What follows belongs to an exercise in optimizing a design on an open flow for small area, a short achievable clock period and few clock cycles per item; a production flow would make more cautious choices.
Where RTL was checked, it was by simulation tests only, not by an equivalence proof against the original.
Some runs may be left out. An edit can pass the tests and still lose a function that they never use.
For runs 7 and 8, only the layout was checked, not whether the RTL still works.

File: design/flow/run.sh
#!/bin/bash
# synth_recipe.tcl (not shown) runs the flow's synth.tcl, then flattens the netlist and writes it again
# the make line also repeats each setting of config.mk as NAME=value (left out here)
make -C /OpenROAD-flow-scripts/flow DESIGN_CONFIG=/design/flow/config.mk WORK_HOME=/design/flow/orfs CLKGATE_MAP_FILE= SYNTH_SCRIPT=/design/flow/synth_recipe.tcl finish
File: design/flow/constraint.sdc
create_clock -name core_clock -period 11.0 [get_ports {clk}]
set_input_delay 2.2000 -clock core_clock [delete_from_list [all_inputs] [get_ports {clk}]]
set_output_delay 2.2000 -clock core_clock [all_outputs]
set_load 0.01 [all_outputs]
File: design/flow/design.v
`timescale 1ns / 1ps
module preproc (
    input  logic       clk,
    input  logic       rst_n,
    input  logic       rx_valid,
    input  logic [7:0] rx_data,
    output logic       valid_o,      
    output logic [31:0] M_o          
);
typedef enum logic [2:0] {
    IDLE, RECEIVE, PAD1, SEND
} state_t;
state_t state;
logic [7:0] block [0:63];
logic [63:0] bit_length;
logic [6:0]  byte_cnt;
logic [3:0]  word_cnt;
always_ff @(posedge clk or negedge rst_n) begin
    if (!rst_n) begin
        state      <= IDLE;
        byte_cnt   <= '0;
        bit_length <= '0;
        word_cnt   <= '0;
        valid_o    <= 1'b0;
        M_o        <= '0;
        for (int i=0; i<64; i++) block[i] <= '0;
    end else begin
        valid_o <= 1'b0;
        case (state)
            IDLE: begin
                if (rx_valid && rx_data != 8'h0D) begin
                    block[0]   <= rx_data;
                    byte_cnt   <= 7'd1;
                    bit_length <= 64'd8;
                    state      <= RECEIVE;
                end
            end
            RECEIVE: begin
                if (rx_valid) begin
                    if (rx_data == 8'h0d) begin           
                        state <= PAD1;
                    end else if (byte_cnt < 64) begin
                        block[byte_cnt] <= rx_data;
                        byte_cnt        <= byte_cnt + 1'd1;
                        bit_length      <= bit_length + 64'd8;
                    end
                end
            end
            PAD1: begin
                block[byte_cnt] <= 8'h80;      
                block[56] <= bit_length[63:56];
                block[57] <= bit_length[55:48];
                block[58] <= bit_length[47:40];
                block[59] <= bit_length[39:32];
                block[60] <= bit_length[31:24];
                block[61] <= bit_length[23:16];
                block[62] <= bit_length[15:8];
                block[63] <= bit_length[7:0];
                state     <= SEND;
                word_cnt  <= '0;
            end
            SEND: begin
                valid_o <= 1'b1;
                M_o <= {block[word_cnt*4],   block[word_cnt*4+1],
                        block[word_cnt*4+2], block[word_cnt*4+3]};
                if (word_cnt == 15) begin
                    state <= IDLE;
                    byte_cnt   <= '0;
                    bit_length <= '0;
                    for (int i=0; i<64; i++) block[i] <= '0;
                end else begin
                    word_cnt <= word_cnt + 1'd1;
                end
            end
            default: state <= IDLE;
        endcase
    end
end
endmodule
`timescale 1ns / 1ps
module msg_sch(
    input  logic clk,
    input  logic rst_n, 
    input  logic [31:0] M_i,
    input  logic M_dv,
    output logic [31:0] W_o,
    output logic W_dv
);
    logic [5:0]  W_count;       
    logic [31:0] W_reg [0:15];  
    logic [31:0] w_next;        
    always_comb begin
        if (W_count < 16) begin
            w_next = M_i;
        end else begin
            w_next = sigma1(W_reg[14]) + W_reg[9] + sigma0(W_reg[1]) + W_reg[0];
        end
    end
    always_ff @(posedge clk or negedge rst_n) begin
        if (!rst_n) begin
            W_count <= '0;
            W_o     <= '0;
            W_dv    <= 1'b0;
            for(int i=0; i<16; i++) W_reg[i] <= '0;
        end
        else begin
            if (W_count < 16) begin
                if (M_dv) begin
                    W_reg[W_count] <= w_next;  
                    W_o            <= w_next;  
                    W_dv           <= 1'b1;
                    W_count        <= W_count + 1;
                end
                else begin
                    W_dv <= 1'b0;  
                end
            end
            else if (W_count < 64) begin
                for (int i = 0; i < 15; i++) begin
                    W_reg[i] <= W_reg[i+1];
                end
                W_reg[15] <= w_next;
                W_o       <= w_next;
                W_dv      <= 1'b1;
                if (W_count == 63) begin
                    W_count <= '0;  
                end else begin
                    W_count <= W_count + 1;
                end
            end
        end
    end
function automatic [31:0] ROTR;
    input [31:0] x;
    input [4:0]  n;
    begin
            ROTR = (x >> n) | (x << (32-n));
    end
endfunction
function automatic [31:0] SHR;
    input [31:0] x;
    input [4:0]  n;
    begin
            SHR = x >> n;
    end
endfunction
function automatic [31:0] sigma0;
    input [31:0] x;
    begin
        sigma0 = ROTR(x,7) ^ ROTR(x,18) ^ SHR(x,3);
    end
endfunction
function automatic [31:0] sigma1;
    input [31:0] x;
    begin
        sigma1 = ROTR(x,17) ^ ROTR(x,19) ^ SHR(x,10);
    end
endfunction
endmodule
`timescale 1ns / 1ps
module hash_core(
    input logic clk,
    input logic rst_n,
    input bit d_valid,
    input logic [31:0] Wt_i,       
    output logic [255:0] fin_hash,
    output logic done          
);
    logic [31:0] H0, H1, H2, H3, H4, H5, H6, H7;
  logic [31:0] a, b, c, d, e, f, g, h;
  logic [31:0] A_o, B_o, C_o, D_o, E_o, F_o, G_o, H_o;
  logic [6:0] count;
  logic [31:0] Kt_i;
  logic [31:0] T1, T2;
  function automatic logic [31:0] ROM(input logic [5:0] idx);
    case (idx)
      6'd0: ROM = 32'h428a2f98;
      6'd1: ROM = 32'h71374491;
      6'd2: ROM = 32'hb5c0fbcf;
      6'd3: ROM = 32'he9b5dba5;
      6'd4: ROM = 32'h3956c25b;
      6'd5: ROM = 32'h59f111f1;
      6'd6: ROM = 32'h923f82a4;
      6'd7: ROM = 32'hab1c5ed5;
      6'd8: ROM = 32'hd807aa98;
      6'd9: ROM = 32'h12835b01;
      6'd10: ROM = 32'h243185be;
      6'd11: ROM = 32'h550c7dc3;
      6'd12: ROM = 32'h72be5d74;
      6'd13: ROM = 32'h80deb1fe;
      6'd14: ROM = 32'h9bdc06a7;
      6'd15: ROM = 32'hc19bf174;
      6'd16: ROM = 32'he49b69c1;
      6'd17: ROM = 32'hefbe4786;
      6'd18: ROM = 32'h0fc19dc6;
      6'd19: ROM = 32'h240ca1cc;
      6'd20: ROM = 32'h2de92c6f;
      6'd21: ROM = 32'h4a7484aa;
      6'd22: ROM = 32'h5cb0a9dc;
      6'd23: ROM = 32'h76f988da;
      6'd24: ROM = 32'h983e5152;
      6'd25: ROM = 32'ha831c66d;
      6'd26: ROM = 32'hb00327c8;
      6'd27: ROM = 32'hbf597fc7;
      6'd28: ROM = 32'hc6e00bf3;
      6'd29: ROM = 32'hd5a79147;
      6'd30: ROM = 32'h06ca6351;
      6'd31: ROM = 32'h14292967;
      6'd32: ROM = 32'h27b70a85;
      6'd33: ROM = 32'h2e1b2138;
      6'd34: ROM = 32'h4d2c6dfc;
      6'd35: ROM = 32'h53380d13;
      6'd36: ROM = 32'h650a7354;
      6'd37: ROM = 32'h766a0abb;
      6'd38: ROM = 32'h81c2c92e;
      6'd39: ROM = 32'h92722c85;
      6'd40: ROM = 32'ha2bfe8a1;
      6'd41: ROM = 32'ha81a664b;
      6'd42: ROM = 32'hc24b8b70;
      6'd43: ROM = 32'hc76c51a3;
      6'd44: ROM = 32'hd192e819;
      6'd45: ROM = 32'hd6990624;
      6'd46: ROM = 32'hf40e3585;
      6'd47: ROM = 32'h106aa070;
      6'd48: ROM = 32'h19a4c116;
      6'd49: ROM = 32'h1e376c08;
      6'd50: ROM = 32'h2748774c;
      6'd51: ROM = 32'h34b0bcb5;
      6'd52: ROM = 32'h391c0cb3;
      6'd53: ROM = 32'h4ed8aa4a;
      6'd54: ROM = 32'h5b9cca4f;
      6'd55: ROM = 32'h682e6ff3;
      6'd56: ROM = 32'h748f82ee;
      6'd57: ROM = 32'h78a5636f;
      6'd58: ROM = 32'h84c87814;
      6'd59: ROM = 32'h8cc70208;
      6'd60: ROM = 32'h90befffa;
      6'd61: ROM = 32'ha4506ceb;
      6'd62: ROM = 32'hbef9a3f7;
      6'd63: ROM = 32'hc67178f2;
      default: ROM = 32'h0;
    endcase
  endfunction
        assign Kt_i = ROM(count[5:0]);
function automatic logic [31:0] rotr(input logic [31:0] x, input int n);
   rotr = (x>>n) | (x << (32-n));
endfunction
function automatic logic [31:0] Ch(input logic [31:0] x, y, z);
    Ch = (x & y) ^ (~x & z);
endfunction
function automatic logic [31:0] Maj(input logic [31:0] x, y, z);
    Maj = (x & y)^(x & z)^(y & z);
endfunction
function automatic logic [31:0] sigma_0(input logic [31:0] x);
    sigma_0 = rotr(x,2) ^ rotr(x,13) ^ rotr(x,22);
endfunction
function automatic logic [31:0] sigma_1(input logic [31:0] x);
    sigma_1 = rotr(x,6) ^ rotr(x,11) ^ rotr(x,25);
endfunction
  logic [31:0] ra, rb, rc, rd, re, rf, rg, rh;
  assign ra = (count == 7'd0) ? H0 : a;
  assign rb = (count == 7'd0) ? H1 : b;
  assign rc = (count == 7'd0) ? H2 : c;
  assign rd = (count == 7'd0) ? H3 : d;
  assign re = (count == 7'd0) ? H4 : e;
  assign rf = (count == 7'd0) ? H5 : f;
  assign rg = (count == 7'd0) ? H6 : g;
  assign rh = (count == 7'd0) ? H7 : h;
   assign  T1 = rh + sigma_1(re) + Ch(re,rf,rg) + Kt_i + Wt_i;
   assign  T2 = sigma_0(ra) + Maj(ra,rb,rc);
always_ff @(posedge clk or negedge rst_n)
 begin
    if (!rst_n) 
        begin
                count <= 7'd0;
                done <= 1'b0;
                    a <= 32'h6a09e667;
                    b <= 32'hbb67ae85; 
                    c <= 32'h3c6ef372; 
                    d <= 32'ha54ff53a;
                    e <= 32'h510e527f; 
                    f <= 32'h9b05688c; 
                    g <= 32'h1f83d9ab; 
                    h <= 32'h5be0cd19;
                    H0 <= 32'h6a09e667;
                    H1 <= 32'hbb67ae85; 
                    H2 <= 32'h3c6ef372; 
                    H3 <= 32'ha54ff53a;
                    H4 <= 32'h510e527f; 
                    H5 <= 32'h9b05688c; 
                    H6 <= 32'h1f83d9ab; 
                    H7 <= 32'h5be0cd19;
        end
    else 
        begin    
            if(d_valid == 1'b1 && count < 64)
                 begin
                    h <= rg;
                    g <= rf;
                    f <= re; 
                    d <= rc;
                    c <= rb;
                    b <= ra;
                    e <= rd + T1;
                    a <= T1 + T2;
                    count <= count + 1'b1;
                    if (count == 7'd63) begin
                        done <= 1'b1;
                        count <= 7'd0;
                    end else begin
                        done <= 1'b0;
                    end
                 end
            else if (count >= 64) begin
                done <= 1'b1;
            end
            else begin
                done <= 1'b0;
            end
        end
end
    assign A_o = a + H0;
    assign B_o = b + H1;
    assign C_o = c + H2;
    assign D_o = d + H3;
    assign E_o = e + H4;
    assign F_o = f + H5;
    assign G_o = g + H6;
    assign H_o = h + H7;
    assign fin_hash = {A_o,B_o,C_o,D_o,E_o,F_o,G_o,H_o};
endmodule
`timescale 1ns / 1ps
module hash (
    input  logic        clk,
    input  logic        rst_n,
    input  logic       rx_valid,         
    input  logic [7:0] rx_data,   
    output logic        hash_done,
    output logic [255:0] fin_hash
);
    logic        valid_o;       
    logic [31:0] M_o;           
    logic        W_dv;          
    logic [31:0] W_o;           
    preproc u_padder (
        .clk            (clk),
        .rst_n          (rst_n),
        .rx_valid     (rx_valid),
        .rx_data        (rx_data),
        .valid_o        (valid_o),
        .M_o            (M_o)
    );
    msg_sch u_sched (
        .clk        (clk),
        .rst_n      (rst_n),
        .M_dv       (valid_o),
        .M_i        (M_o),
        .W_o        (W_o),
        .W_dv       (W_dv)
    );
    hash_core u_hash (
        .clk            (clk),
        .rst_n          (rst_n),
        .d_valid        (W_dv),
        .Wt_i           (W_o),
        .fin_hash       (fin_hash),
        .done           (hash_done)
    );
endmodule
File: design/flow/config.mk
export PLATFORM = sky130hd
export DESIGN_NAME = hash
export DESIGN_NICKNAME = hash
export VERILOG_FILES = /design/flow/design.v
export SDC_FILE = /design/flow/constraint.sdc
export NUM_CORES = 4
export LEC_CHECK = 0
export CAP_MARGIN = 20
export CORE_MARGIN = 2
export CORE_UTILIZATION = 40
export SLEW_MARGIN = 20
==> notes.md, run 1 <==
- I/O pin cnt: 268
- Synthesized instance count: 9,367
- Combined area of the multi-input logic cells: 43,300 um2
- Class of the tightest hold or removal check: reg -> reg
- N_taps: 2,704
- Worst reg-to-reg path cell count: 28
- Worst hold endpoint: u_sched.W_reg[9][30]
- Setup slack after layout: 1.76 ns
- Top cell class by occupied area: multi-input combinational cells
- Length of routed wiring on met1: 131,000 um
- Number of antenna violations at the first check in global routing: 9
- Outcome: complete, no violations
- Tightest Pin Transition: 1.16 ns
- Antenna violation net count after detailed routing: 0
- Nonclk inv count: 219
- Vias post-DR: 68,900
- Headroom to the max-slew limit: 0.230
- Wire length on met3: 18,700 um
- Total CTS buffers: 160
- Total of hold buffers inserted after clock tree synthesis: 0
- Seq cells: 1,434
- Most used cells in the layout excluding fill and tap cells: nand2_1 (1,615), o21ai_0 (1,335), dfrtp_1 (1,293)
- Required @ worst endpoint: 11.78 ns
- Cell at the slowest stage of the critical path: dfrtp_2
- Routed WL per cell: 25.6 um
- Global route overflow: 0
- Cell types occupying the most area after synthesis: dfrtp_1 (39%), o21ai_0 (8.1%), nand2_1 (7.3%), mux2i_1 (5.4%), fa_1 (4.5%)
- Final core occ: 0.450
- Unrepaired setup endpoints after global routing: false
- Start point of the critical path: u_hash.count[4]
- Clock-pin slew on the worst setup and hold paths: 0.06 ns
- Worst Min Path Start: u_sched.W_reg[10][30]
- Proportion of synthesized chip area in sequential cells: 0.434
- CTS Buffer Depth: 3
- XOR/XNOR Fraction of Synth Area: 0.0663
- Post-synth EDFFs: 0
- Mapped Nets: 9,733
- Pins Over Slew Limit: 0
- Worst reg2reg endpoint: u_hash.a[31]
- Mapped Avg Cell Area: 8.86 um2
Testbench counts for the RTL of run 1, summed over its fixed seeds: cycles 18,504, items 192.
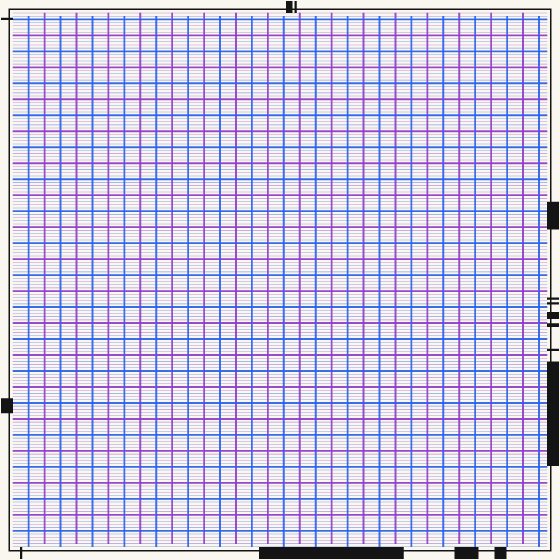
**Above:** run 1 (PDN straps and rails).
Pins as bars on the die edge.
Blue is VSS. Purple is VDD.
33 straps on met4. 168 met1 rails follow the rows.
die extent in y: 459 um
width of the die: 459 um
floorplan core area: 207,000 um2

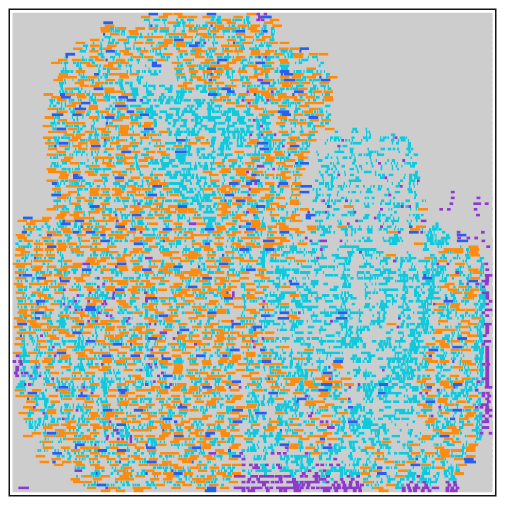
**Above:** run 1 (cell classes on the final placement).
Fill, decap, tap and diode cells in grey.
Orange is flip-flops, cells 1,434. Blue is clock drivers and dummy loads, cells 288. Purple is other buffers and delay cells, cells 432. Cyan is all other logic, cells 7,136.

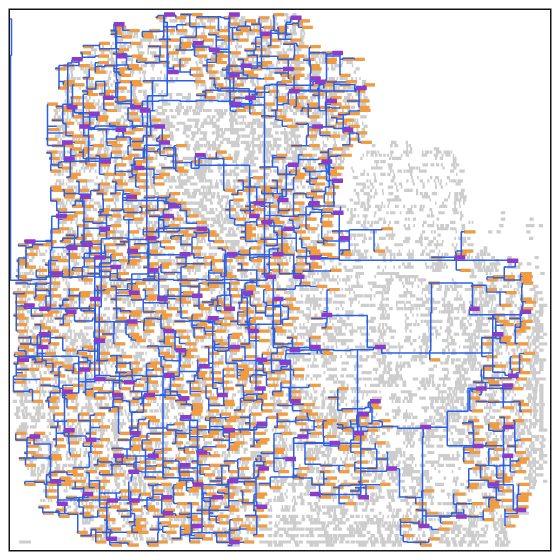
**Above:** run 1 (clock wires, drivers and flops).
Orange is flip-flops, count 1,434. Blue is clock wires, length 20,000 um. Purple is cells driving clock nets, count 160.
There are 161 routed clock nets.
final clock skew: 0.0558 ns
clock network latency to the later pin of the worst-skew pair: 0.86 ns

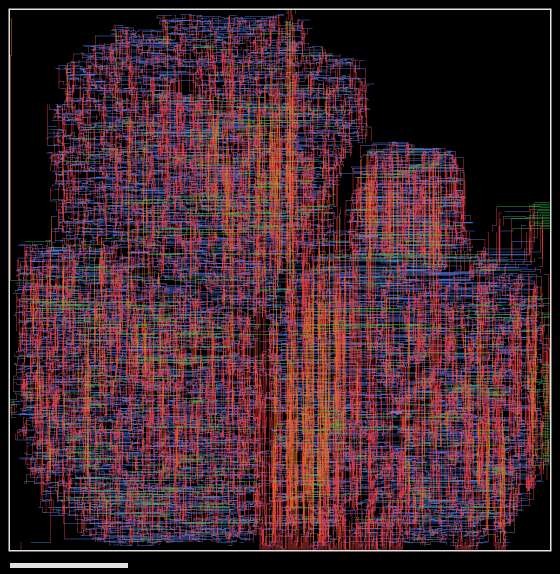
**Above:** run 1 (wiring by layer).
Bar = 100 um.
Green is met3, wire length 18,700 um. Blue is met1, wire length 131 mm. Orange is met4, wire length 15,300 um. Red is met2, wire length 142 mm. Purple is met5, wire length 35.9 um.

## Run 2: files that changed since run 1, shown whole
==> design/flow/design.v <==
`timescale 1ns / 1ps
module hash (
    input  logic         clk,
    input  logic         rst_n,
    input  logic         rx_valid,
    input  logic [7:0]   rx_data,
    output logic         hash_done,
    output logic [255:0] fin_hash
);
  localparam logic [31:0] IV0 = 32'h6a09e667, IV1 = 32'hbb67ae85,
                          IV2 = 32'h3c6ef372, IV3 = 32'ha54ff53a,
                          IV4 = 32'h510e527f, IV5 = 32'h9b05688c,
                          IV6 = 32'h1f83d9ab, IV7 = 32'h5be0cd19;
  logic       in_byte, in_term;    
  logic [7:0] in_data;
  always_ff @(posedge clk or negedge rst_n)
    if (!rst_n) begin
      in_byte <= 1'b0;
      in_term <= 1'b0;
    end else begin
      in_byte <= rx_valid && (rx_data != 8'h0d);
      in_term <= rx_valid && (rx_data == 8'h0d);
    end
  always_ff @(posedge clk) in_data <= rx_data;
  logic       recv;       
  logic       gen;        
  logic [5:0] cnt;        
  logic [5:0] w;          
  logic       wf;         
  logic       qv, ql;     
  logic       done;
  logic wr, term, put, newword, shift, start;
  assign wr      = in_byte && !gen;           
  assign term    = in_term && recv;           
  assign start   = in_byte && !recv && !gen;  
  assign put     = wr || term;                
  assign newword = (cnt[1:0] == 2'd0);
  assign shift   = (put && newword) || (gen && (w != 6'd63));
  always_ff @(posedge clk or negedge rst_n)
    if (!rst_n) begin
      recv <= 1'b0;
      gen  <= 1'b0;
      cnt  <= '0;
      w    <= '0;
      wf   <= 1'b0;
      qv   <= 1'b0;
      ql   <= 1'b0;
      done <= 1'b0;
    end else begin
      qv   <= wf;
      ql   <= wf && (w == 6'd63);
      done <= qv && ql;
      wf   <= 1'b0;
      if (gen) begin
        if (w != 6'd63) begin
          w  <= w + 6'd1;
          wf <= 1'b1;
        end else begin
          gen <= 1'b0;
          cnt <= '0;
        end
      end else if (term) begin
        recv <= 1'b0;
        gen  <= 1'b1;
        w    <= cnt[5:2];
        wf   <= 1'b1;
      end else if (wr) begin
        recv <= 1'b1;
        cnt  <= cnt + 6'd1;
        w    <= cnt[5:2];
        wf   <= (cnt[1:0] == 2'd3);
      end
    end
  logic [31:0] W [0:15];
  logic [31:0] sched, genword;
  logic [7:0]  pbyte;
  assign sched   = ssig1(W[14]) + W[9] + ssig0(W[1]) + W[0];
  assign genword = (w[5:4] != 2'b00 || w[3:0] == 4'd15) ? sched :
                   (w[3:0] == 4'd14) ? {23'd0, cnt, 3'd0} : 32'd0;
  assign pbyte   = term ? 8'h80 : in_data;
  always_ff @(posedge clk) begin
    if (shift)
      for (int i = 0; i < 15; i++) W[i] <= W[i+1];
    if (gen) begin
      if (w != 6'd63) W[15] <= genword;
    end else if (put) begin
      for (int j = 0; j < 4; j++) begin
        if (cnt[1:0] == 2'(j))
          W[15][31-8*j -: 8] <= pbyte;
        else if (newword)
          W[15][31-8*j -: 8] <= 8'd0;
      end
    end
  end
  logic [31:0] q;
  always_ff @(posedge clk) q <= ROM(w) + W[15];
  logic [31:0] a, b, c, d, e, f, g, h;
  logic [31:0] t1, an, en;
  assign t1 = h + q + bsig1(e) + ch(e, f, g);
  assign an = t1 + bsig0(a) + maj(a, b, c);
  assign en = d + t1;
  always_ff @(posedge clk) begin
    if (start) begin
      a <= IV0; b <= IV1; c <= IV2; d <= IV3;
      e <= IV4; f <= IV5; g <= IV6; h <= IV7;
    end else if (qv) begin
      a <= an; b <= a; c <= b; d <= c;
      e <= en; f <= e; g <= f; h <= g;
    end
  end
  assign hash_done = done;
  assign fin_hash  = {a + IV0, b + IV1, c + IV2, d + IV3,
                      e + IV4, f + IV5, g + IV6, h + IV7};
  function automatic logic [31:0] rotr(input logic [31:0] x, input int n);
    rotr = (x >> n) | (x << (32 - n));
  endfunction
  function automatic logic [31:0] bsig0(input logic [31:0] x);
    bsig0 = rotr(x, 2) ^ rotr(x, 13) ^ rotr(x, 22);
  endfunction
  function automatic logic [31:0] bsig1(input logic [31:0] x);
    bsig1 = rotr(x, 6) ^ rotr(x, 11) ^ rotr(x, 25);
  endfunction
  function automatic logic [31:0] ssig0(input logic [31:0] x);
    ssig0 = rotr(x, 7) ^ rotr(x, 18) ^ (x >> 3);
  endfunction
  function automatic logic [31:0] ssig1(input logic [31:0] x);
    ssig1 = rotr(x, 17) ^ rotr(x, 19) ^ (x >> 10);
  endfunction
  function automatic logic [31:0] ch(input logic [31:0] x, y, z);
    ch = (x & y) ^ (~x & z);
  endfunction
  function automatic logic [31:0] maj(input logic [31:0] x, y, z);
    maj = (x & y) ^ (x & z) ^ (y & z);
  endfunction
  function automatic logic [31:0] ROM(input logic [5:0] idx);
    case (idx)
      6'd0: ROM = 32'h428a2f98;
      6'd1: ROM = 32'h71374491;
      6'd2: ROM = 32'hb5c0fbcf;
      6'd3: ROM = 32'he9b5dba5;
      6'd4: ROM = 32'h3956c25b;
      6'd5: ROM = 32'h59f111f1;
      6'd6: ROM = 32'h923f82a4;
      6'd7: ROM = 32'hab1c5ed5;
      6'd8: ROM = 32'hd807aa98;
      6'd9: ROM = 32'h12835b01;
      6'd10: ROM = 32'h243185be;
      6'd11: ROM = 32'h550c7dc3;
      6'd12: ROM = 32'h72be5d74;
      6'd13: ROM = 32'h80deb1fe;
      6'd14: ROM = 32'h9bdc06a7;
      6'd15: ROM = 32'hc19bf174;
      6'd16: ROM = 32'he49b69c1;
      6'd17: ROM = 32'hefbe4786;
      6'd18: ROM = 32'h0fc19dc6;
      6'd19: ROM = 32'h240ca1cc;
      6'd20: ROM = 32'h2de92c6f;
      6'd21: ROM = 32'h4a7484aa;
      6'd22: ROM = 32'h5cb0a9dc;
      6'd23: ROM = 32'h76f988da;
      6'd24: ROM = 32'h983e5152;
      6'd25: ROM = 32'ha831c66d;
      6'd26: ROM = 32'hb00327c8;
      6'd27: ROM = 32'hbf597fc7;
      6'd28: ROM = 32'hc6e00bf3;
      6'd29: ROM = 32'hd5a79147;
      6'd30: ROM = 32'h06ca6351;
      6'd31: ROM = 32'h14292967;
      6'd32: ROM = 32'h27b70a85;
      6'd33: ROM = 32'h2e1b2138;
      6'd34: ROM = 32'h4d2c6dfc;
      6'd35: ROM = 32'h53380d13;
      6'd36: ROM = 32'h650a7354;
      6'd37: ROM = 32'h766a0abb;
      6'd38: ROM = 32'h81c2c92e;
      6'd39: ROM = 32'h92722c85;
      6'd40: ROM = 32'ha2bfe8a1;
      6'd41: ROM = 32'ha81a664b;
      6'd42: ROM = 32'hc24b8b70;
      6'd43: ROM = 32'hc76c51a3;
      6'd44: ROM = 32'hd192e819;
      6'd45: ROM = 32'hd6990624;
      6'd46: ROM = 32'hf40e3585;
      6'd47: ROM = 32'h106aa070;
      6'd48: ROM = 32'h19a4c116;
      6'd49: ROM = 32'h1e376c08;
      6'd50: ROM = 32'h2748774c;
      6'd51: ROM = 32'h34b0bcb5;
      6'd52: ROM = 32'h391c0cb3;
      6'd53: ROM = 32'h4ed8aa4a;
      6'd54: ROM = 32'h5b9cca4f;
      6'd55: ROM = 32'h682e6ff3;
      6'd56: ROM = 32'h748f82ee;
      6'd57: ROM = 32'h78a5636f;
      6'd58: ROM = 32'h84c87814;
      6'd59: ROM = 32'h8cc70208;
      6'd60: ROM = 32'h90befffa;
      6'd61: ROM = 32'ha4506ceb;
      6'd62: ROM = 32'hbef9a3f7;
      6'd63: ROM = 32'hc67178f2;
      default: ROM = 32'h0;
    endcase
  endfunction
endmodule
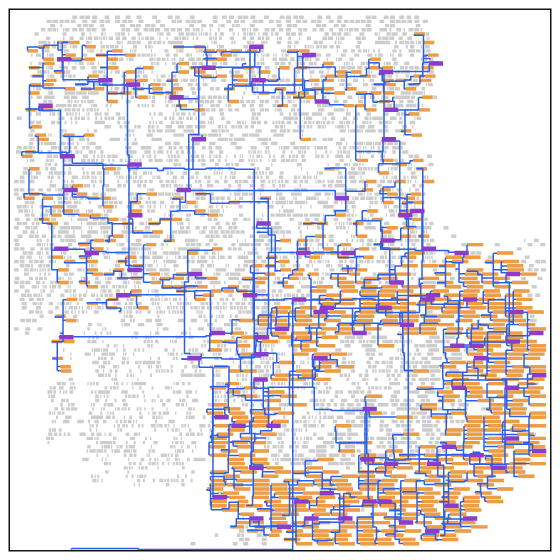
**Above:** run 2 (clock wires, drivers and flops).
Blue is clock wires, length 10,700 um. Orange is flip-flops, count 828. Purple is cells driving clock nets, count 89.
Position of the flops: widely spread. There are 90 routed clock nets.
clock network latency to the later pin of the worst-skew pair: 0.69 ns
final clock skew: 0.0511 ns

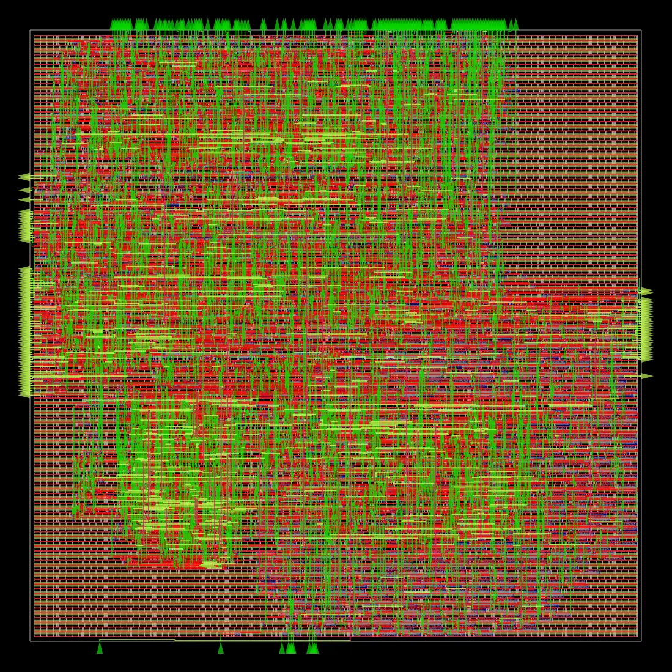
**Above:** run 2 (the routed nets).
length of routed wiring on met1: 69,100 um
total wire length after detailed routing: 145,000 um
highest routed metal layer: met4

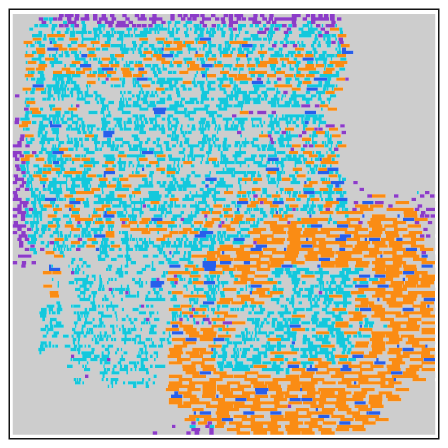
**Above:** run 2 (cell classes on the final placement).
Fill, decap, tap and diode cells in grey.
Blue is clock drivers and dummy loads, cells 162. Purple is other buffers and delay cells, cells 308. Orange is flip-flops, cells 828. Cyan is all other logic, cells 3,327.

==> run 2 against run 1 <==
Net effect: critical path depth unchanged; largest cell class unchanged; global-route usage decreased by 5.2 points; clock-buffer cell count decreased by 100; register-to-register slack improved by 1.0 ns.
==> notes.md, run 2 <==
- Outcome: complete, no violations (unchanged)
- Fraction of the mapped netlist area in compound gates: 0.122 (was 0.180)
- Class of the tightest hold or removal check: reg -> reg (unchanged)
- Synthesized instance count: 4,393 (was 9,367)
- Total of hold buffers inserted after clock tree synthesis: 0 (unchanged)
- Nonclk inv count: 191 (was 219)
- Wire length on met3: 10,100 um (was 18,700 um)
- Most used cells in the layout excluding fill and tap cells: edfxtp_1 (512), xnor2_1 (427), nand2_1 (357) (was nand2_1 (1,615), o21ai_0 (1,335), dfrtp_1 (1,293))
- Routed WL per cell: 23.6 um (was 25.6 um)
- I/O pin cnt: 268 (unchanged)
- Total CTS buffers: 89 (was 160)
- Setup slack after layout: 2.78 ns (was 1.76 ns)
- Die extent in y: 349 um (was 459 um)
- Headroom to the max-slew limit: 0.206 (was 0.230)
- Worst Min Path Start: W[7][26] (was u_sched.W_reg[10][30])
- Antenna violation net count after detailed routing: 0 (unchanged)
- Cell at the slowest stage of the critical path: a211oi_1 (was dfrtp_2)
- Tightest Pin Transition: 1.18 ns (was 1.16 ns)
- Post-synth ARST share: 0.0242 (was 1.00)
- Worst reg-to-reg path cell count: 28 (unchanged)
- Number of antenna violations at the first check in global routing: 2 (was 9)
- Top cell class by occupied area: multi-input combinational cells (unchanged)
- Floorplan core area: 118,000 um2 (was 207,000 um2)
- Cell types occupying the most area after synthesis: edfxtp_1 (32%), dfxtp_1 (12%), xnor2_1 (7.9%), fa_1 (6.7%), ha_1 (4.9%) (was dfrtp_1 (39%), o21ai_0 (8.1%), nand2_1 (7.3%), mux2i_1 (5.4%), fa_1 (4.5%))
- Mapped Avg Cell Area: 10.8 um2 (was 8.86 um2)
- N_taps: 1,536 (was 2,704)
- Start point of the critical path: e[27] (was u_hash.count[4])
- XOR/XNOR Fraction of Synth Area: 0.110 (was 0.0663)
- CTS Buffer Depth: 3 (unchanged)
- Mapped Nets: 4,749 (was 9,733)
- Post-synth EDFFs: 512 (was 0)
- Worst hold endpoint: W[6][26] (was u_sched.W_reg[9][30])
- Final core occ: 0.462 (was 0.450)
- Vias post-DR: 33,900 (was 68,900)
- Clock-pin slew on the worst setup and hold paths: 0.06 ns (about the same)
- Proportion of synthesized chip area in sequential cells: 0.459 (was 0.434)
- Unrepaired setup endpoints after global routing: false (unchanged)
- Required @ worst endpoint: 11.55 ns (was 11.78 ns)
- Seq cells: 828 (was 1,434)
- Global route overflow: 0 (unchanged)
- Combined area of the multi-input logic cells: 24,100 um2 (was 43,300 um2)
Testbench counts for the RTL of run 2, summed over its fixed seeds: cycles 17,024, items 192.
## Run 3: what changed since run 2
--- a/design/flow/design.v
+++ b/design/flow/design.v
@@ -75,5 +75,8 @@
   logic [31:0] sched, genword;
   logic [7:0]  pbyte;
-  assign sched   = ssig1(W[14]) + W[9] + ssig0(W[1]) + W[0];
+  logic [31:0] w1s, w1c, w2s, w2c;
+  assign {w1c, w1s} = csa(W[9], W[0], ssig0(W[1]));
+  assign {w2c, w2s} = csa(w1s, w1c, ssig1(W[14]));
+  assign sched   = w2s + w2c;
   assign genword = (w[5:4] != 2'b00 || w[3:0] == 4'd15) ? sched :
                    (w[3:0] == 4'd14) ? {23'd0, cnt, 3'd0} : 32'd0;
@@ -96,8 +99,20 @@
   always_ff @(posedge clk) q <= ROM(w) + W[15];
   logic [31:0] a, b, c, d, e, f, g, h;
-  logic [31:0] t1, an, en;
-  assign t1 = h + q + bsig1(e) + ch(e, f, g);
-  assign an = t1 + bsig0(a) + maj(a, b, c);
-  assign en = d + t1;
+  logic [31:0] s1, chv, s0, mj, an, en;
+  logic [31:0] a1s, a1c, b1s, b1c, a2s, a2c, a3s, a3c;
+  logic [31:0] e1s, e1c, e2s, e2c, e3s, e3c;
+  assign s1  = bsig1(e);
+  assign chv = ch(e, f, g);
+  assign s0  = bsig0(a);
+  assign mj  = maj(a, b, c);
+  assign {a1c, a1s} = csa(h, q, mj);
+  assign {b1c, b1s} = csa(s1, chv, s0);
+  assign {a2c, a2s} = csa(a1s, a1c, b1s);
+  assign {a3c, a3s} = csa(a2s, a2c, b1c);
+  assign an = a3s + a3c;
+  assign {e1c, e1s} = csa(d, h, q);
+  assign {e2c, e2s} = csa(e1s, e1c, s1);
+  assign {e3c, e3s} = csa(e2s, e2c, chv);
+  assign en = e3s + e3c;
   always_ff @(posedge clk) begin
     if (start) begin
@@ -112,4 +127,7 @@
   assign fin_hash  = {a + IV0, b + IV1, c + IV2, d + IV3,
                       e + IV4, f + IV5, g + IV6, h + IV7};
+  function automatic logic [63:0] csa(input logic [31:0] x, y, z);
+    csa = {((x & y) | (x & z) | (y & z)) << 1, x ^ y ^ z};
+  endfunction
   function automatic logic [31:0] rotr(input logic [31:0] x, input int n);
     rotr = (x >> n) | (x << (32 - n));
--- a/design/flow/config.mk
+++ b/design/flow/config.mk
@@ -9,3 +9,4 @@
 export CORE_MARGIN = 2
 export CORE_UTILIZATION = 40
+export SETUP_SLACK_MARGIN = 5
 export SLEW_MARGIN = 20
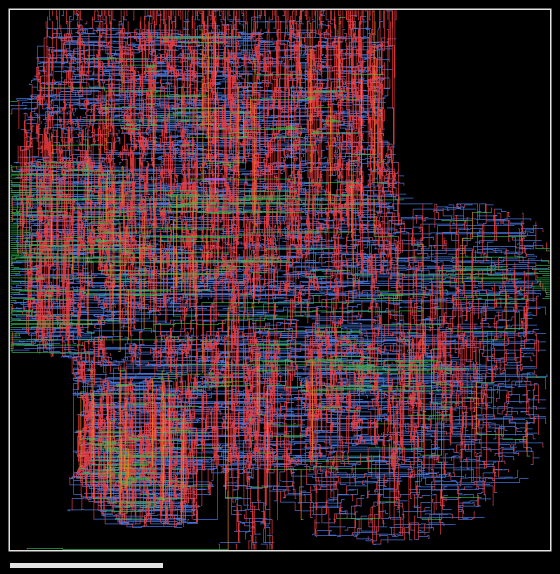
**Above:** run 3 (wiring by layer).
Bar = 100 um.
Red is met2, wire length 70.3 mm. Orange is met4, wire length 4,630 um. Purple is met5, wire length 12.0 um. Green is met3, wire length 11,000 um. Blue is met1, wire length 65.7 mm.

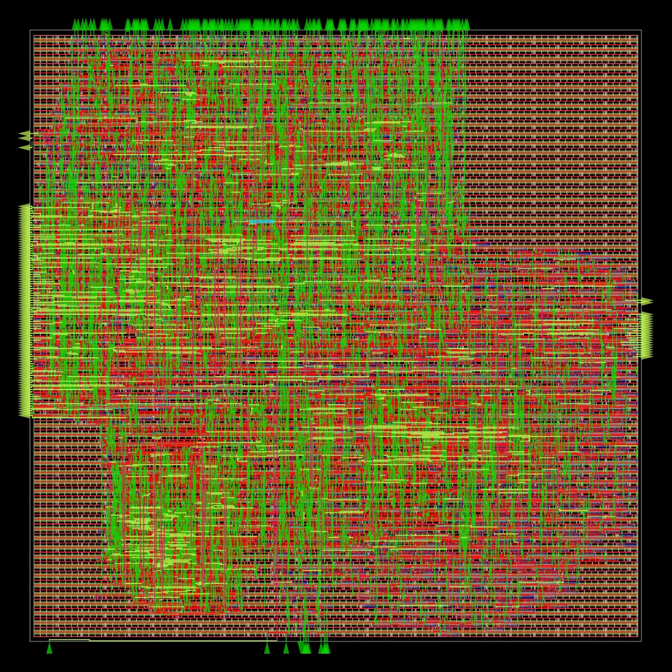
**Above:** run 3 (the routed nets).
Routed WL per cell: 23.7 um
length of routed wiring on met1: 65,700 um
WL met2: 70,300 um
wire length on met3: 11,000 um
global routing usage summed across all routing layers: 0.239

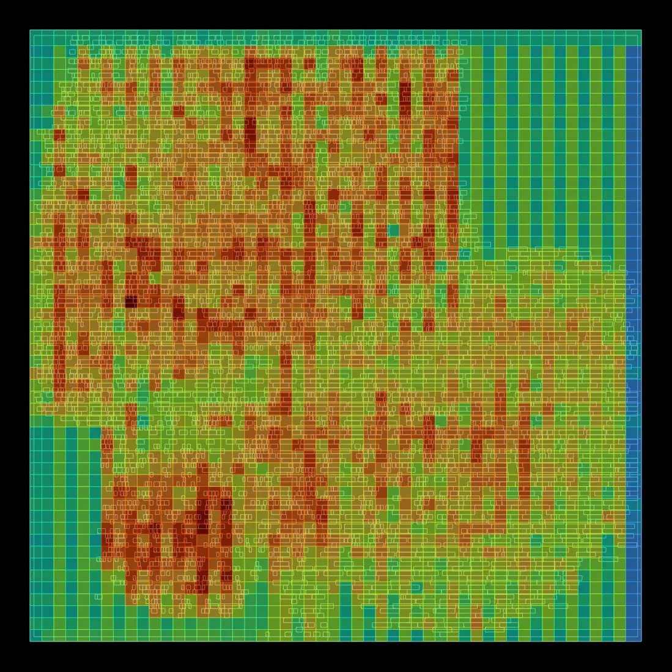
**Above:** run 3 (congestion heat map).
global routing usage on met3: 0.0405
met2 routing resource usage after global routing: 0.381
highest-utilization routing layer at the global route stage: met2
met1 routing resource usage after global routing: 0.332
final core occ: 0.467

==> run 3 against run 2 <==
Net effect: still clean; register-to-register slack better by 2.4 ns; flip-flop and latch count unchanged; synthesized cell count is 3.1% higher; clock skew grew 0.0067 ns; fmax rose by 37%; die area rose by 3.1%; synthesized area is 3.1% higher; final area up 4.4%; core utilization rose by 0.54 points; critical path type is now reg -> out; largest cell class unchanged; highest routed layer is now met5.
==> notes.md, run 3 <==
- Outcome: complete, no violations (unchanged)
- Mapped Nets: 4,976 (was 4,749)
- Antenna violation net count after detailed routing: 0 (unchanged)
- Top cell class by occupied area: multi-input combinational cells (unchanged)
- Launching element type of the critical path: flop (unchanged)
- Floorplan core area: 122,000 um2 (was 118,000 um2)
- Seq cells: 828 (unchanged)
- Setup slack after layout: 5.00 ns (was 2.78 ns)
- Mapped Avg Cell Area: 10.8 um2 (about the same)
- Fin area: 56,900 um2 (was 54,500 um2)
- Buf+Inv Stages, Crit Path: 3 (was 1)
- Unrepaired setup endpoints after global routing: true (was false)
- Cell at the slowest stage of the critical path: clkdlybuf4s50_1 (was a211oi_1)
- CTS Buffer Depth: 3 (unchanged)
- Global route overflow: 0 (unchanged)
- Count of state elements after synthesis: 828 (unchanged)
- Worst hold endpoint: qv (was W[6][26])
- Post-synth EDFFs: 512 (unchanged)
- Most used cells in the layout excluding fill and tap cells: edfxtp_1 (512), nand2_1 (372), xnor2_1 (369) (was edfxtp_1 (512), xnor2_1 (427), nand2_1 (357))
- Required @ worst endpoint: 8.80 ns (was 11.55 ns)
- Non-filler cells, final: 6,402 (was 6,161)
- Die extent in y: 354 um (was 349 um)
- Total wire length after detailed routing: 152,000 um (was 145,000 um)
- Nonclk inv count: 369 (was 191)
- Clock network latency to the later pin of the worst-skew pair: 0.69 ns (about the same)
- Proportion of synthesized chip area in sequential cells: 0.445 (was 0.459)
- Tightest Pin Transition: 1.44 ns (was 1.18 ns)
- XOR/XNOR Fraction of Synth Area: 0.101 (was 0.110)
- Combined area of the multi-input logic cells: 25,500 um2 (was 24,100 um2)
- Post-synth ARST share: 0.0242 (unchanged)
- Worst reg-to-reg path cell count: 18 (was 28)
- Final clock skew: 0.0578 ns (was 0.0511 ns)
- Class of the tightest hold or removal check: reg -> reg (unchanged)
- Synthesized instance count: 4,530 (was 4,393)
- N_taps: 1,625 (was 1,536)
- Total CTS buffers: 90 (was 89)
- Clock-pin slew on the worst setup and hold paths: 0.06 ns (about the same)
- Worst Min Path Start: wf (was W[7][26])
- Weighted congestion reported at the end of routability-driven placement: 0.945 (was 0.908)
- I/O pin cnt: 268 (unchanged)
- Cell types occupying the most area after synthesis: edfxtp_1 (31%), dfxtp_1 (12%), fa_1 (11%), xnor2_1 (6.6%), mux2i_1 (4.5%) (was edfxtp_1 (32%), dfxtp_1 (12%), xnor2_1 (7.9%), fa_1 (6.7%), ha_1 (4.9%))
- Fraction of the mapped netlist area in compound gates: 0.106 (was 0.122)
- Start point of the critical path: a[1] (was e[27])
Testbench counts for the RTL of run 3, summed over its fixed seeds: cycles 17,024, items 192.
## Run 4: what changed since run 3
--- a/design/flow/config.mk
+++ b/design/flow/config.mk
@@ -9,4 +9,3 @@
 export CORE_MARGIN = 2
 export CORE_UTILIZATION = 40
-export SETUP_SLACK_MARGIN = 5
 export SLEW_MARGIN = 20
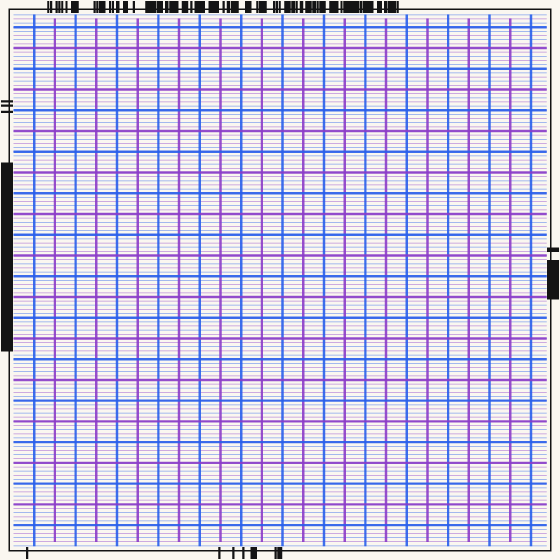
**Above:** run 4 (PDN straps and rails).
Pins as bars on the die edge.
Purple is VDD. Blue is VSS.
268 signal pins sit on the boundary. 25 straps on met4. The core has 128 rows. 25 straps on met5.
floorplan core area: 122,000 um2
width of the die: 354 um
die extent in y: 354 um

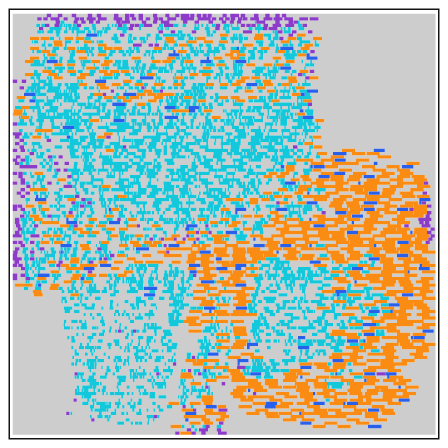
**Above:** run 4 (cell classes on the final placement).
Fill, decap, tap and diode cells in grey.
Blue is clock drivers and dummy loads, cells 161. Cyan is all other logic, cells 3,466. Orange is flip-flops, cells 828. Purple is other buffers and delay cells, cells 307.
fin area: 56,100 um2
fraction of area in registers: 0.389
num rows: 128
final core occ: 0.461

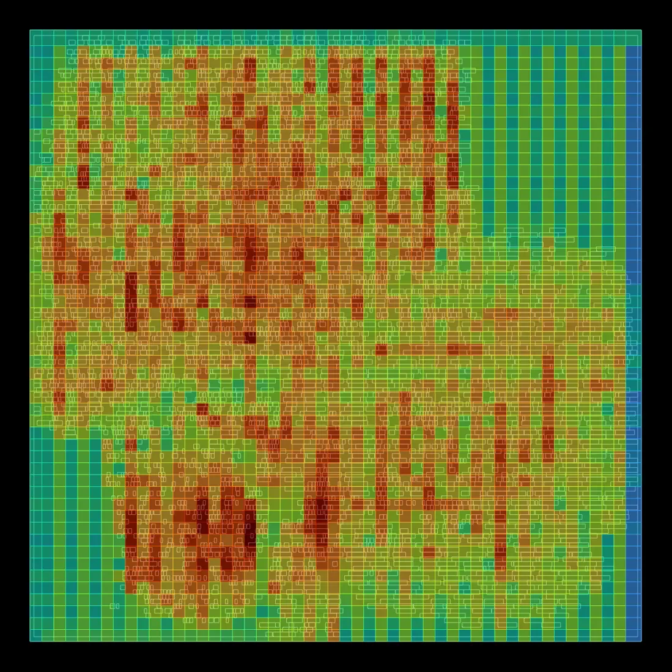
**Above:** run 4 (congestion heat map).
met2 routing resource usage after global routing: 0.385
global routing usage summed across all routing layers: 0.238
met1 routing resource usage after global routing: 0.330
Routed WL per cell: 23.7 um

==> run 4 against run 3 <==
Net effect: still clean on timing, DRC and antenna; sequential share of layout area grew 0.47 points; largest cell class unchanged; highest routed layer unchanged.
==> notes.md, run 4 <==
- Number of antenna violations at the first check in global routing: 8 (was 4)
- Clock network latency to the later pin of the worst-skew pair: 0.69 ns (about the same)
- WL met2: 70,800 um (was 70,300 um)
- Highest routed metal layer: met5 (unchanged)
- Worst hold endpoint: qv (unchanged)
- I/O pin cnt: 268 (unchanged)
- Mapped Avg Cell Area: 10.8 um2 (unchanged)
- Total wire length after detailed routing: 151,000 um (was 152,000 um)
- Setup slack after layout: 4.16 ns (was 5.00 ns)
- Worst Min Path Start: wf (unchanged)
- Length of routed wiring on met1: 65,700 um (about the same)
- Outcome: complete, no violations (unchanged)
- Non-filler cells, final: 6,388 (was 6,402)
- Worst reg2reg endpoint: q[29] (was a[31])
- Headroom to the max-slew limit: 0.288 (was 0.0426)
- Global route overflow: 0 (unchanged)
- Highest-utilization routing layer at the global route stage: met2 (unchanged)
- Combined area of the multi-input logic cells: 24,900 um2 (was 25,500 um2)
- Total of hold buffers inserted after clock tree synthesis: 0 (unchanged)
- Tightest Pin Transition: 1.07 ns (was 1.44 ns)
- Wire length on met3: 10,400 um (was 11,000 um)
- Nonclk inv count: 369 (unchanged)
- Antenna violation net count after detailed routing: 0 (unchanged)
- Class of the tightest hold or removal check: reg -> reg (unchanged)
- Pins Over Slew Limit: 0 (unchanged)
- Mapped Nets: 4,976 (unchanged)
- Launching element type of the critical path: flop (unchanged)
- Fraction of the mapped netlist area in compound gates: 0.106 (unchanged)
- Seq cells: 828 (unchanged)
- Weighted congestion reported at the end of routability-driven placement: 0.968 (was 0.945)
- Clock-pin slew on the worst setup and hold paths: 0.06 ns (about the same)
- Cell at the slowest stage of the critical path: dfxtp_1 (was clkdlybuf4s50_1)
## Run 5: what changed since run 4
--- a/design/flow/design.v
+++ b/design/flow/design.v
@@ -111,6 +111,9 @@
   assign {a3c, a3s} = csa(a2s, a2c, b1c);
   assign an = a3s + a3c;
+  logic [31:0] ef, exs, exc;
+  assign ef = ql ? (IV4 - IV0) : 32'd0;
   assign {e1c, e1s} = csa(d, h, q);
-  assign {e2c, e2s} = csa(e1s, e1c, s1);
+  assign {exc, exs} = csa(e1s, e1c, ef);
+  assign {e2c, e2s} = csa(exs, exc, s1);
   assign {e3c, e3s} = csa(e2s, e2c, chv);
   assign en = e3s + e3c;
@@ -120,11 +123,12 @@
       e <= IV4; f <= IV5; g <= IV6; h <= IV7;
     end else if (qv) begin
-      a <= an; b <= a; c <= b; d <= c;
-      e <= en; f <= e; g <= f; h <= g;
+      a <= an;                         b <= a + (ql ? IV1 : 32'd0);
+      c <= b + (ql ? IV2 : 32'd0);     d <= c + (ql ? IV3 : 32'd0);
+      e <= en;                         f <= e + (ql ? IV5 : 32'd0);
+      g <= f + (ql ? IV6 : 32'd0);     h <= g + (ql ? IV7 : 32'd0);
     end
   end
   assign hash_done = done;
-  assign fin_hash  = {a + IV0, b + IV1, c + IV2, d + IV3,
-                      e + IV4, f + IV5, g + IV6, h + IV7};
+  assign fin_hash  = {a, b, c, d, e, f, g, h};
   function automatic logic [63:0] csa(input logic [31:0] x, y, z);
     csa = {((x & y) | (x & z) | (y & z)) << 1, x ^ y ^ z};
@@ -216,5 +220,5 @@
       6'd61: ROM = 32'ha4506ceb;
       6'd62: ROM = 32'hbef9a3f7;
-      6'd63: ROM = 32'hc67178f2;
+      6'd63: ROM = 32'hc67178f2 + 32'h6a09e667;  
       default: ROM = 32'h0;
     endcase
==> design/flow/flow/run.sh (new file) <==
#!/bin/bash
# Standard ORFS layout, with setup repair aimed below the clock period.
set -euo pipefail
bash standard.sh SETUP_SLACK_MARGIN=6.5 finish > orfs_flow.log 2>&1
==> design/flow/standard.sh (new file) <==
#!/bin/bash
# synth_recipe.tcl (not shown) runs the flow's synth.tcl, then flattens the netlist and writes it again
# the make line also repeats each setting of config.mk as NAME=value (left out here)
make -C /OpenROAD-flow-scripts/flow DESIGN_CONFIG=/design/flow/config.mk WORK_HOME=/design/flow/orfs CLKGATE_MAP_FILE= SYNTH_SCRIPT=/design/flow/synth_recipe.tcl "${@:-finish}"
removed: design/flow/run.sh
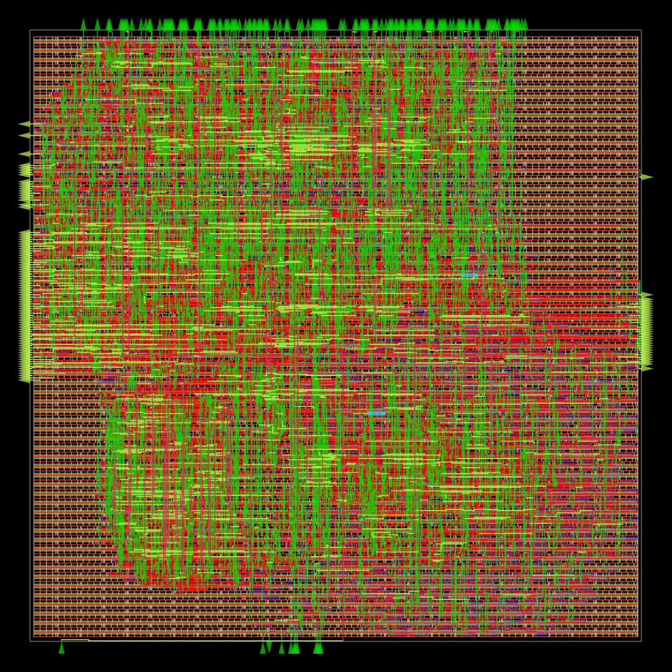
**Above:** run 5 (the routed nets).
WL met2: 76,300 um
total wire length after detailed routing: 171,000 um
vias post-DR: 38,600

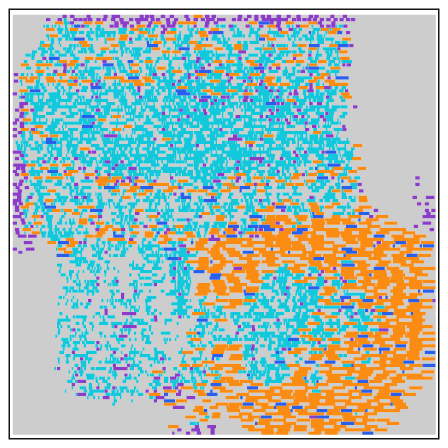
**Above:** run 5 (cell classes on the final placement).
Fill, decap, tap and diode cells in grey.
Orange is flip-flops, cells 828. Purple is other buffers and delay cells, cells 528. Cyan is all other logic, cells 3,720. Blue is clock drivers and dummy loads, cells 167.

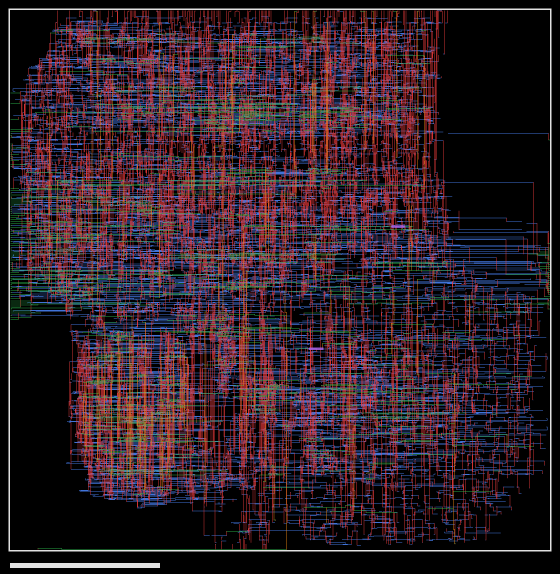
**Above:** run 5 (wiring by layer).
Bar = 100 um.
Orange is met4, wire length 5,570 um. Red is met2, wire length 76.3 mm. Blue is met1, wire length 75.9 mm. Green is met3, wire length 12,800 um. Purple is met5, wire length 15.6 um.

==> run 5 against run 4 <==
Net effect: still clean on timing, DRC and antenna; via count increased by 12%; global-route usage grew 1.8 points; clock-buffer cell count up 6; critical endpoint is now e[25].
==> notes.md, run 5 <==
- Mapped Nets: 5,338 (was 4,976)
- Launching element type of the critical path: flop (unchanged)
- Proportion of synthesized chip area in sequential cells: 0.429 (was 0.445)
- CTS Buffer Depth: 3 (unchanged)
- Fraction of area in registers: 0.352 (was 0.389)
- Top cell class by occupied area: multi-input combinational cells (unchanged)
- Worst Min Path Start: wf (unchanged)
- Pins Over Slew Limit: 0 (unchanged)
- Final core occ: 0.499 (was 0.461)
- Nonclk inv count: 425 (was 369)
- Outcome: complete, no violations (unchanged)
- Start point of the critical path: h[7] (was a[3])
- Combined area of the multi-input logic cells: 29,000 um2 (was 24,900 um2)
- Worst reg-to-reg path cell count: 18 (was 15)
- XOR/XNOR Fraction of Synth Area: 0.0874 (was 0.101)
- Fraction of the mapped netlist area in compound gates: 0.131 (was 0.106)
- Final clock skew: 0.0637 ns (was 0.0492 ns)
- Total of hold buffers inserted after clock tree synthesis: 0 (unchanged)
- Highest-utilization routing layer at the global route stage: met2 (unchanged)
- Worst hold endpoint: qv (unchanged)
- Clock-pin slew on the worst setup and hold paths: 0.06 ns (about the same)
- Weighted congestion reported at the end of routability-driven placement: 0.937 (was 0.968)
- Post-synth EDFFs: 512 (unchanged)
- Seq cells: 828 (unchanged)
- Antenna violation net count after detailed routing: 0 (unchanged)
- Wire length on met3: 12,800 um (was 10,400 um)
- Headroom to the max-slew limit: 0.313 (was 0.288)
Testbench counts for the RTL of run 5, summed over its fixed seeds: cycles 17,024, items 192.
## Run 6: what changed since run 5
==> design/flow/run.sh (new file) <==
#!/bin/bash
# synth_recipe.tcl (not shown) runs the flow's synth.tcl, then flattens the netlist and writes it again
# the make line also repeats each setting of config.mk as NAME=value (left out here)
make -C /OpenROAD-flow-scripts/flow DESIGN_CONFIG=/design/flow/config.mk WORK_HOME=/design/flow/orfs CLKGATE_MAP_FILE= SYNTH_SCRIPT=/design/flow/synth_recipe.tcl finish
--- a/design/flow/config.mk
+++ b/design/flow/config.mk
@@ -9,3 +9,4 @@
 export CORE_MARGIN = 2
 export CORE_UTILIZATION = 40
+export SETUP_SLACK_MARGIN = 5
 export SLEW_MARGIN = 20
removed: design/flow/flow/run.sh
removed: design/flow/standard.sh
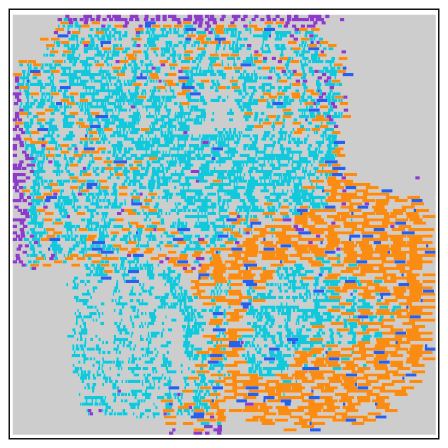
**Above:** run 6 (cell classes on the final placement).
Fill, decap, tap and diode cells in grey.
Cyan is all other logic, cells 3,719. Orange is flip-flops, cells 828. Blue is clock drivers and dummy loads, cells 167. Purple is other buffers and delay cells, cells 296.

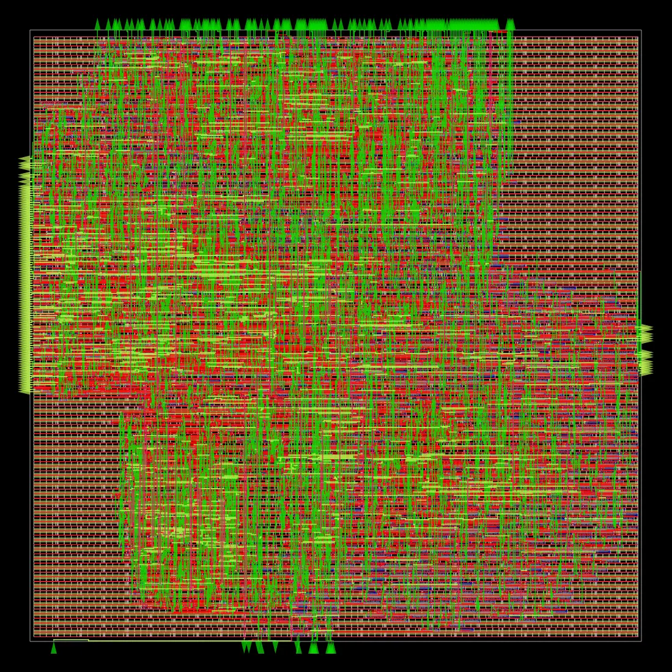
**Above:** run 6 (the routed nets).
Routed WL per cell: 24.8 um
total wire length after detailed routing: 165,000 um
vias post-DR: 37,300

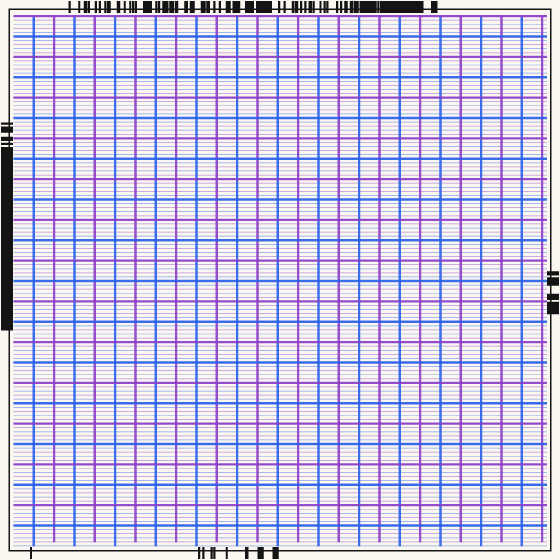
**Above:** run 6 (PDN straps and rails).
Pins as bars on the die edge.
Purple is VDD. Blue is VSS.
26 straps on met5. 26 straps on met4. 131 met1 rails follow the rows.

==> run 6 against run 5 <==
Net effect: still clean; synthesized area unchanged; first-iteration DRC count decreased by 8.9%; setup slack got worse by 0.93 ns; wire length decreased by 3.1%; synthesized cell count unchanged; flip-flop and latch count unchanged; via count decreased by 3.3%; cell count decreased by 3.3%.
==> notes.md, run 6 <==
- Setup slack after layout: 5.20 ns (was 6.13 ns)
- Non-filler cells, final: 6,665 (was 6,893)
- Synthesized instance count: 4,767 (unchanged)
- Headroom to the max-slew limit: 0.238 (was 0.313)
- Clock network latency to the later pin of the worst-skew pair: 0.73 ns (was 0.72 ns)
- Fraction of area in registers: 0.375 (was 0.352)
- Clock-pin slew on the worst setup and hold paths: 0.06 ns (about the same)
- Global routing usage summed across all routing layers: 0.252 (was 0.256)
- Outcome: complete, no violations (unchanged)
- Met2 routing resource usage after global routing: 0.391 (was 0.394)
- Fin area: 58,300 um2 (was 62,900 um2)
- Worst reg2reg endpoint: a[31] (was e[25])
- Top cell class by occupied area: multi-input combinational cells (unchanged)
- Fraction of the mapped netlist area in compound gates: 0.131 (unchanged)
- Total of hold buffers inserted after clock tree synthesis: 0 (unchanged)
- Final clock skew: 0.0514 ns (was 0.0637 ns)
- Proportion of synthesized chip area in sequential cells: 0.429 (unchanged)
- Met1 routing resource usage after global routing: 0.363 (was 0.370)
- Mapped Nets: 5,338 (unchanged)
- Length of routed wiring on met1: 74,300 um (was 75,900 um)
- Mapped Avg Cell Area: 10.7 um2 (unchanged)
- Cell types occupying the most area after synthesis: edfxtp_1 (30%), dfxtp_1 (12%), fa_1 (11%), ha_1 (6.6%), xnor2_1 (6.2%) (unchanged)
- Combined area of the multi-input logic cells: 26,700 um2 (was 29,000 um2)
- Die extent in y: 360 um (unchanged)
- Pins Over Slew Limit: 0 (unchanged)
- I/O pin cnt: 268 (unchanged)
- Weighted congestion reported at the end of routability-driven placement: 0.967 (was 0.937)
- WL met2: 74,000 um (was 76,300 um)
- Launching element type of the critical path: flop (unchanged)
- Total CTS buffers: 91 (was 92)
- Num rows: 130 (unchanged)
- Post-synth EDFFs: 512 (unchanged)
- Global route overflow: 0 (unchanged)
- N_taps: 1,650 (unchanged)
- Wire length on met3: 11,700 um (was 12,800 um)
- Required @ worst endpoint: 11.59 ns (was 11.54 ns)
- Floorplan core area: 126,000 um2 (unchanged)
- Final core occ: 0.463 (was 0.499)
- Highest-utilization routing layer at the global route stage: met2 (unchanged)
- Global routing usage on met3: 0.0396 (was 0.0412)
- Post-synth ARST share: 0.0242 (unchanged)
- Highest routed metal layer: met4 (was met5)
- Cell at the slowest stage of the critical path: dfxtp_1 (was or4_4)
- XOR/XNOR Fraction of Synth Area: 0.0874 (unchanged)
- Unrepaired setup endpoints after global routing: true (unchanged)
- Width of the die: 360 um (unchanged)
## Run 7: what changed since run 6
--- a/design/flow/design.v
+++ b/design/flow/design.v
@@ -14,13 +14,7 @@
   logic       in_byte, in_term;    
   logic [7:0] in_data;
-  always_ff @(posedge clk or negedge rst_n)
-    if (!rst_n) begin
-      in_byte <= 1'b0;
-      in_term <= 1'b0;
-    end else begin
-      in_byte <= rx_valid && (rx_data != 8'h0d);
-      in_term <= rx_valid && (rx_data == 8'h0d);
-    end
-  always_ff @(posedge clk) in_data <= rx_data;
+  assign in_byte = rx_valid && (rx_data != 8'h0d);
+  assign in_term = rx_valid && (rx_data == 8'h0d);
+  assign in_data = rx_data;
   logic       recv;       
   logic       gen;        
@@ -28,5 +22,5 @@
   logic [5:0] w;          
   logic       wf;         
-  logic       qv, ql;     
+  logic       qv, ql, qp;  
   logic       done;
   logic wr, term, put, newword, shift, start;
@@ -46,8 +40,10 @@
       qv   <= 1'b0;
       ql   <= 1'b0;
+      qp   <= 1'b0;
       done <= 1'b0;
     end else begin
       qv   <= wf;
       ql   <= wf && (w == 6'd63);
+      qp   <= wf && (w == 6'd62);
       done <= qv && ql;
       wf   <= 1'b0;
@@ -111,9 +107,6 @@
   assign {a3c, a3s} = csa(a2s, a2c, b1c);
   assign an = a3s + a3c;
-  logic [31:0] ef, exs, exc;
-  assign ef = ql ? (IV4 - IV0) : 32'd0;
   assign {e1c, e1s} = csa(d, h, q);
-  assign {exc, exs} = csa(e1s, e1c, ef);
-  assign {e2c, e2s} = csa(exs, exc, s1);
+  assign {e2c, e2s} = csa(e1s, e1c, s1);
   assign {e3c, e3s} = csa(e2s, e2c, chv);
   assign en = e3s + e3c;
@@ -124,5 +117,6 @@
     end else if (qv) begin
       a <= an;                         b <= a + (ql ? IV1 : 32'd0);
-      c <= b + (ql ? IV2 : 32'd0);     d <= c + (ql ? IV3 : 32'd0);
+      c <= b + (ql ? IV2 : 32'd0);
+      d <= c + (ql ? IV3 : qp ? IV4 - IV0 : 32'd0);
       e <= en;                         f <= e + (ql ? IV5 : 32'd0);
       g <= f + (ql ? IV6 : 32'd0);     h <= g + (ql ? IV7 : 32'd0);
==> design/flow/flow/run.sh (new file) <==
#!/bin/bash
# Standard ORFS layout, with setup repair aimed below the clock period.
set -euo pipefail
bash standard.sh SETUP_SLACK_MARGIN=6.5 finish > orfs_flow.log 2>&1
==> design/flow/standard.sh (new file) <==
#!/bin/bash
# synth_recipe.tcl (not shown) runs the flow's synth.tcl, then flattens the netlist and writes it again
# the make line also repeats each setting of config.mk as NAME=value (left out here)
make -C /OpenROAD-flow-scripts/flow DESIGN_CONFIG=/design/flow/config.mk WORK_HOME=/design/flow/orfs CLKGATE_MAP_FILE= SYNTH_SCRIPT=/design/flow/synth_recipe.tcl "${@:-finish}"
--- a/design/flow/config.mk
+++ b/design/flow/config.mk
@@ -9,4 +9,3 @@
 export CORE_MARGIN = 2
 export CORE_UTILIZATION = 40
-export SETUP_SLACK_MARGIN = 5
 export SLEW_MARGIN = 20
removed: design/flow/run.sh
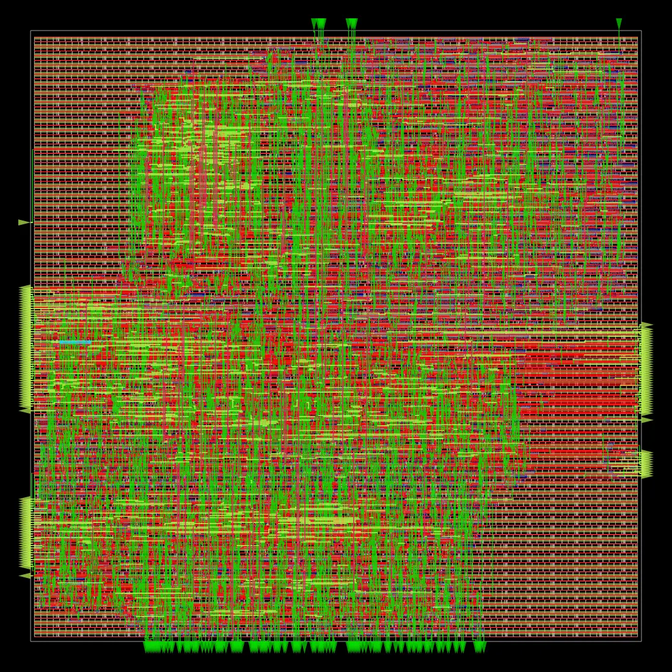
**Above:** run 7 (the routed nets).
length of routed wiring on met1: 72,400 um
vias post-DR: 37,300
Routed WL per cell: 24.5 um
wire length on met3: 13,100 um

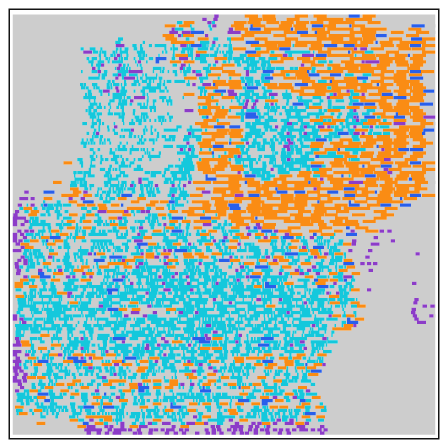
**Above:** run 7 (cell classes on the final placement).
Fill, decap, tap and diode cells in grey.
Orange is flip-flops, cells 819. Purple is other buffers and delay cells, cells 457. Cyan is all other logic, cells 3,608. Blue is clock drivers and dummy loads, cells 172.
final core occ: 0.495
num rows: 129
floorplan core area: 124,000 um2
fin area: 61,200 um2
fraction of area in registers: 0.357

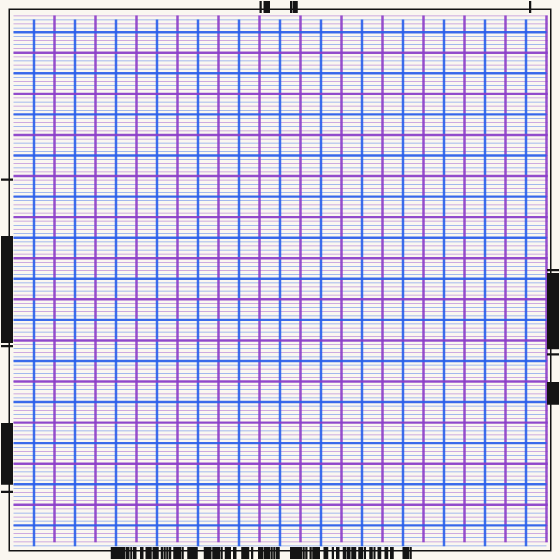
**Above:** run 7 (PDN straps and rails).
Pins as bars on the die edge.
Purple is VDD. Blue is VSS.
The core has 129 rows. 25 straps on met5. 130 met1 rails follow the rows. 26 straps on met4. 268 signal pins sit on the boundary.
die extent in y: 357 um

==> run 7 against run 6 <==
Net effect: still clean on timing, DRC and antenna; clock-buffer cell count fell by 12; hold slack gained 0.012 ns; flip-flop and latch count down 9; fmax increased by 18%; critical path depth rose by 3; setup slack improved by 0.88 ns; register-to-register slack improved by 0.88 ns; clock skew is 0.0025 ns lower; wire length is 0.68% lower; sequential share of layout area shrank 1.8 points; final area grew 5.1%; largest cell class unchanged.
==> notes.md, run 7 <==
- Outcome: complete, no violations (unchanged)
- Mapped Avg Cell Area: 10.8 um2 (was 10.7 um2)
- Count of state elements after synthesis: 819 (was 828)
- Worst reg2reg endpoint: a[28] (was a[31])
- Total CTS buffers: 91 (unchanged)
- Global routing usage summed across all routing layers: 0.249 (was 0.252)
- Fraction of the mapped netlist area in compound gates: 0.136 (was 0.131)
- WL met2: 73,100 um (was 74,000 um)
- Unrepaired setup endpoints after global routing: true (unchanged)
- Clock-pin slew on the worst setup and hold paths: 0.06 ns (about the same)
- Class of the tightest hold or removal check: reg -> reg (unchanged)
- Headroom to the max-slew limit: 0.306 (was 0.238)
- Proportion of synthesized chip area in sequential cells: 0.433 (was 0.429)
- Cell at the slowest stage of the critical path: fa_1 (was dfxtp_1)
- Tightest Pin Transition: 1.04 ns (was 1.14 ns)
- Nonclk inv count: 366 (was 424)
- Most used cells in the layout excluding fill and tap cells: edfxtp_1 (512), inv_1 (352), nand2_1 (306) (was edfxtp_1 (512), inv_1 (421), xnor2_1 (359))
- Worst reg-to-reg path cell count: 19 (was 16)
- CTS Buffer Depth: 3 (unchanged)
- Launching element type of the critical path: flop (unchanged)
- Start point of the critical path: e[27] (was e[8])
- Width of the die: 357 um (was 360 um)
- Cell types occupying the most area after synthesis: edfxtp_1 (31%), dfxtp_1 (12%), fa_1 (11%), ha_1 (6.3%), xnor2_1 (6.0%) (was edfxtp_1 (30%), dfxtp_1 (12%), fa_1 (11%), ha_1 (6.6%), xnor2_1 (6.2%))
- Buf+Inv Stages, Crit Path: 2 (was 1)
- Non-filler cells, final: 6,694 (was 6,665)
- Required @ worst endpoint: 11.55 ns (was 11.59 ns)
- Seq cells: 819 (was 828)
- Worst hold endpoint: W[11][9] (was qv)
- Combined area of the multi-input logic cells: 28,100 um2 (was 26,700 um2)
- Highest-utilization routing layer at the global route stage: met2 (unchanged)
- Mapped Nets: 5,186 (was 5,338)
- Setup slack after layout: 6.08 ns (was 5.20 ns)
- I/O pin cnt: 268 (unchanged)
- Global route overflow: 0 (unchanged)
- Clock network latency to the later pin of the worst-skew pair: 0.70 ns (was 0.73 ns)
- Post-synth EDFFs: 512 (unchanged)
## Run 8: what changed since run 7
==> design/flow/flow/run.sh (replaced) <==
#!/bin/bash
# Standard ORFS layout, with setup repair aimed below the clock period and
# small port buffers.
set -euo pipefail
bash standard.sh SETUP_SLACK_MARGIN=6.5 'BUFFER_PORTS_ARGS=-buffer_cell sky130_fd_sc_hd__buf_1' finish > orfs_flow.log 2>&1
--- a/design/flow/config.mk
+++ b/design/flow/config.mk
@@ -8,4 +8,5 @@
 export CAP_MARGIN = 20
 export CORE_MARGIN = 2
-export CORE_UTILIZATION = 40
+export CORE_UTILIZATION = 55
+export CTS_BUF_LIST = sky130_fd_sc_hd__clkbuf_8
 export SLEW_MARGIN = 20
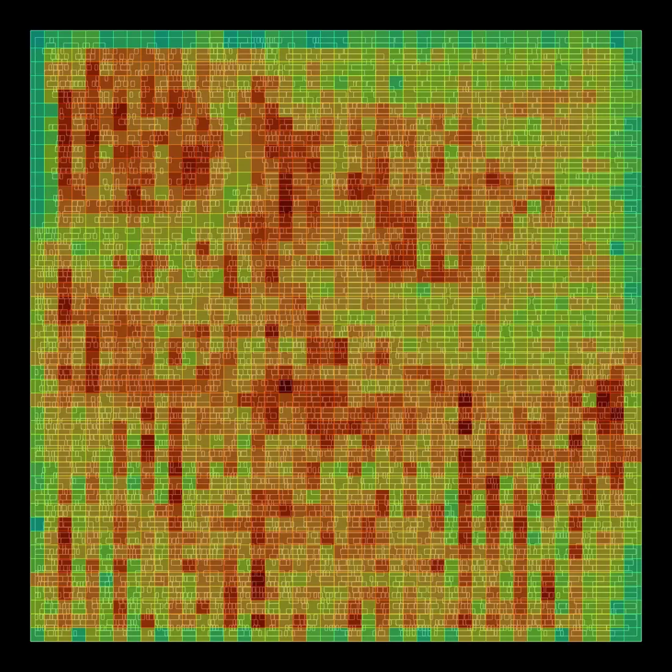
**Above:** run 8 (congestion heat map).
met1 routing resource usage after global routing: 0.505
global routing usage summed across all routing layers: 0.342
global routing usage on met3: 0.0744
final core occ: 0.646

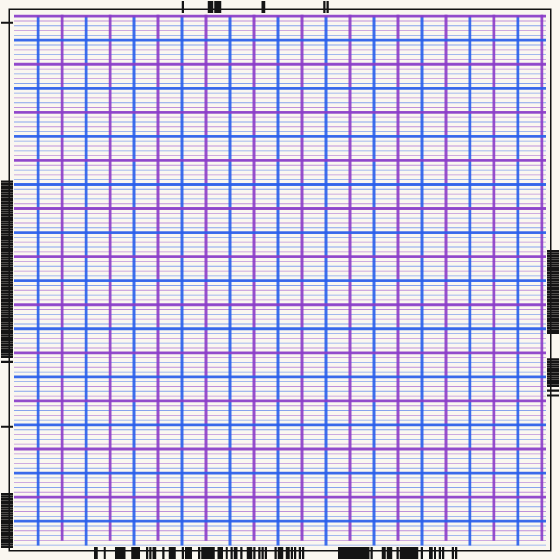
**Above:** run 8 (PDN straps and rails).
Pins as bars on the die edge.
Blue is VSS. Purple is VDD.
22 straps on met4. 22 straps on met5. The core has 110 rows.
floorplan core area: 90,000 um2
die extent in y: 305 um

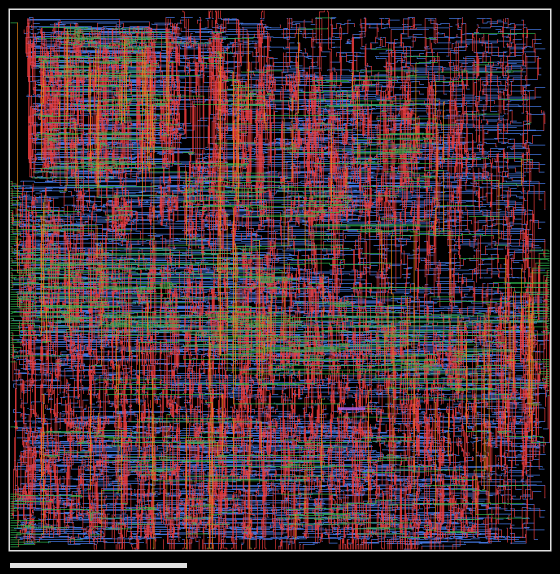
**Above:** run 8 (wiring by layer).
Bar = 100 um.
Red is met2, wire length 70.6 mm. Purple is met5, wire length 13.8 um. Orange is met4, wire length 6,040 um. Green is met3, wire length 16,700 um. Blue is met1, wire length 69.7 mm.
Routed WL per cell: 25.8 um
total wire length after detailed routing: 163,000 um

==> run 8 against run 7 <==
Net effect: first-iteration DRC count up 13%; core utilization grew 15 points; highest routed layer unchanged.
==> notes.md, run 8 <==
- Most used cells in the layout excluding fill and tap cells: edfxtp_1 (512), inv_1 (396), nand2_1 (306) (was edfxtp_1 (512), inv_1 (352), nand2_1 (306))
- Combined area of the multi-input logic cells: 28,000 um2 (was 28,100 um2)
- Fin area: 58,200 um2 (was 61,200 um2)
- Required @ worst endpoint: 11.68 ns (was 11.55 ns)
- N_taps: 1,176 (was 1,637)
- Met2 routing resource usage after global routing: 0.499 (was 0.380)
- Worst reg2reg endpoint: a[30] (was a[28])
- Highest-utilization routing layer at the global route stage: met1 (was met2)
- Seq cells: 819 (unchanged)
- Buf+Inv Stages, Crit Path: 1 (was 2)
- Count of state elements after synthesis: 819 (unchanged)
- Proportion of synthesized chip area in sequential cells: 0.433 (unchanged)
- Tightest Pin Transition: 1.09 ns (was 1.04 ns)
- Synthesized instance count: 4,642 (unchanged)
- Vias post-DR: 37,900 (was 37,300)
- Cell at the slowest stage of the critical path: fa_1 (unchanged)
- Pins Over Slew Limit: 0 (unchanged)
- WL met2: 70,600 um (was 73,100 um)
- Clock-pin slew on the worst setup and hold paths: 0.07 ns (was 0.06 ns)
- Class of the tightest hold or removal check: reg -> reg (unchanged)
- Antenna violation net count after detailed routing: 0 (unchanged)
- XOR/XNOR Fraction of Synth Area: 0.0896 (unchanged)
- Outcome: complete, no violations (unchanged)
- Worst Min Path Start: W[12][16] (was W[12][9])
- Mapped Avg Cell Area: 10.8 um2 (unchanged)
- Setup slack after layout: 6.13 ns (was 6.08 ns)
- Highest routed metal layer: met5 (unchanged)
- Final clock skew: 0.0622 ns (was 0.0489 ns)
- Worst reg-to-reg path cell count: 17 (was 19)
- Fraction of the mapped netlist area in compound gates: 0.136 (unchanged)
- Length of routed wiring on met1: 69,700 um (was 72,400 um)
- Cell types occupying the most area after synthesis: edfxtp_1 (31%), dfxtp_1 (12%), fa_1 (11%), ha_1 (6.3%), xnor2_1 (6.0%) (unchanged)
- Nonclk inv count: 366 (unchanged)
## Run 9: what changed since run 8
--- a/design/flow/design.v
+++ b/design/flow/design.v
@@ -12,9 +12,4 @@
                           IV4 = 32'h510e527f, IV5 = 32'h9b05688c,
                           IV6 = 32'h1f83d9ab, IV7 = 32'h5be0cd19;
-  logic       in_byte, in_term;    
-  logic [7:0] in_data;
-  assign in_byte = rx_valid && (rx_data != 8'h0d);
-  assign in_term = rx_valid && (rx_data == 8'h0d);
-  assign in_data = rx_data;
   logic       recv;       
   logic       gen;        
@@ -22,7 +17,9 @@
   logic [5:0] w;          
   logic       wf;         
-  logic       qv, ql, qp;  
   logic       done;
-  logic wr, term, put, newword, shift, start;
+  logic       fresh;      
+  logic in_byte, in_term, wr, term, put, newword, shift, start, last;
+  assign in_byte = rx_valid && (rx_data != 8'h0d);
+  assign in_term = rx_valid && (rx_data == 8'h0d);
   assign wr      = in_byte && !gen;           
   assign term    = in_term && recv;           
@@ -30,5 +27,6 @@
   assign put     = wr || term;                
   assign newword = (cnt[1:0] == 2'd0);
-  assign shift   = (put && newword) || (gen && (w != 6'd63));
+  assign last    = (w == 6'd63);
+  assign shift   = (put && newword) || (gen && !last);
   always_ff @(posedge clk or negedge rst_n)
     if (!rst_n) begin
@@ -38,16 +36,12 @@
       w    <= '0;
       wf   <= 1'b0;
-      qv   <= 1'b0;
-      ql   <= 1'b0;
-      qp   <= 1'b0;
       done <= 1'b0;
+      fresh <= 1'b1;
     end else begin
-      qv   <= wf;
-      ql   <= wf && (w == 6'd63);
-      qp   <= wf && (w == 6'd62);
-      done <= qv && ql;
+      fresh <= 1'b0;
+      done <= wf && last;
       wf   <= 1'b0;
       if (gen) begin
-        if (w != 6'd63) begin
+        if (!last) begin
           w  <= w + 6'd1;
           wf <= 1'b1;
@@ -70,6 +64,6 @@
   logic [31:0] W [0:15];
   logic [31:0] sched, genword;
+  logic [31:0] w1s, w1c, w2s, w2c;
   logic [7:0]  pbyte;
-  logic [31:0] w1s, w1c, w2s, w2c;
   assign {w1c, w1s} = csa(W[9], W[0], ssig0(W[1]));
   assign {w2c, w2s} = csa(w1s, w1c, ssig1(W[14]));
@@ -77,10 +71,10 @@
   assign genword = (w[5:4] != 2'b00 || w[3:0] == 4'd15) ? sched :
                    (w[3:0] == 4'd14) ? {23'd0, cnt, 3'd0} : 32'd0;
-  assign pbyte   = term ? 8'h80 : in_data;
+  assign pbyte   = term ? 8'h80 : rx_data;
   always_ff @(posedge clk) begin
     if (shift)
       for (int i = 0; i < 15; i++) W[i] <= W[i+1];
     if (gen) begin
-      if (w != 6'd63) W[15] <= genword;
+      if (!last) W[15] <= genword;
     end else if (put) begin
       for (int j = 0; j < 4; j++) begin
@@ -92,9 +86,9 @@
     end
   end
-  logic [31:0] q;
-  always_ff @(posedge clk) q <= ROM(w) + W[15];
+  logic [31:0] k;
+  always_ff @(posedge clk) k <= ROM(gen ? w + 6'd1 : cnt[5:2]);
   logic [31:0] a, b, c, d, e, f, g, h;
   logic [31:0] s1, chv, s0, mj, an, en;
-  logic [31:0] a1s, a1c, b1s, b1c, a2s, a2c, a3s, a3c;
+  logic [31:0] p1s, p1c, p2s, p2c, b1s, b1c, a2s, a2c, a3s, a3c;
   logic [31:0] e1s, e1c, e2s, e2c, e3s, e3c;
   assign s1  = bsig1(e);
@@ -102,27 +96,26 @@
   assign s0  = bsig0(a);
   assign mj  = maj(a, b, c);
-  assign {a1c, a1s} = csa(h, q, mj);
+  assign {p1c, p1s} = csa(h, k, W[15]);
+  assign {p2c, p2s} = csa(p1s, p1c, mj);
   assign {b1c, b1s} = csa(s1, chv, s0);
-  assign {a2c, a2s} = csa(a1s, a1c, b1s);
+  assign {a2c, a2s} = csa(p2s, p2c, b1s);
   assign {a3c, a3s} = csa(a2s, a2c, b1c);
   assign an = a3s + a3c;
-  assign {e1c, e1s} = csa(d, h, q);
+  assign {e1c, e1s} = csa(p1s, p1c, d);
   assign {e2c, e2s} = csa(e1s, e1c, s1);
   assign {e3c, e3s} = csa(e2s, e2c, chv);
   assign en = e3s + e3c;
   always_ff @(posedge clk) begin
-    if (start) begin
+    if (done || fresh) begin
       a <= IV0; b <= IV1; c <= IV2; d <= IV3;
       e <= IV4; f <= IV5; g <= IV6; h <= IV7;
-    end else if (qv) begin
-      a <= an;                         b <= a + (ql ? IV1 : 32'd0);
-      c <= b + (ql ? IV2 : 32'd0);
-      d <= c + (ql ? IV3 : qp ? IV4 - IV0 : 32'd0);
-      e <= en;                         f <= e + (ql ? IV5 : 32'd0);
-      g <= f + (ql ? IV6 : 32'd0);     h <= g + (ql ? IV7 : 32'd0);
+    end else if (wf) begin
+      a <= an; b <= a; c <= b; d <= c;
+      e <= en; f <= e; g <= f; h <= g;
     end
   end
   assign hash_done = done;
-  assign fin_hash  = {a, b, c, d, e, f, g, h};
+  assign fin_hash  = {a, b + IV1, c + IV2, d + IV3,
+                      e + (IV4 - IV0), f + IV5, g + IV6, h + IV7};
   function automatic logic [63:0] csa(input logic [31:0] x, y, z);
     csa = {((x & y) | (x & z) | (y & z)) << 1, x ^ y ^ z};
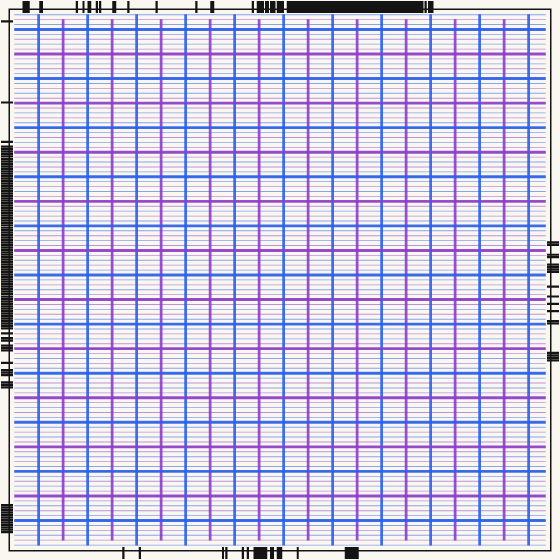
**Above:** run 9 (PDN straps and rails).
Pins as bars on the die edge.
Purple is VDD. Blue is VSS.
109 met1 rails follow the rows. 21 straps on met5. The core has 108 rows.

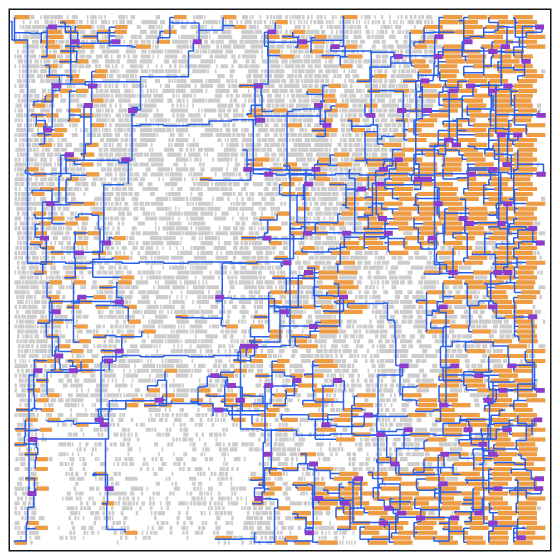
**Above:** run 9 (clock wires, drivers and flops).
Purple is cells driving clock nets, count 143. Orange is flip-flops, count 817. Blue is clock wires, length 11,500 um.
There are 144 routed clock nets.
clock network latency to the later pin of the worst-skew pair: 0.84 ns

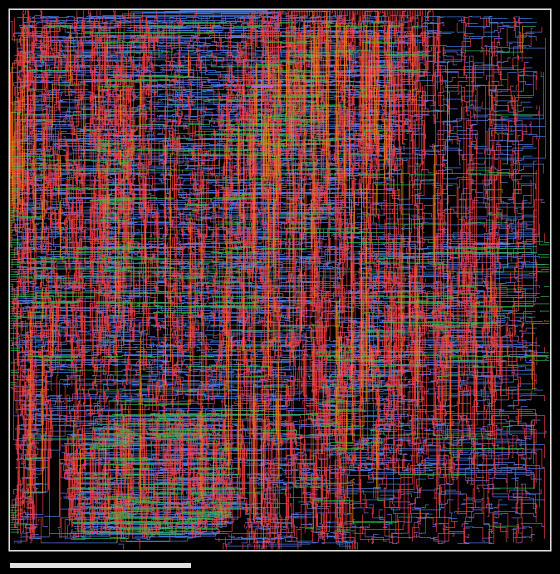
**Above:** run 9 (wiring by layer).
Bar = 100 um.
Green is met3, wire length 13,200 um. Blue is met1, wire length 65.2 mm. Purple is met5, wire length 10.1 um. Red is met2, wire length 75.1 mm. Orange is met4, wire length 9,360 um.

==> run 9 against run 8 <==
Net effect: cell count fell by 2.1%; core utilization up 4.7 points; global-route usage is 1.5 points higher; synthesized area decreased by 4.1%.
==> notes.md, run 9 <==
- Worst reg-to-reg path cell count: 28 (was 17)
- Wire length on met3: 13,200 um (was 16,700 um)
- Final clock skew: 0.0513 ns (was 0.0622 ns)
- Fin area: 60,000 um2 (was 58,200 um2)
- Length of routed wiring on met1: 65,200 um (was 69,700 um)
- Met1 routing resource usage after global routing: 0.482 (was 0.505)
- Combined area of the multi-input logic cells: 27,800 um2 (was 28,000 um2)
- Worst reg2reg endpoint: a[20] (was a[30])
- Total wire length after detailed routing: 163,000 um (about the same)
- Most used cells in the layout excluding fill and tap cells: edfxtp_1 (512), inv_1 (402), xnor2_1 (282) (was edfxtp_1 (512), inv_1 (396), nand2_1 (306))
- Proportion of synthesized chip area in sequential cells: 0.450 (was 0.433)
- Antenna violation net count after detailed routing: 0 (unchanged)
- Outcome: complete, no violations (unchanged)
- Top cell class by occupied area: multi-input combinational cells (unchanged)
- Floorplan core area: 86,500 um2 (was 90,000 um2)
- XOR/XNOR Fraction of Synth Area: 0.100 (was 0.0896)
- Mapped Avg Cell Area: 10.9 um2 (was 10.8 um2)
- Non-filler cells, final: 6,177 (was 6,311)
- Synthesized instance count: 4,394 (was 4,642)
- Fraction of the mapped netlist area in compound gates: 0.106 (was 0.136)
- Total of hold buffers inserted after clock tree synthesis: 0 (unchanged)
- Fraction of area in registers: 0.363 (was 0.375)
- Class of the tightest hold or removal check: reg -> reg (unchanged)
- Die extent in y: 299 um (was 305 um)
- Seq cells: 817 (was 819)
- Final core occ: 0.694 (was 0.646)
- Setup slack after layout: 5.10 ns (was 6.13 ns)
- Launching element type of the critical path: flop (unchanged)
- WL met2: 75,100 um (was 70,600 um)
- Required @ worst endpoint: 8.80 ns (was 11.68 ns)
- Start point of the critical path: h[0] (was e[15])
- Mapped Nets: 4,811 (was 5,186)
- Vias post-DR: 36,400 (was 37,900)
- Buf+Inv Stages, Crit Path: 1 (unchanged)
- Tightest Pin Transition: 1.14 ns (was 1.09 ns)
- Number of antenna violations at the first check in global routing: 7 (was 5)
- Global routing usage on met3: 0.0649 (was 0.0744)
- Cell at the slowest stage of the critical path: or4_4 (was fa_1)
- Width of the die: 299 um (was 305 um)
- Headroom to the max-slew limit: 0.241 (was 0.271)
- Count of state elements after synthesis: 817 (was 819)
- CTS Buffer Depth: 3 (unchanged)
- Post-synth EDFFs: 512 (unchanged)
- N_taps: 1,155 (was 1,176)
- Worst Min Path Start: W[13][15] (was W[12][16])
- Global routing usage summed across all routing layers: 0.356 (was 0.342)
- I/O pin cnt: 268 (unchanged)
- Nonclk inv count: 390 (was 366)
- Cell types occupying the most area after synthesis: edfxtp_1 (32%), dfxtp_1 (12%), fa_1 (12%), xnor2_1 (6.9%), mux2i_1 (4.1%) (was edfxtp_1 (31%), dfxtp_1 (12%), fa_1 (11%), ha_1 (6.3%), xnor2_1 (6.0%))
Testbench counts for the RTL of run 9, summed over its fixed seeds: cycles 16,640, items 192.
## Run 10: what changed since run 9
==> design/flow/flow/run.sh (replaced) <==
#!/bin/bash
# Standard ORFS layout, with setup repair aimed below the clock period and
# small port buffers.
set -euo pipefail
bash standard.sh SETUP_SLACK_MARGIN=7.5 'BUFFER_PORTS_ARGS=-buffer_cell sky130_fd_sc_hd__buf_1' finish > orfs_flow.log 2>&1
--- a/design/flow/config.mk
+++ b/design/flow/config.mk
@@ -8,5 +8,7 @@
 export CAP_MARGIN = 20
 export CORE_MARGIN = 2
-export CORE_UTILIZATION = 55
-export CTS_BUF_LIST = sky130_fd_sc_hd__clkbuf_8
+export CORE_UTILIZATION = 65
+export CTS_BUF_LIST = sky130_fd_sc_hd__clkbuf_16
+export CTS_CLUSTER_DIAMETER = 100
+export CTS_CLUSTER_SIZE = 30
 export SLEW_MARGIN = 20
==> run 10 against run 9 <==
Net effect: the run now fails in global routing; synthesized cell count did not move; synthesized area did not move.
==> notes.md, run 10 <==
- Stage reached: global routing
- Mux cell area share after synthesis: 0.0468 (unchanged)
- Highest-utilization routing layer at the global route stage: met2
- Post-placement cell count: 5,387 (was 5,591)
- Total of hold buffers inserted after clock tree synthesis: 0 (unchanged)
- XOR/XNOR Fraction of Synth Area: 0.100 (unchanged)
- Post-synth EDFFs: 512 (unchanged)
- Fraction of the mapped netlist area in compound gates: 0.106 (unchanged)
- Total CTS buffers: 37 (was 143)
- CTS sink count: 817 (unchanged)
- Met1 routing resource usage after global routing: 0.802
- Num rows: 99 (was 108)
- Outcome: aborted with a tool error (was complete, no violations)
- Cell types occupying the most area after synthesis: edfxtp_1 (32%), dfxtp_1 (12%), fa_1 (12%), xnor2_1 (6.9%), mux2i_1 (4.1%) (unchanged)
- Mapped Avg Cell Area: 10.9 um2 (unchanged)
- Global routing usage on met3: 0.699
- Post-synth ARST share: 0.0208 (unchanged)
- Global route overflow: 195
- Weighted congestion reported at the end of routability-driven placement: 1.04 (was 0.977)
- Met2 routing resource usage after global routing: 0.930
- Number of warnings printed during yosys synthesis: 2 (unchanged)
- Global routing usage summed across all routing layers: 0.803
- Synthesized instance count: 4,394 (unchanged)
- Number of antenna violations at the first check in global routing: 28
- Most numerous cell types in the synthesized netlist: edfxtp_1 (512), inv_1 (387), xnor2_1 (376), nor2_1 (318), nand2_1 (302) (unchanged)
- Count of state elements after synthesis: 817 (unchanged)
- CTS Buffer Depth: 3 (unchanged)
- Buffers inserted by post-CTS timing repair: 303 (was 215)
- Cell area after placement: 50,200 um2 (was 49,900 um2)
- I/O pin cnt: 268 (unchanged)
- Die extent in y: 275 um (was 299 um)
- First error: [ERROR GRT-0232] Routing congestion too high. Check the congestion heatmap in the GUI.
- Width of the die: 275 um (was 299 um)
- Mapped Nets: 4,811 (unchanged)
- Cell accounting for the most synthesized area: edfxtp_1 (unchanged)
- Area fraction in and, or, nand and nor cells after synthesis: 0.0873 (unchanged)
- Proportion of synthesized chip area in sequential cells: 0.450 (unchanged)
- Kind of the worst endpoint: top-level output
## Run 11: what changed since run 10
--- a/design/flow/design.v
+++ b/design/flow/design.v
@@ -28,4 +28,7 @@
   assign newword = (cnt[1:0] == 2'd0);
   assign last    = (w == 6'd63);
+  logic r63, r62;                             
+  assign r63     = wf && last;
+  assign r62     = wf && (w == 6'd62);
   assign shift   = (put && newword) || (gen && !last);
   always_ff @(posedge clk or negedge rst_n)
@@ -111,11 +114,16 @@
       e <= IV4; f <= IV5; g <= IV6; h <= IV7;
     end else if (wf) begin
-      a <= an; b <= a; c <= b; d <= c;
-      e <= en; f <= e; g <= f; h <= g;
+      a <= an;
+      b <= a + (r63 ? IV1 : 32'd0);
+      c <= b + (r63 ? IV2 : 32'd0);
+      d <= c + (r63 ? IV3 : r62 ? IV4 - IV0 : 32'd0);
+      e <= en;
+      f <= e + (r63 ? IV5 : 32'd0);
+      g <= f + (r63 ? IV6 : 32'd0);
+      h <= g + (r63 ? IV7 : 32'd0);
     end
   end
   assign hash_done = done;
-  assign fin_hash  = {a, b + IV1, c + IV2, d + IV3,
-                      e + (IV4 - IV0), f + IV5, g + IV6, h + IV7};
+  assign fin_hash  = {a, b, c, d, e, f, g, h};
   function automatic logic [63:0] csa(input logic [31:0] x, y, z);
     csa = {((x & y) | (x & z) | (y & z)) << 1, x ^ y ^ z};
==> design/flow/flow/run.sh (replaced) <==
#!/bin/bash
# Standard ORFS layout, with setup repair aimed below the clock period and
# small port buffers.
set -euo pipefail
bash standard.sh SETUP_SLACK_MARGIN=6.5 'BUFFER_PORTS_ARGS=-buffer_cell sky130_fd_sc_hd__buf_1' finish > orfs_flow.log 2>&1
--- a/design/flow/config.mk
+++ b/design/flow/config.mk
@@ -8,5 +8,5 @@
 export CAP_MARGIN = 20
 export CORE_MARGIN = 2
-export CORE_UTILIZATION = 65
+export CORE_UTILIZATION = 55
 export CTS_BUF_LIST = sky130_fd_sc_hd__clkbuf_16
 export CTS_CLUSTER_DIAMETER = 100
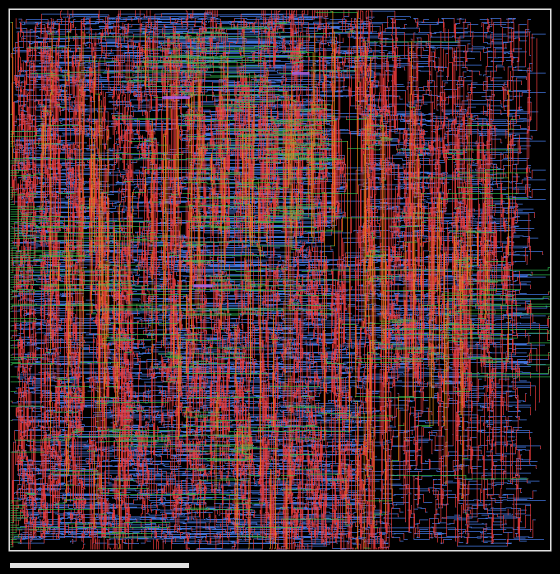
**Above:** run 11 (wiring by layer).
Bar = 100 um.
Blue is met1, wire length 64.8 mm. Purple is met5, wire length 31.3 um. Orange is met4, wire length 10,500 um. Red is met2, wire length 74.8 mm. Green is met3, wire length 11,200 um.

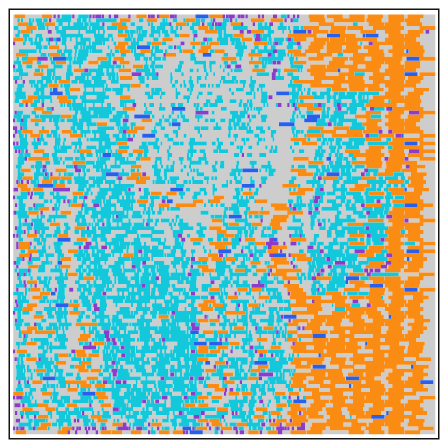
**Above:** run 11 (cell classes on the final placement).
Fill, decap, tap and diode cells in grey.
Blue is clock drivers and dummy loads, cells 76. Purple is other buffers and delay cells, cells 433. Cyan is all other logic, cells 3,515. Orange is flip-flops, cells 817.
final core occ: 0.629
fin area: 55,600 um2
num rows: 109
floorplan core area: 88,400 um2
fraction of area in registers: 0.390

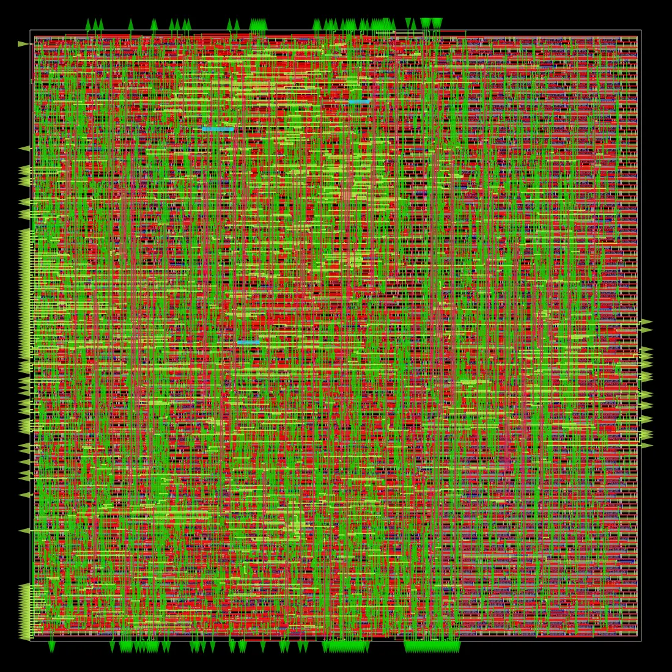
**Above:** run 11 (the routed nets).
global routing usage summed across all routing layers: 0.348
wire length on met3: 11,200 um

==> run 11 against run 10 <==
Net effect: now clean on timing, DRC and antenna; synthesized cell count is 3.4% higher; synthesized area is 2.2% higher.
==> notes.md, run 11 <==
- Number of antenna violations at the first check in global routing: 7
- Number of warnings printed during yosys synthesis: 2 (unchanged)
- Width of the die: 302 um (was 275 um)
- Nonclk inv count: 349
- Post-synth ARST share: 0.0208 (unchanged)
- WL met2: 74,800 um
- Die extent in y: 302 um (was 275 um)
- Count of state elements after synthesis: 817 (unchanged)
- Tightest Pin Transition: 1.18 ns
- CTS sink count: 817 (unchanged)
- Worst hold endpoint: W[5][6]
- Highest routed metal layer: met5
- Worst Min Path Start: W[6][6]
- Global routing usage on met3: 0.0526
- I/O pin cnt: 268 (unchanged)
- Antenna diode count: 5
- Top cell class by occupied area: multi-input combinational cells
- Wire length of the first global-routing pass: 231,000 um
- Vias post-DR: 36,000
- Unrepaired setup endpoints after global routing: true
- Most numerous cell types in the synthesized netlist: edfxtp_1 (512), inv_1 (345), nor2_1 (344), o21ai_0 (330), xnor2_1 (330) (was edfxtp_1 (512), inv_1 (387), xnor2_1 (376), nor2_1 (318), nand2_1 (302))
- Multi-input combinational area share: 0.490
- Met2 routing resource usage after global routing: 0.560
- Cell at the slowest stage of the critical path: fa_2
- Highest-utilization routing layer at the global route stage: met2
- Cell types occupying the most area after synthesis: edfxtp_1 (31%), dfxtp_1 (12%), fa_1 (12%), xnor2_1 (5.9%), ha_1 (5.8%) (was edfxtp_1 (32%), dfxtp_1 (12%), fa_1 (12%), xnor2_1 (6.9%), mux2i_1 (4.1%))
- Worst reg2reg endpoint: a[24]
- Mapped Nets: 5,067 (was 4,811)
- Area fraction in and, or, nand and nor cells after synthesis: 0.0914 (was 0.0873)
- Post-placement cell count: 5,803 (was 5,387)
- Cell accounting for the most synthesized area: edfxtp_1 (unchanged)
- Required @ worst endpoint: 11.55 ns
- Buffers inserted by post-CTS timing repair: 53 (was 303)
- Total wire length after detailed routing: 161,000 um
- Clock-pin slew on the worst setup and hold paths: 0.11 ns
- Mux cell area share after synthesis: 0.0203 (was 0.0468)
- Post-synth EDFFs: 512 (unchanged)
- Routed WL per cell: 26.9 um
- Cell area after placement: 51,600 um2 (was 50,200 um2)
- Pins Over Slew Limit: 0
- Length of routed wiring on met1: 64,800 um
- Class of the tightest hold or removal check: reg -> reg
- Most used cells in the layout excluding fill and tap cells: edfxtp_1 (512), inv_1 (342), nor2_1 (332)
- Global route overflow: 0
- Start point of the critical path: W[15][1]
- Outcome: complete, no violations (was aborted with a tool error)
- Buf+Inv Stages, Crit Path: 5
- Seq cells: 817
- Setup slack after layout: 5.88 ns
- Headroom to the max-slew limit: 0.214
- Synthesized instance count: 4,545 (was 4,394)
- Met1 routing resource usage after global routing: 0.462
Testbench counts for the RTL of run 11, summed over its fixed seeds: cycles 16,640, items 192.
## Run 12: what changed since run 11
--- a/design/flow/config.mk
+++ b/design/flow/config.mk
@@ -10,5 +10,6 @@
 export CORE_UTILIZATION = 55
 export CTS_BUF_LIST = sky130_fd_sc_hd__clkbuf_16
-export CTS_CLUSTER_DIAMETER = 100
-export CTS_CLUSTER_SIZE = 30
+export CTS_CLUSTER_DIAMETER = 80
+export CTS_CLUSTER_SIZE = 20
 export SLEW_MARGIN = 20
+export TNS_END_PERCENT = 5
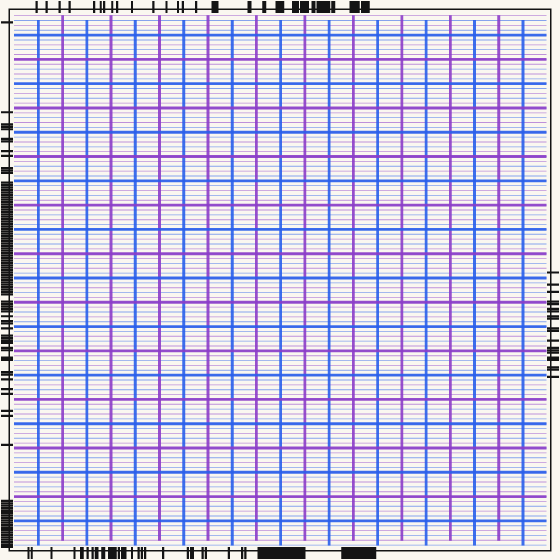
**Above:** run 12 (PDN straps and rails).
Pins as bars on the die edge.
Blue is VSS. Purple is VDD.
The core has 109 rows. 21 straps on met4.
die extent in y: 302 um
width of the die: 302 um

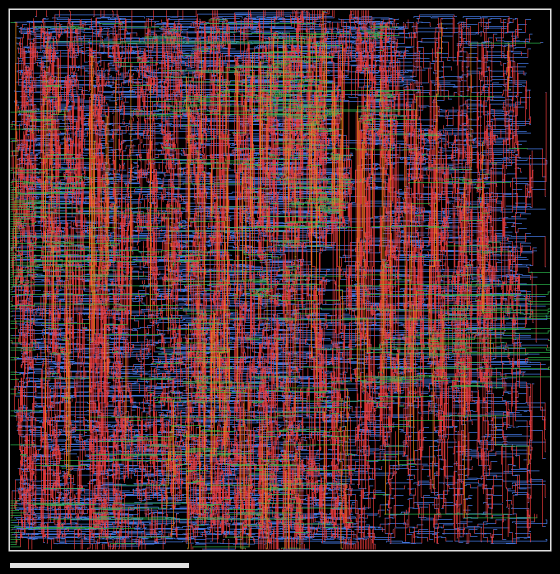
**Above:** run 12 (wiring by layer).
Bar = 100 um.
Red is met2, wire length 78.2 mm. Blue is met1, wire length 63.5 mm. Orange is met4, wire length 9,610 um. Green is met3, wire length 12,200 um.
total wire length after detailed routing: 163,000 um
global routing usage summed across all routing layers: 0.355
vias post-DR: 36,000

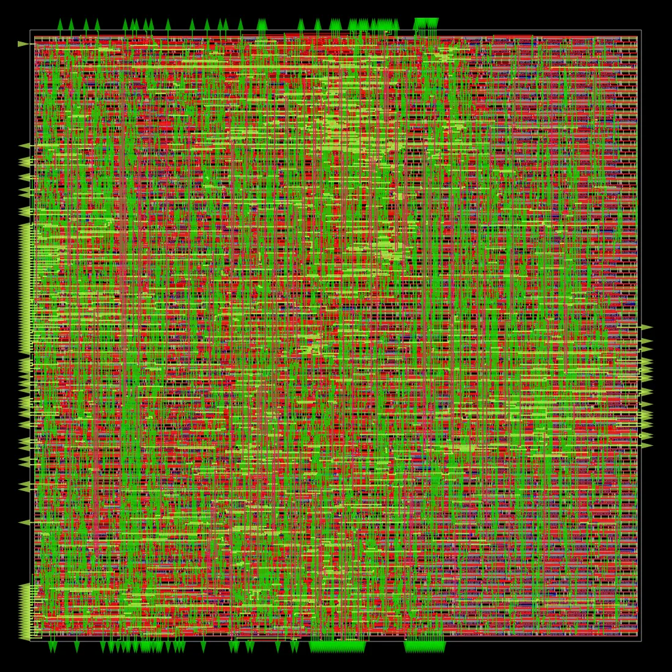
**Above:** run 12 (the routed nets).
WL met2: 78,200 um
length of routed wiring on met1: 63,500 um
Routed WL per cell: 27.3 um
wire length on met3: 12,200 um

==> run 12 against run 11 <==
Net effect: clock-buffer cell count increased by 11; clock skew up 0.017 ns; setup slack worse by 0.027 ns; synthesized cell count unchanged; core utilization decreased by 0.83 points; flip-flop and latch count is the same; hold slack lost 0.0093 ns.
==> notes.md, run 12 <==
- Fraction of the mapped netlist area in compound gates: 0.131 (unchanged)
- Antenna diode count: 1 (was 5)
- Met2 routing resource usage after global routing: 0.593 (was 0.560)
- Final clock skew: 0.0582 ns (was 0.0411 ns)
- Area fraction in and, or, nand and nor cells after synthesis: 0.0914 (unchanged)
- Proportion of synthesized chip area in sequential cells: 0.440 (unchanged)
- Pins Over Slew Limit: 0 (unchanged)
- Highest-utilization routing layer at the global route stage: met2 (unchanged)
- Multi-input combinational area share: 0.485 (was 0.490)
- Worst hold endpoint: W[11][12] (was W[5][6])
- Tightest Pin Transition: 1.20 ns (was 1.18 ns)
- Number of warnings printed during yosys synthesis: 2 (unchanged)
- Fin area: 54,900 um2 (was 55,600 um2)
- Post-synth ARST share: 0.0208 (unchanged)
- Antenna violation net count after detailed routing: 0 (unchanged)
- Class of the tightest hold or removal check: reg -> reg (unchanged)
- Cell at the slowest stage of the critical path: fa_2 (unchanged)
- Cell accounting for the most synthesized area: edfxtp_1 (unchanged)
- Worst Min Path Start: W[12][12] (was W[6][6])
- Global route overflow: 0 (unchanged)
- Outcome: complete, no violations (unchanged)
- Fraction of area in registers: 0.396 (was 0.390)
- Top cell class by occupied area: multi-input combinational cells (unchanged)
- Buffers inserted by post-CTS timing repair: 42 (was 53)
- Nonclk inv count: 350 (was 349)
- Mux cell area share after synthesis: 0.0203 (unchanged)
- Most used cells in the layout excluding fill and tap cells: edfxtp_1 (512), inv_1 (353), nor2_1 (337) (was edfxtp_1 (512), inv_1 (342), nor2_1 (332))
- Final core occ: 0.621 (was 0.629)
- Highest routed metal layer: met4 (was met5)
- Most numerous cell types in the synthesized netlist: edfxtp_1 (512), inv_1 (345), nor2_1 (344), o21ai_0 (330), xnor2_1 (330) (unchanged)
- Worst reg-to-reg path cell count: 20 (was 21)
- Count of state elements after synthesis: 817 (unchanged)
- Global routing usage on met3: 0.0629 (was 0.0526)
- N_taps: 1,165 (unchanged)
- Mapped Avg Cell Area: 10.8 um2 (unchanged)
- Required @ worst endpoint: 11.54 ns (was 11.55 ns)
- Floorplan core area: 88,400 um2 (unchanged)
- CTS sink count: 817 (unchanged)
- Seq cells: 817 (unchanged)
- I/O pin cnt: 268 (unchanged)
- Num rows: 109 (unchanged)
- Unrepaired setup endpoints after global routing: true (unchanged)
- Launching element type of the critical path: flop (unchanged)
- Total CTS buffers: 53 (was 42)
- Number of antenna violations at the first check in global routing: 1 (was 7)
- Setup slack after layout: 5.85 ns (was 5.88 ns)
- Post-placement cell count: 5,810 (was 5,803)
- Wire length of the first global-routing pass: 236,000 um (was 231,000 um)
## Run 13: what changed since run 12
--- a/design/flow/config.mk
+++ b/design/flow/config.mk
@@ -9,7 +9,4 @@
 export CORE_MARGIN = 2
 export CORE_UTILIZATION = 55
-export CTS_BUF_LIST = sky130_fd_sc_hd__clkbuf_16
-export CTS_CLUSTER_DIAMETER = 80
-export CTS_CLUSTER_SIZE = 20
+export CTS_BUF_LIST = sky130_fd_sc_hd__clkbuf_8
 export SLEW_MARGIN = 20
-export TNS_END_PERCENT = 5
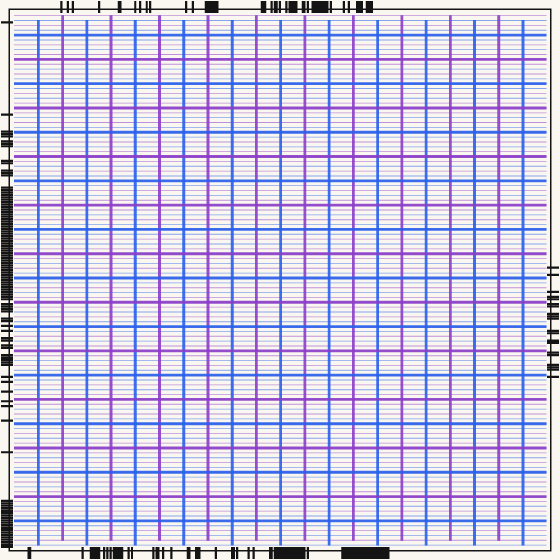
**Above:** run 13 (PDN straps and rails).
Pins as bars on the die edge.
Blue is VSS. Purple is VDD.
110 met1 rails follow the rows. 21 straps on met5. 268 signal pins sit on the boundary. 21 straps on met4.

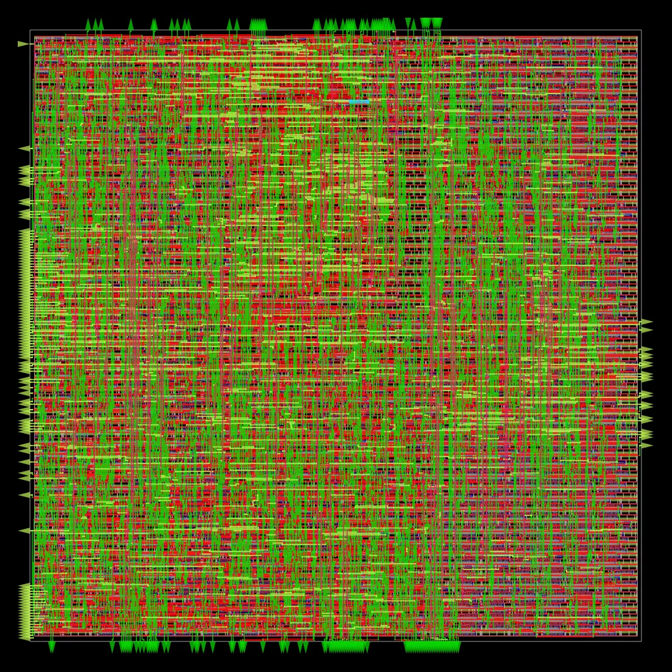
**Above:** run 13 (the routed nets).
vias post-DR: 36,600
WL met2: 76,900 um
global routing usage summed across all routing layers: 0.355
highest routed metal layer: met5

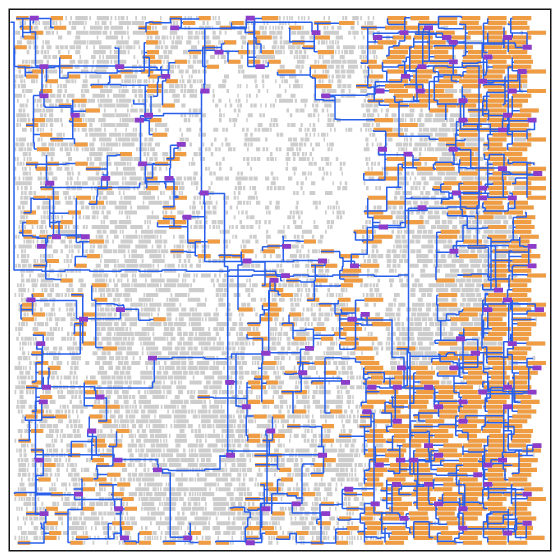
**Above:** run 13 (clock wires, drivers and flops).
Orange is flip-flops, count 817. Purple is cells driving clock nets, count 141. Blue is clock wires, length 11,400 um.
There are 142 routed clock nets.

==> run 13 against run 12 <==
Net effect: first-iteration DRC count grew 5.3%; still clean; clock skew decreased by 0.0058 ns; sequential share of layout area down 1.6 points; critical endpoint is now e[21]; synthesized cell count unchanged; highest routed layer is now met5.
==> notes.md, run 13 <==
- Seq cells: 817 (unchanged)
- Floorplan core area: 88,400 um2 (unchanged)
- Wire length on met3: 12,400 um (was 12,200 um)
- Class of the tightest hold or removal check: reg -> reg (unchanged)
- Wire length of the first global-routing pass: 235,000 um (was 236,000 um)
- Cell at the slowest stage of the critical path: fa_2 (unchanged)
- Area fraction in and, or, nand and nor cells after synthesis: 0.0914 (unchanged)
- Outcome: complete, no violations (unchanged)
- Global route overflow: 0 (unchanged)
- Post-synth ARST share: 0.0208 (unchanged)
- Unrepaired setup endpoints after global routing: true (unchanged)
- Most used cells in the layout excluding fill and tap cells: edfxtp_1 (512), inv_1 (376), nor2_1 (333) (was edfxtp_1 (512), inv_1 (353), nor2_1 (337))
- Most numerous cell types in the synthesized netlist: edfxtp_1 (512), inv_1 (345), nor2_1 (344), o21ai_0 (330), xnor2_1 (330) (unchanged)
- Synthesized instance count: 4,545 (unchanged)
- Buf+Inv Stages, Crit Path: 4 (unchanged)
- Length of routed wiring on met1: 64,900 um (was 63,500 um)
- CTS Buffer Depth: 3 (unchanged)
- Buffers inserted by post-CTS timing repair: 53 (was 42)
- Required @ worst endpoint: 11.68 ns (was 11.54 ns)
- Nonclk inv count: 349 (was 350)
- Setup slack after layout: 5.88 ns (was 5.85 ns)
- Mux cell area share after synthesis: 0.0203 (unchanged)
- Number of warnings printed during yosys synthesis: 2 (unchanged)
- Routed WL per cell: 26.5 um (was 27.3 um)
- Final clock skew: 0.0523 ns (was 0.0582 ns)
## Run 14: what changed since run 13
==> design/flow/flow/run.sh (replaced) <==
#!/bin/bash
# Standard ORFS layout, with setup repair aimed below the clock period and
# small port buffers.
set -euo pipefail
bash standard.sh SETUP_SLACK_MARGIN=5.5 'BUFFER_PORTS_ARGS=-buffer_cell sky130_fd_sc_hd__buf_1' finish > orfs_flow.log 2>&1
--- a/design/flow/config.mk
+++ b/design/flow/config.mk
@@ -9,4 +9,6 @@
 export CORE_MARGIN = 2
 export CORE_UTILIZATION = 55
-export CTS_BUF_LIST = sky130_fd_sc_hd__clkbuf_8
+export CTS_BUF_LIST = sky130_fd_sc_hd__clkbuf_16
+export CTS_CLUSTER_DIAMETER = 80
+export CTS_CLUSTER_SIZE = 20
 export SLEW_MARGIN = 20
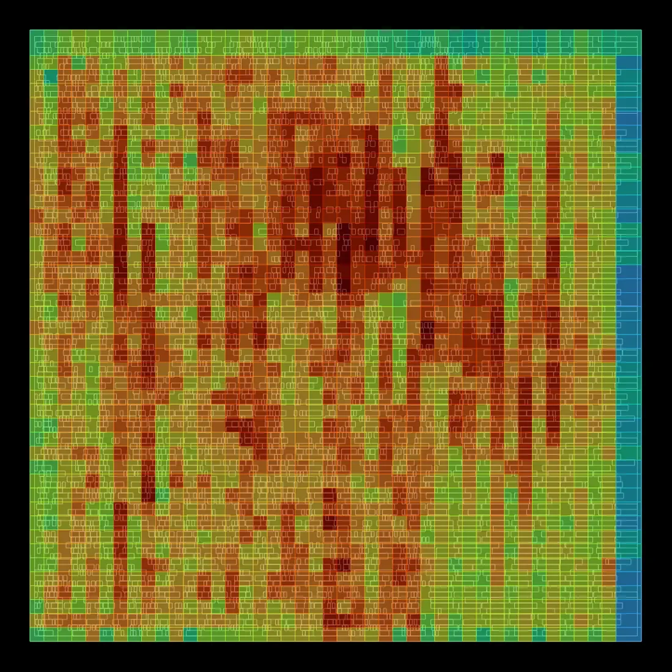
**Above:** run 14 (congestion heat map).
met1 routing resource usage after global routing: 0.447
global routing usage summed across all routing layers: 0.344
global routing usage on met3: 0.0529
met2 routing resource usage after global routing: 0.566
final core occ: 0.602

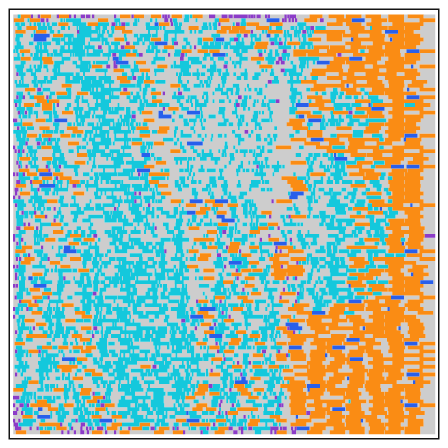
**Above:** run 14 (cell classes on the final placement).
Fill, decap, tap and diode cells in grey.
Cyan is all other logic, cells 3,514. Orange is flip-flops, cells 817. Blue is clock drivers and dummy loads, cells 101. Purple is other buffers and delay cells, cells 321.
fin area: 53,200 um2
fraction of area in registers: 0.406

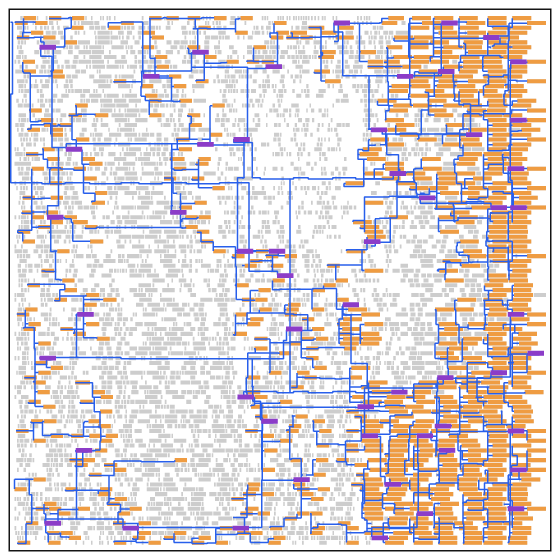
**Above:** run 14 (clock wires, drivers and flops).
Blue is clock wires, length 9,320 um. Orange is flip-flops, count 817. Purple is cells driving clock nets, count 54.
There are 55 routed clock nets. Position of the flops: widely spread.

==> run 14 against run 13 <==
Net effect: hold slack better by 0.0073 ns; flip-flop and latch count stayed put; critical path depth is 3 lower; critical path type unchanged; die area stayed put.
==> notes.md, run 14 <==
- Outcome: complete, no violations (unchanged)
- Mapped Nets: 5,067 (unchanged)
- Headroom to the max-slew limit: 0.202 (was 0.216)
- Non-filler cells, final: 5,920 (was 6,185)
- Total wire length after detailed routing: 157,000 um (was 164,000 um)
- Num rows: 109 (unchanged)
- Most numerous cell types in the synthesized netlist: edfxtp_1 (512), inv_1 (345), nor2_1 (344), o21ai_0 (330), xnor2_1 (330) (unchanged)
- WL met2: 74,800 um (was 76,900 um)
- Count of state elements after synthesis: 817 (unchanged)
- N_taps: 1,165 (unchanged)
- Vias post-DR: 35,400 (was 36,600)
- Wire length on met3: 11,200 um (was 12,400 um)
- Post-synth EDFFs: 512 (unchanged)
- Cell area after placement: 51,100 um2 (was 51,600 um2)
- Post-synth ARST share: 0.0208 (unchanged)
- Worst reg-to-reg path cell count: 16 (was 19)
- Clock network latency to the later pin of the worst-skew pair: 0.67 ns (was 0.85 ns)
- XOR/XNOR Fraction of Synth Area: 0.0930 (unchanged)
- Most used cells in the layout excluding fill and tap cells: edfxtp_1 (512), inv_1 (366), nor2_1 (341) (was edfxtp_1 (512), inv_1 (376), nor2_1 (333))
- Final clock skew: 0.0310 ns (was 0.0523 ns)
- Fraction of the mapped netlist area in compound gates: 0.131 (unchanged)
- Synthesized instance count: 4,545 (unchanged)
- Clock-pin slew on the worst setup and hold paths: 0.09 ns (was 0.07 ns)
- Cell accounting for the most synthesized area: edfxtp_1 (unchanged)
- Weighted congestion reported at the end of routability-driven placement: 1.01 (was 1.03)
- Antenna violation net count after detailed routing: 0 (unchanged)
- Seq cells: 817 (unchanged)
- Class of the tightest hold or removal check: reg -> reg (unchanged)
- Area fraction in and, or, nand and nor cells after synthesis: 0.0914 (unchanged)
- Wire length of the first global-routing pass: 229,000 um (was 235,000 um)
- Antenna diode count: 2 (was 6)
- Total of hold buffers inserted after clock tree synthesis: 0 (unchanged)
- Worst hold endpoint: W[10][1] (was W[10][10])
- Number of warnings printed during yosys synthesis: 2 (unchanged)
- Mapped Avg Cell Area: 10.8 um2 (unchanged)
- Combined area of the multi-input logic cells: 25,600 um2 (was 27,400 um2)
- Global route overflow: 0 (unchanged)
- Worst Min Path Start: W[11][1] (was W[11][10])
- Proportion of synthesized chip area in sequential cells: 0.440 (unchanged)
- CTS Buffer Depth: 3 (unchanged)
- Start point of the critical path: e[20] (was W[15][0])
- Cell types occupying the most area after synthesis: edfxtp_1 (31%), dfxtp_1 (12%), fa_1 (12%), xnor2_1 (5.9%), ha_1 (5.8%) (unchanged)
- Worst reg2reg endpoint: a[31] (was e[21])
- Multi-input combinational area share: 0.481 (was 0.479)
- Launching element type of the critical path: flop (unchanged)
- Mux cell area share after synthesis: 0.0203 (unchanged)
- Highest routed metal layer: met4 (was met5)
- Required @ worst endpoint: 11.57 ns (was 11.68 ns)
- Width of the die: 302 um (unchanged)
- Setup slack after layout: 5.64 ns (was 5.88 ns)
- Routed WL per cell: 26.5 um (about the same)
- Number of antenna violations at the first check in global routing: 2 (was 5)

==> layout pictures side by side <==
Congestion heat map.
(a)
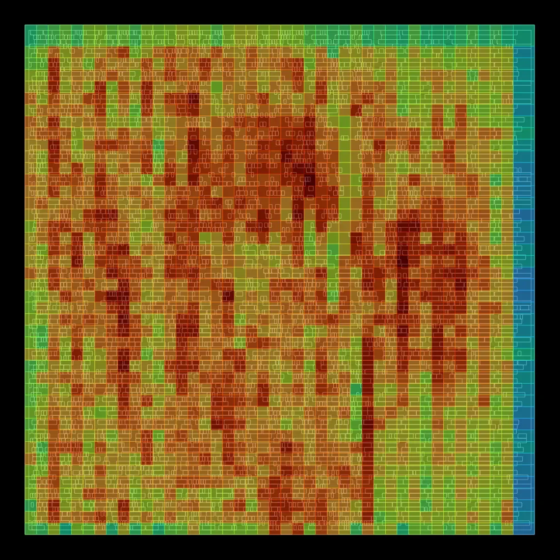
(b)
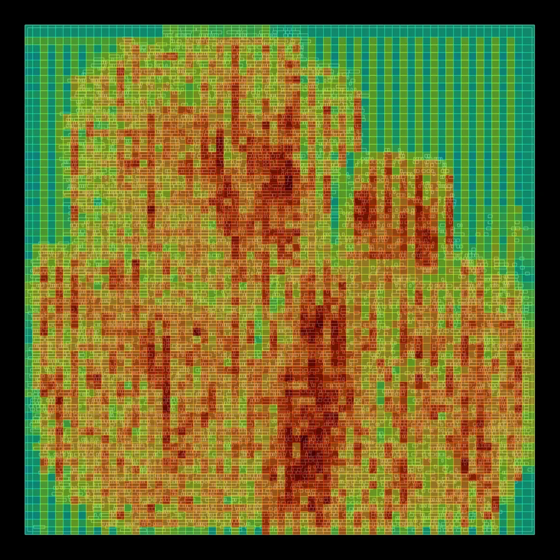
(c)
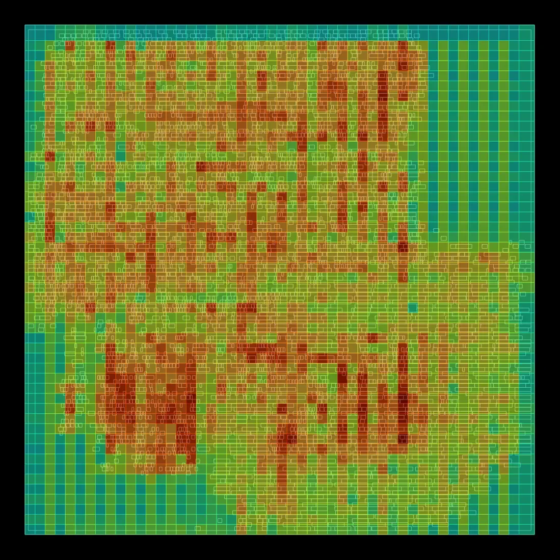
(d)
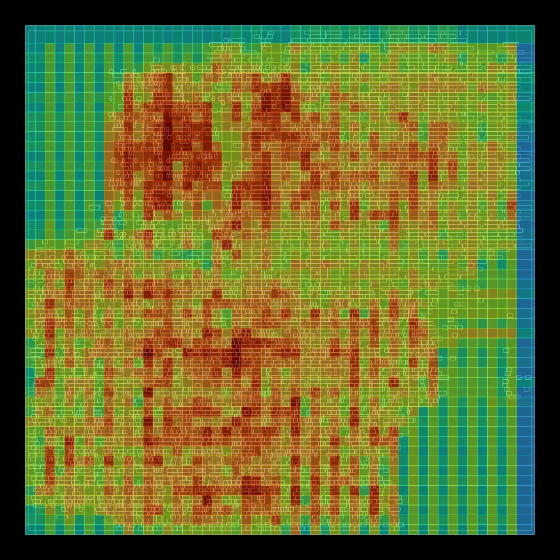
(e)
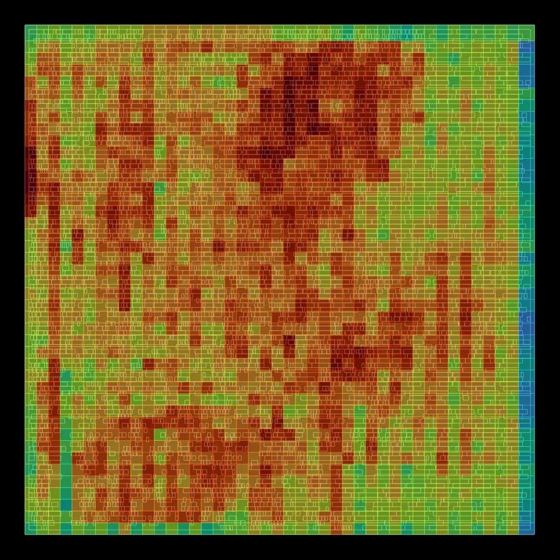
(f)
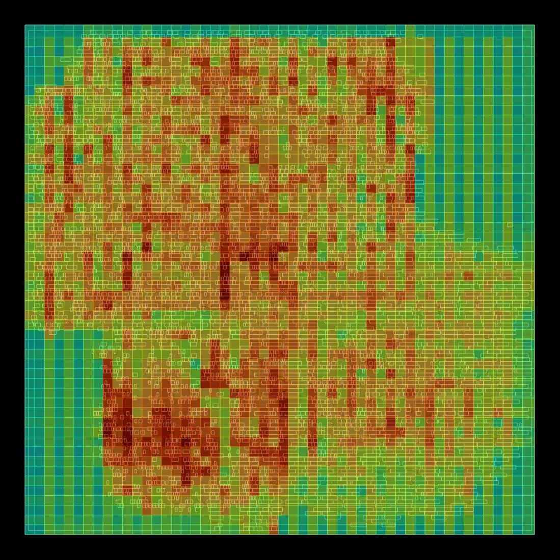
- run 1 = (b)
- run 9 = (e)
- run 13 = (a)
- run 6 = (f)
- run 7 = (d)
- run 2 = (c)


==> gallery <==
Wiring by layer.
Bar = 100 um.
panel A
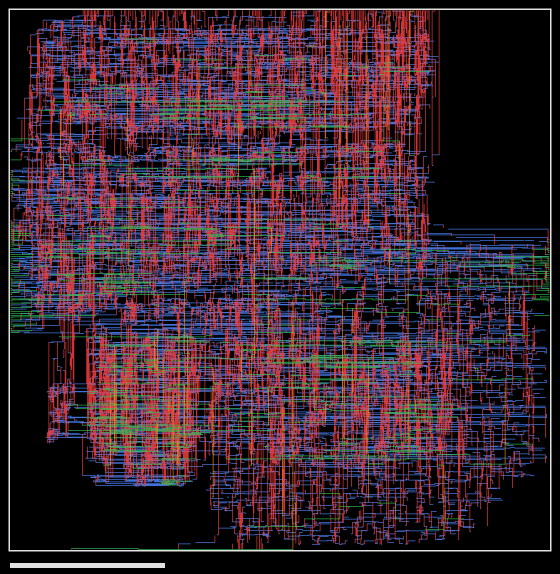
panel B
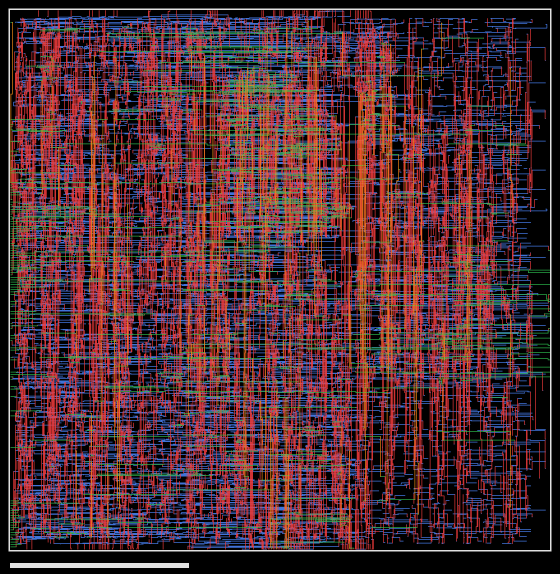
panel C
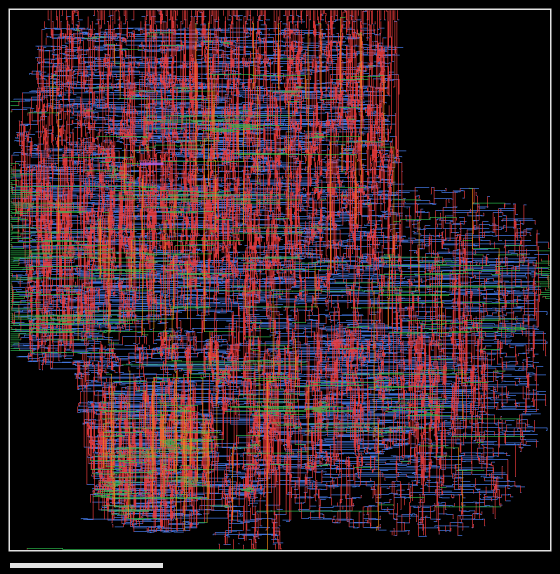
panel D
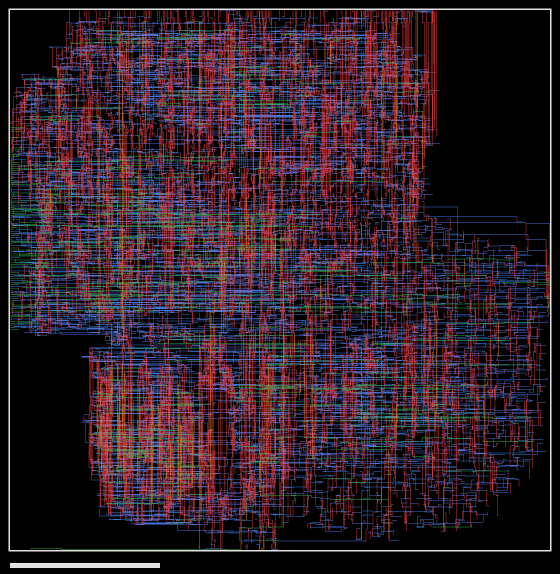
panel E
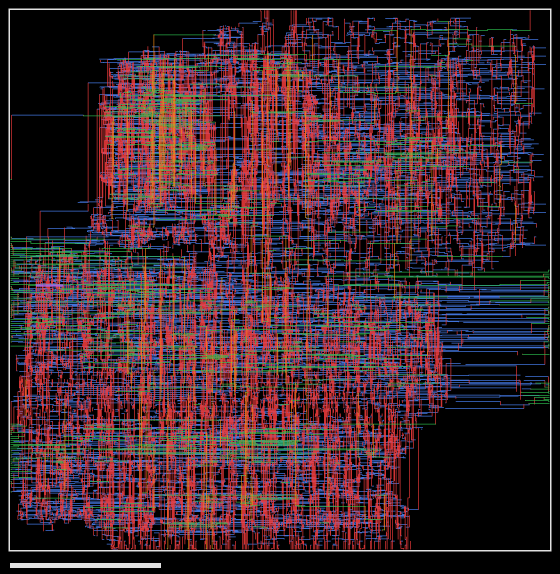
| from | picture |
|---|---|
| run 14 | panel B |
| run 4 | panel C |
| run 7 | panel E |
| run 2 | panel A |
| run 6 | panel D |

-- port drivers added, routing unchanged --
The flow's constraints put no driver on any port. The routed layouts listed below were extracted and timed again, unchanged, in two steps.
Step 1 sets driving cells, clkbuf_16 on the clock port and buf_2 on the other inputs (assumed; they add their load-dependent delay and slew).
Step 2 also shifts input and output timing later by t, the mid clock arrival at the registers, as if the neighbouring blocks saw the same clock.
a / b / c = no drivers / after step 1 / after step 2; a / b = the first two.
| run | shift t [ns] | setup slack, ns | worst hold slack (ns) | worst setup path after step 2 | slew at the worst register clock pin (ns) |
|---|---|---|---|---|---|
| run 1 | 0.914 | 1.759 / 1.759 / 1.759 | 0.446 / 0.446 / 0.446 | register to register | 0.07 / 0.07 |
| run 2 | 0.730 | 2.781 / 2.781 / 2.781 | 0.369 / 0.369 / 0.369 | register to register | 0.07 / 0.07 |
| run 3 | 0.725 | 5.001 / 4.934 / 5.141 | 0.377 / 0.377 / 0.377 | register to register | 0.07 / 0.07 |
| run 4 | 0.738 | 4.158 / 4.086 / 4.818 | 0.383 / 0.383 / 0.383 | register to register | 0.07 / 0.07 |
| run 5 | 0.758 | 6.133 / 6.133 / 6.133 | 0.385 / 0.385 / 0.385 | register to register | 0.07 / 0.07 |
| run 6 | 0.776 | 5.202 / 5.202 / 5.202 | 0.375 / 0.375 / 0.375 | register to register | 0.07 / 0.07 |
| run 7 | 0.752 | 6.084 / 6.084 / 5.886 | 0.386 / 0.386 / 0.386 | input to register | 0.08 / 0.08 |
| run 8 | 0.905 | 6.132 / 6.132 / 5.667 | 0.392 / 0.392 / 0.392 | input to register | 0.08 / 0.08 |
| run 9 | 0.885 | 5.104 / 5.031 / 5.607 | 0.408 / 0.408 / 0.408 | register to register | 0.07 / 0.07 |
| run 11 | 0.709 | 5.880 / 5.880 / 5.880 | 0.419 / 0.419 / 0.419 | register to register | 0.12 / 0.12 |
| run 12 | 0.740 | 5.852 / 5.852 / 5.381 | 0.409 / 0.409 / 0.409 | input to register | 0.09 / 0.09 |
| run 13 | 0.901 | 5.878 / 5.878 / 5.790 | 0.407 / 0.407 / 0.407 | input to register | 0.07 / 0.07 |
| run 14 | 0.732 | 5.636 / 5.636 / 5.142 | 0.414 / 0.414 / 0.414 | input to register | 0.09 / 0.09 |
After both steps setup and hold are still met in every run listed. For run 14, which loses most, drivers alone change the setup slack by 0.000 ns; drivers and shift together by -0.494 ns.
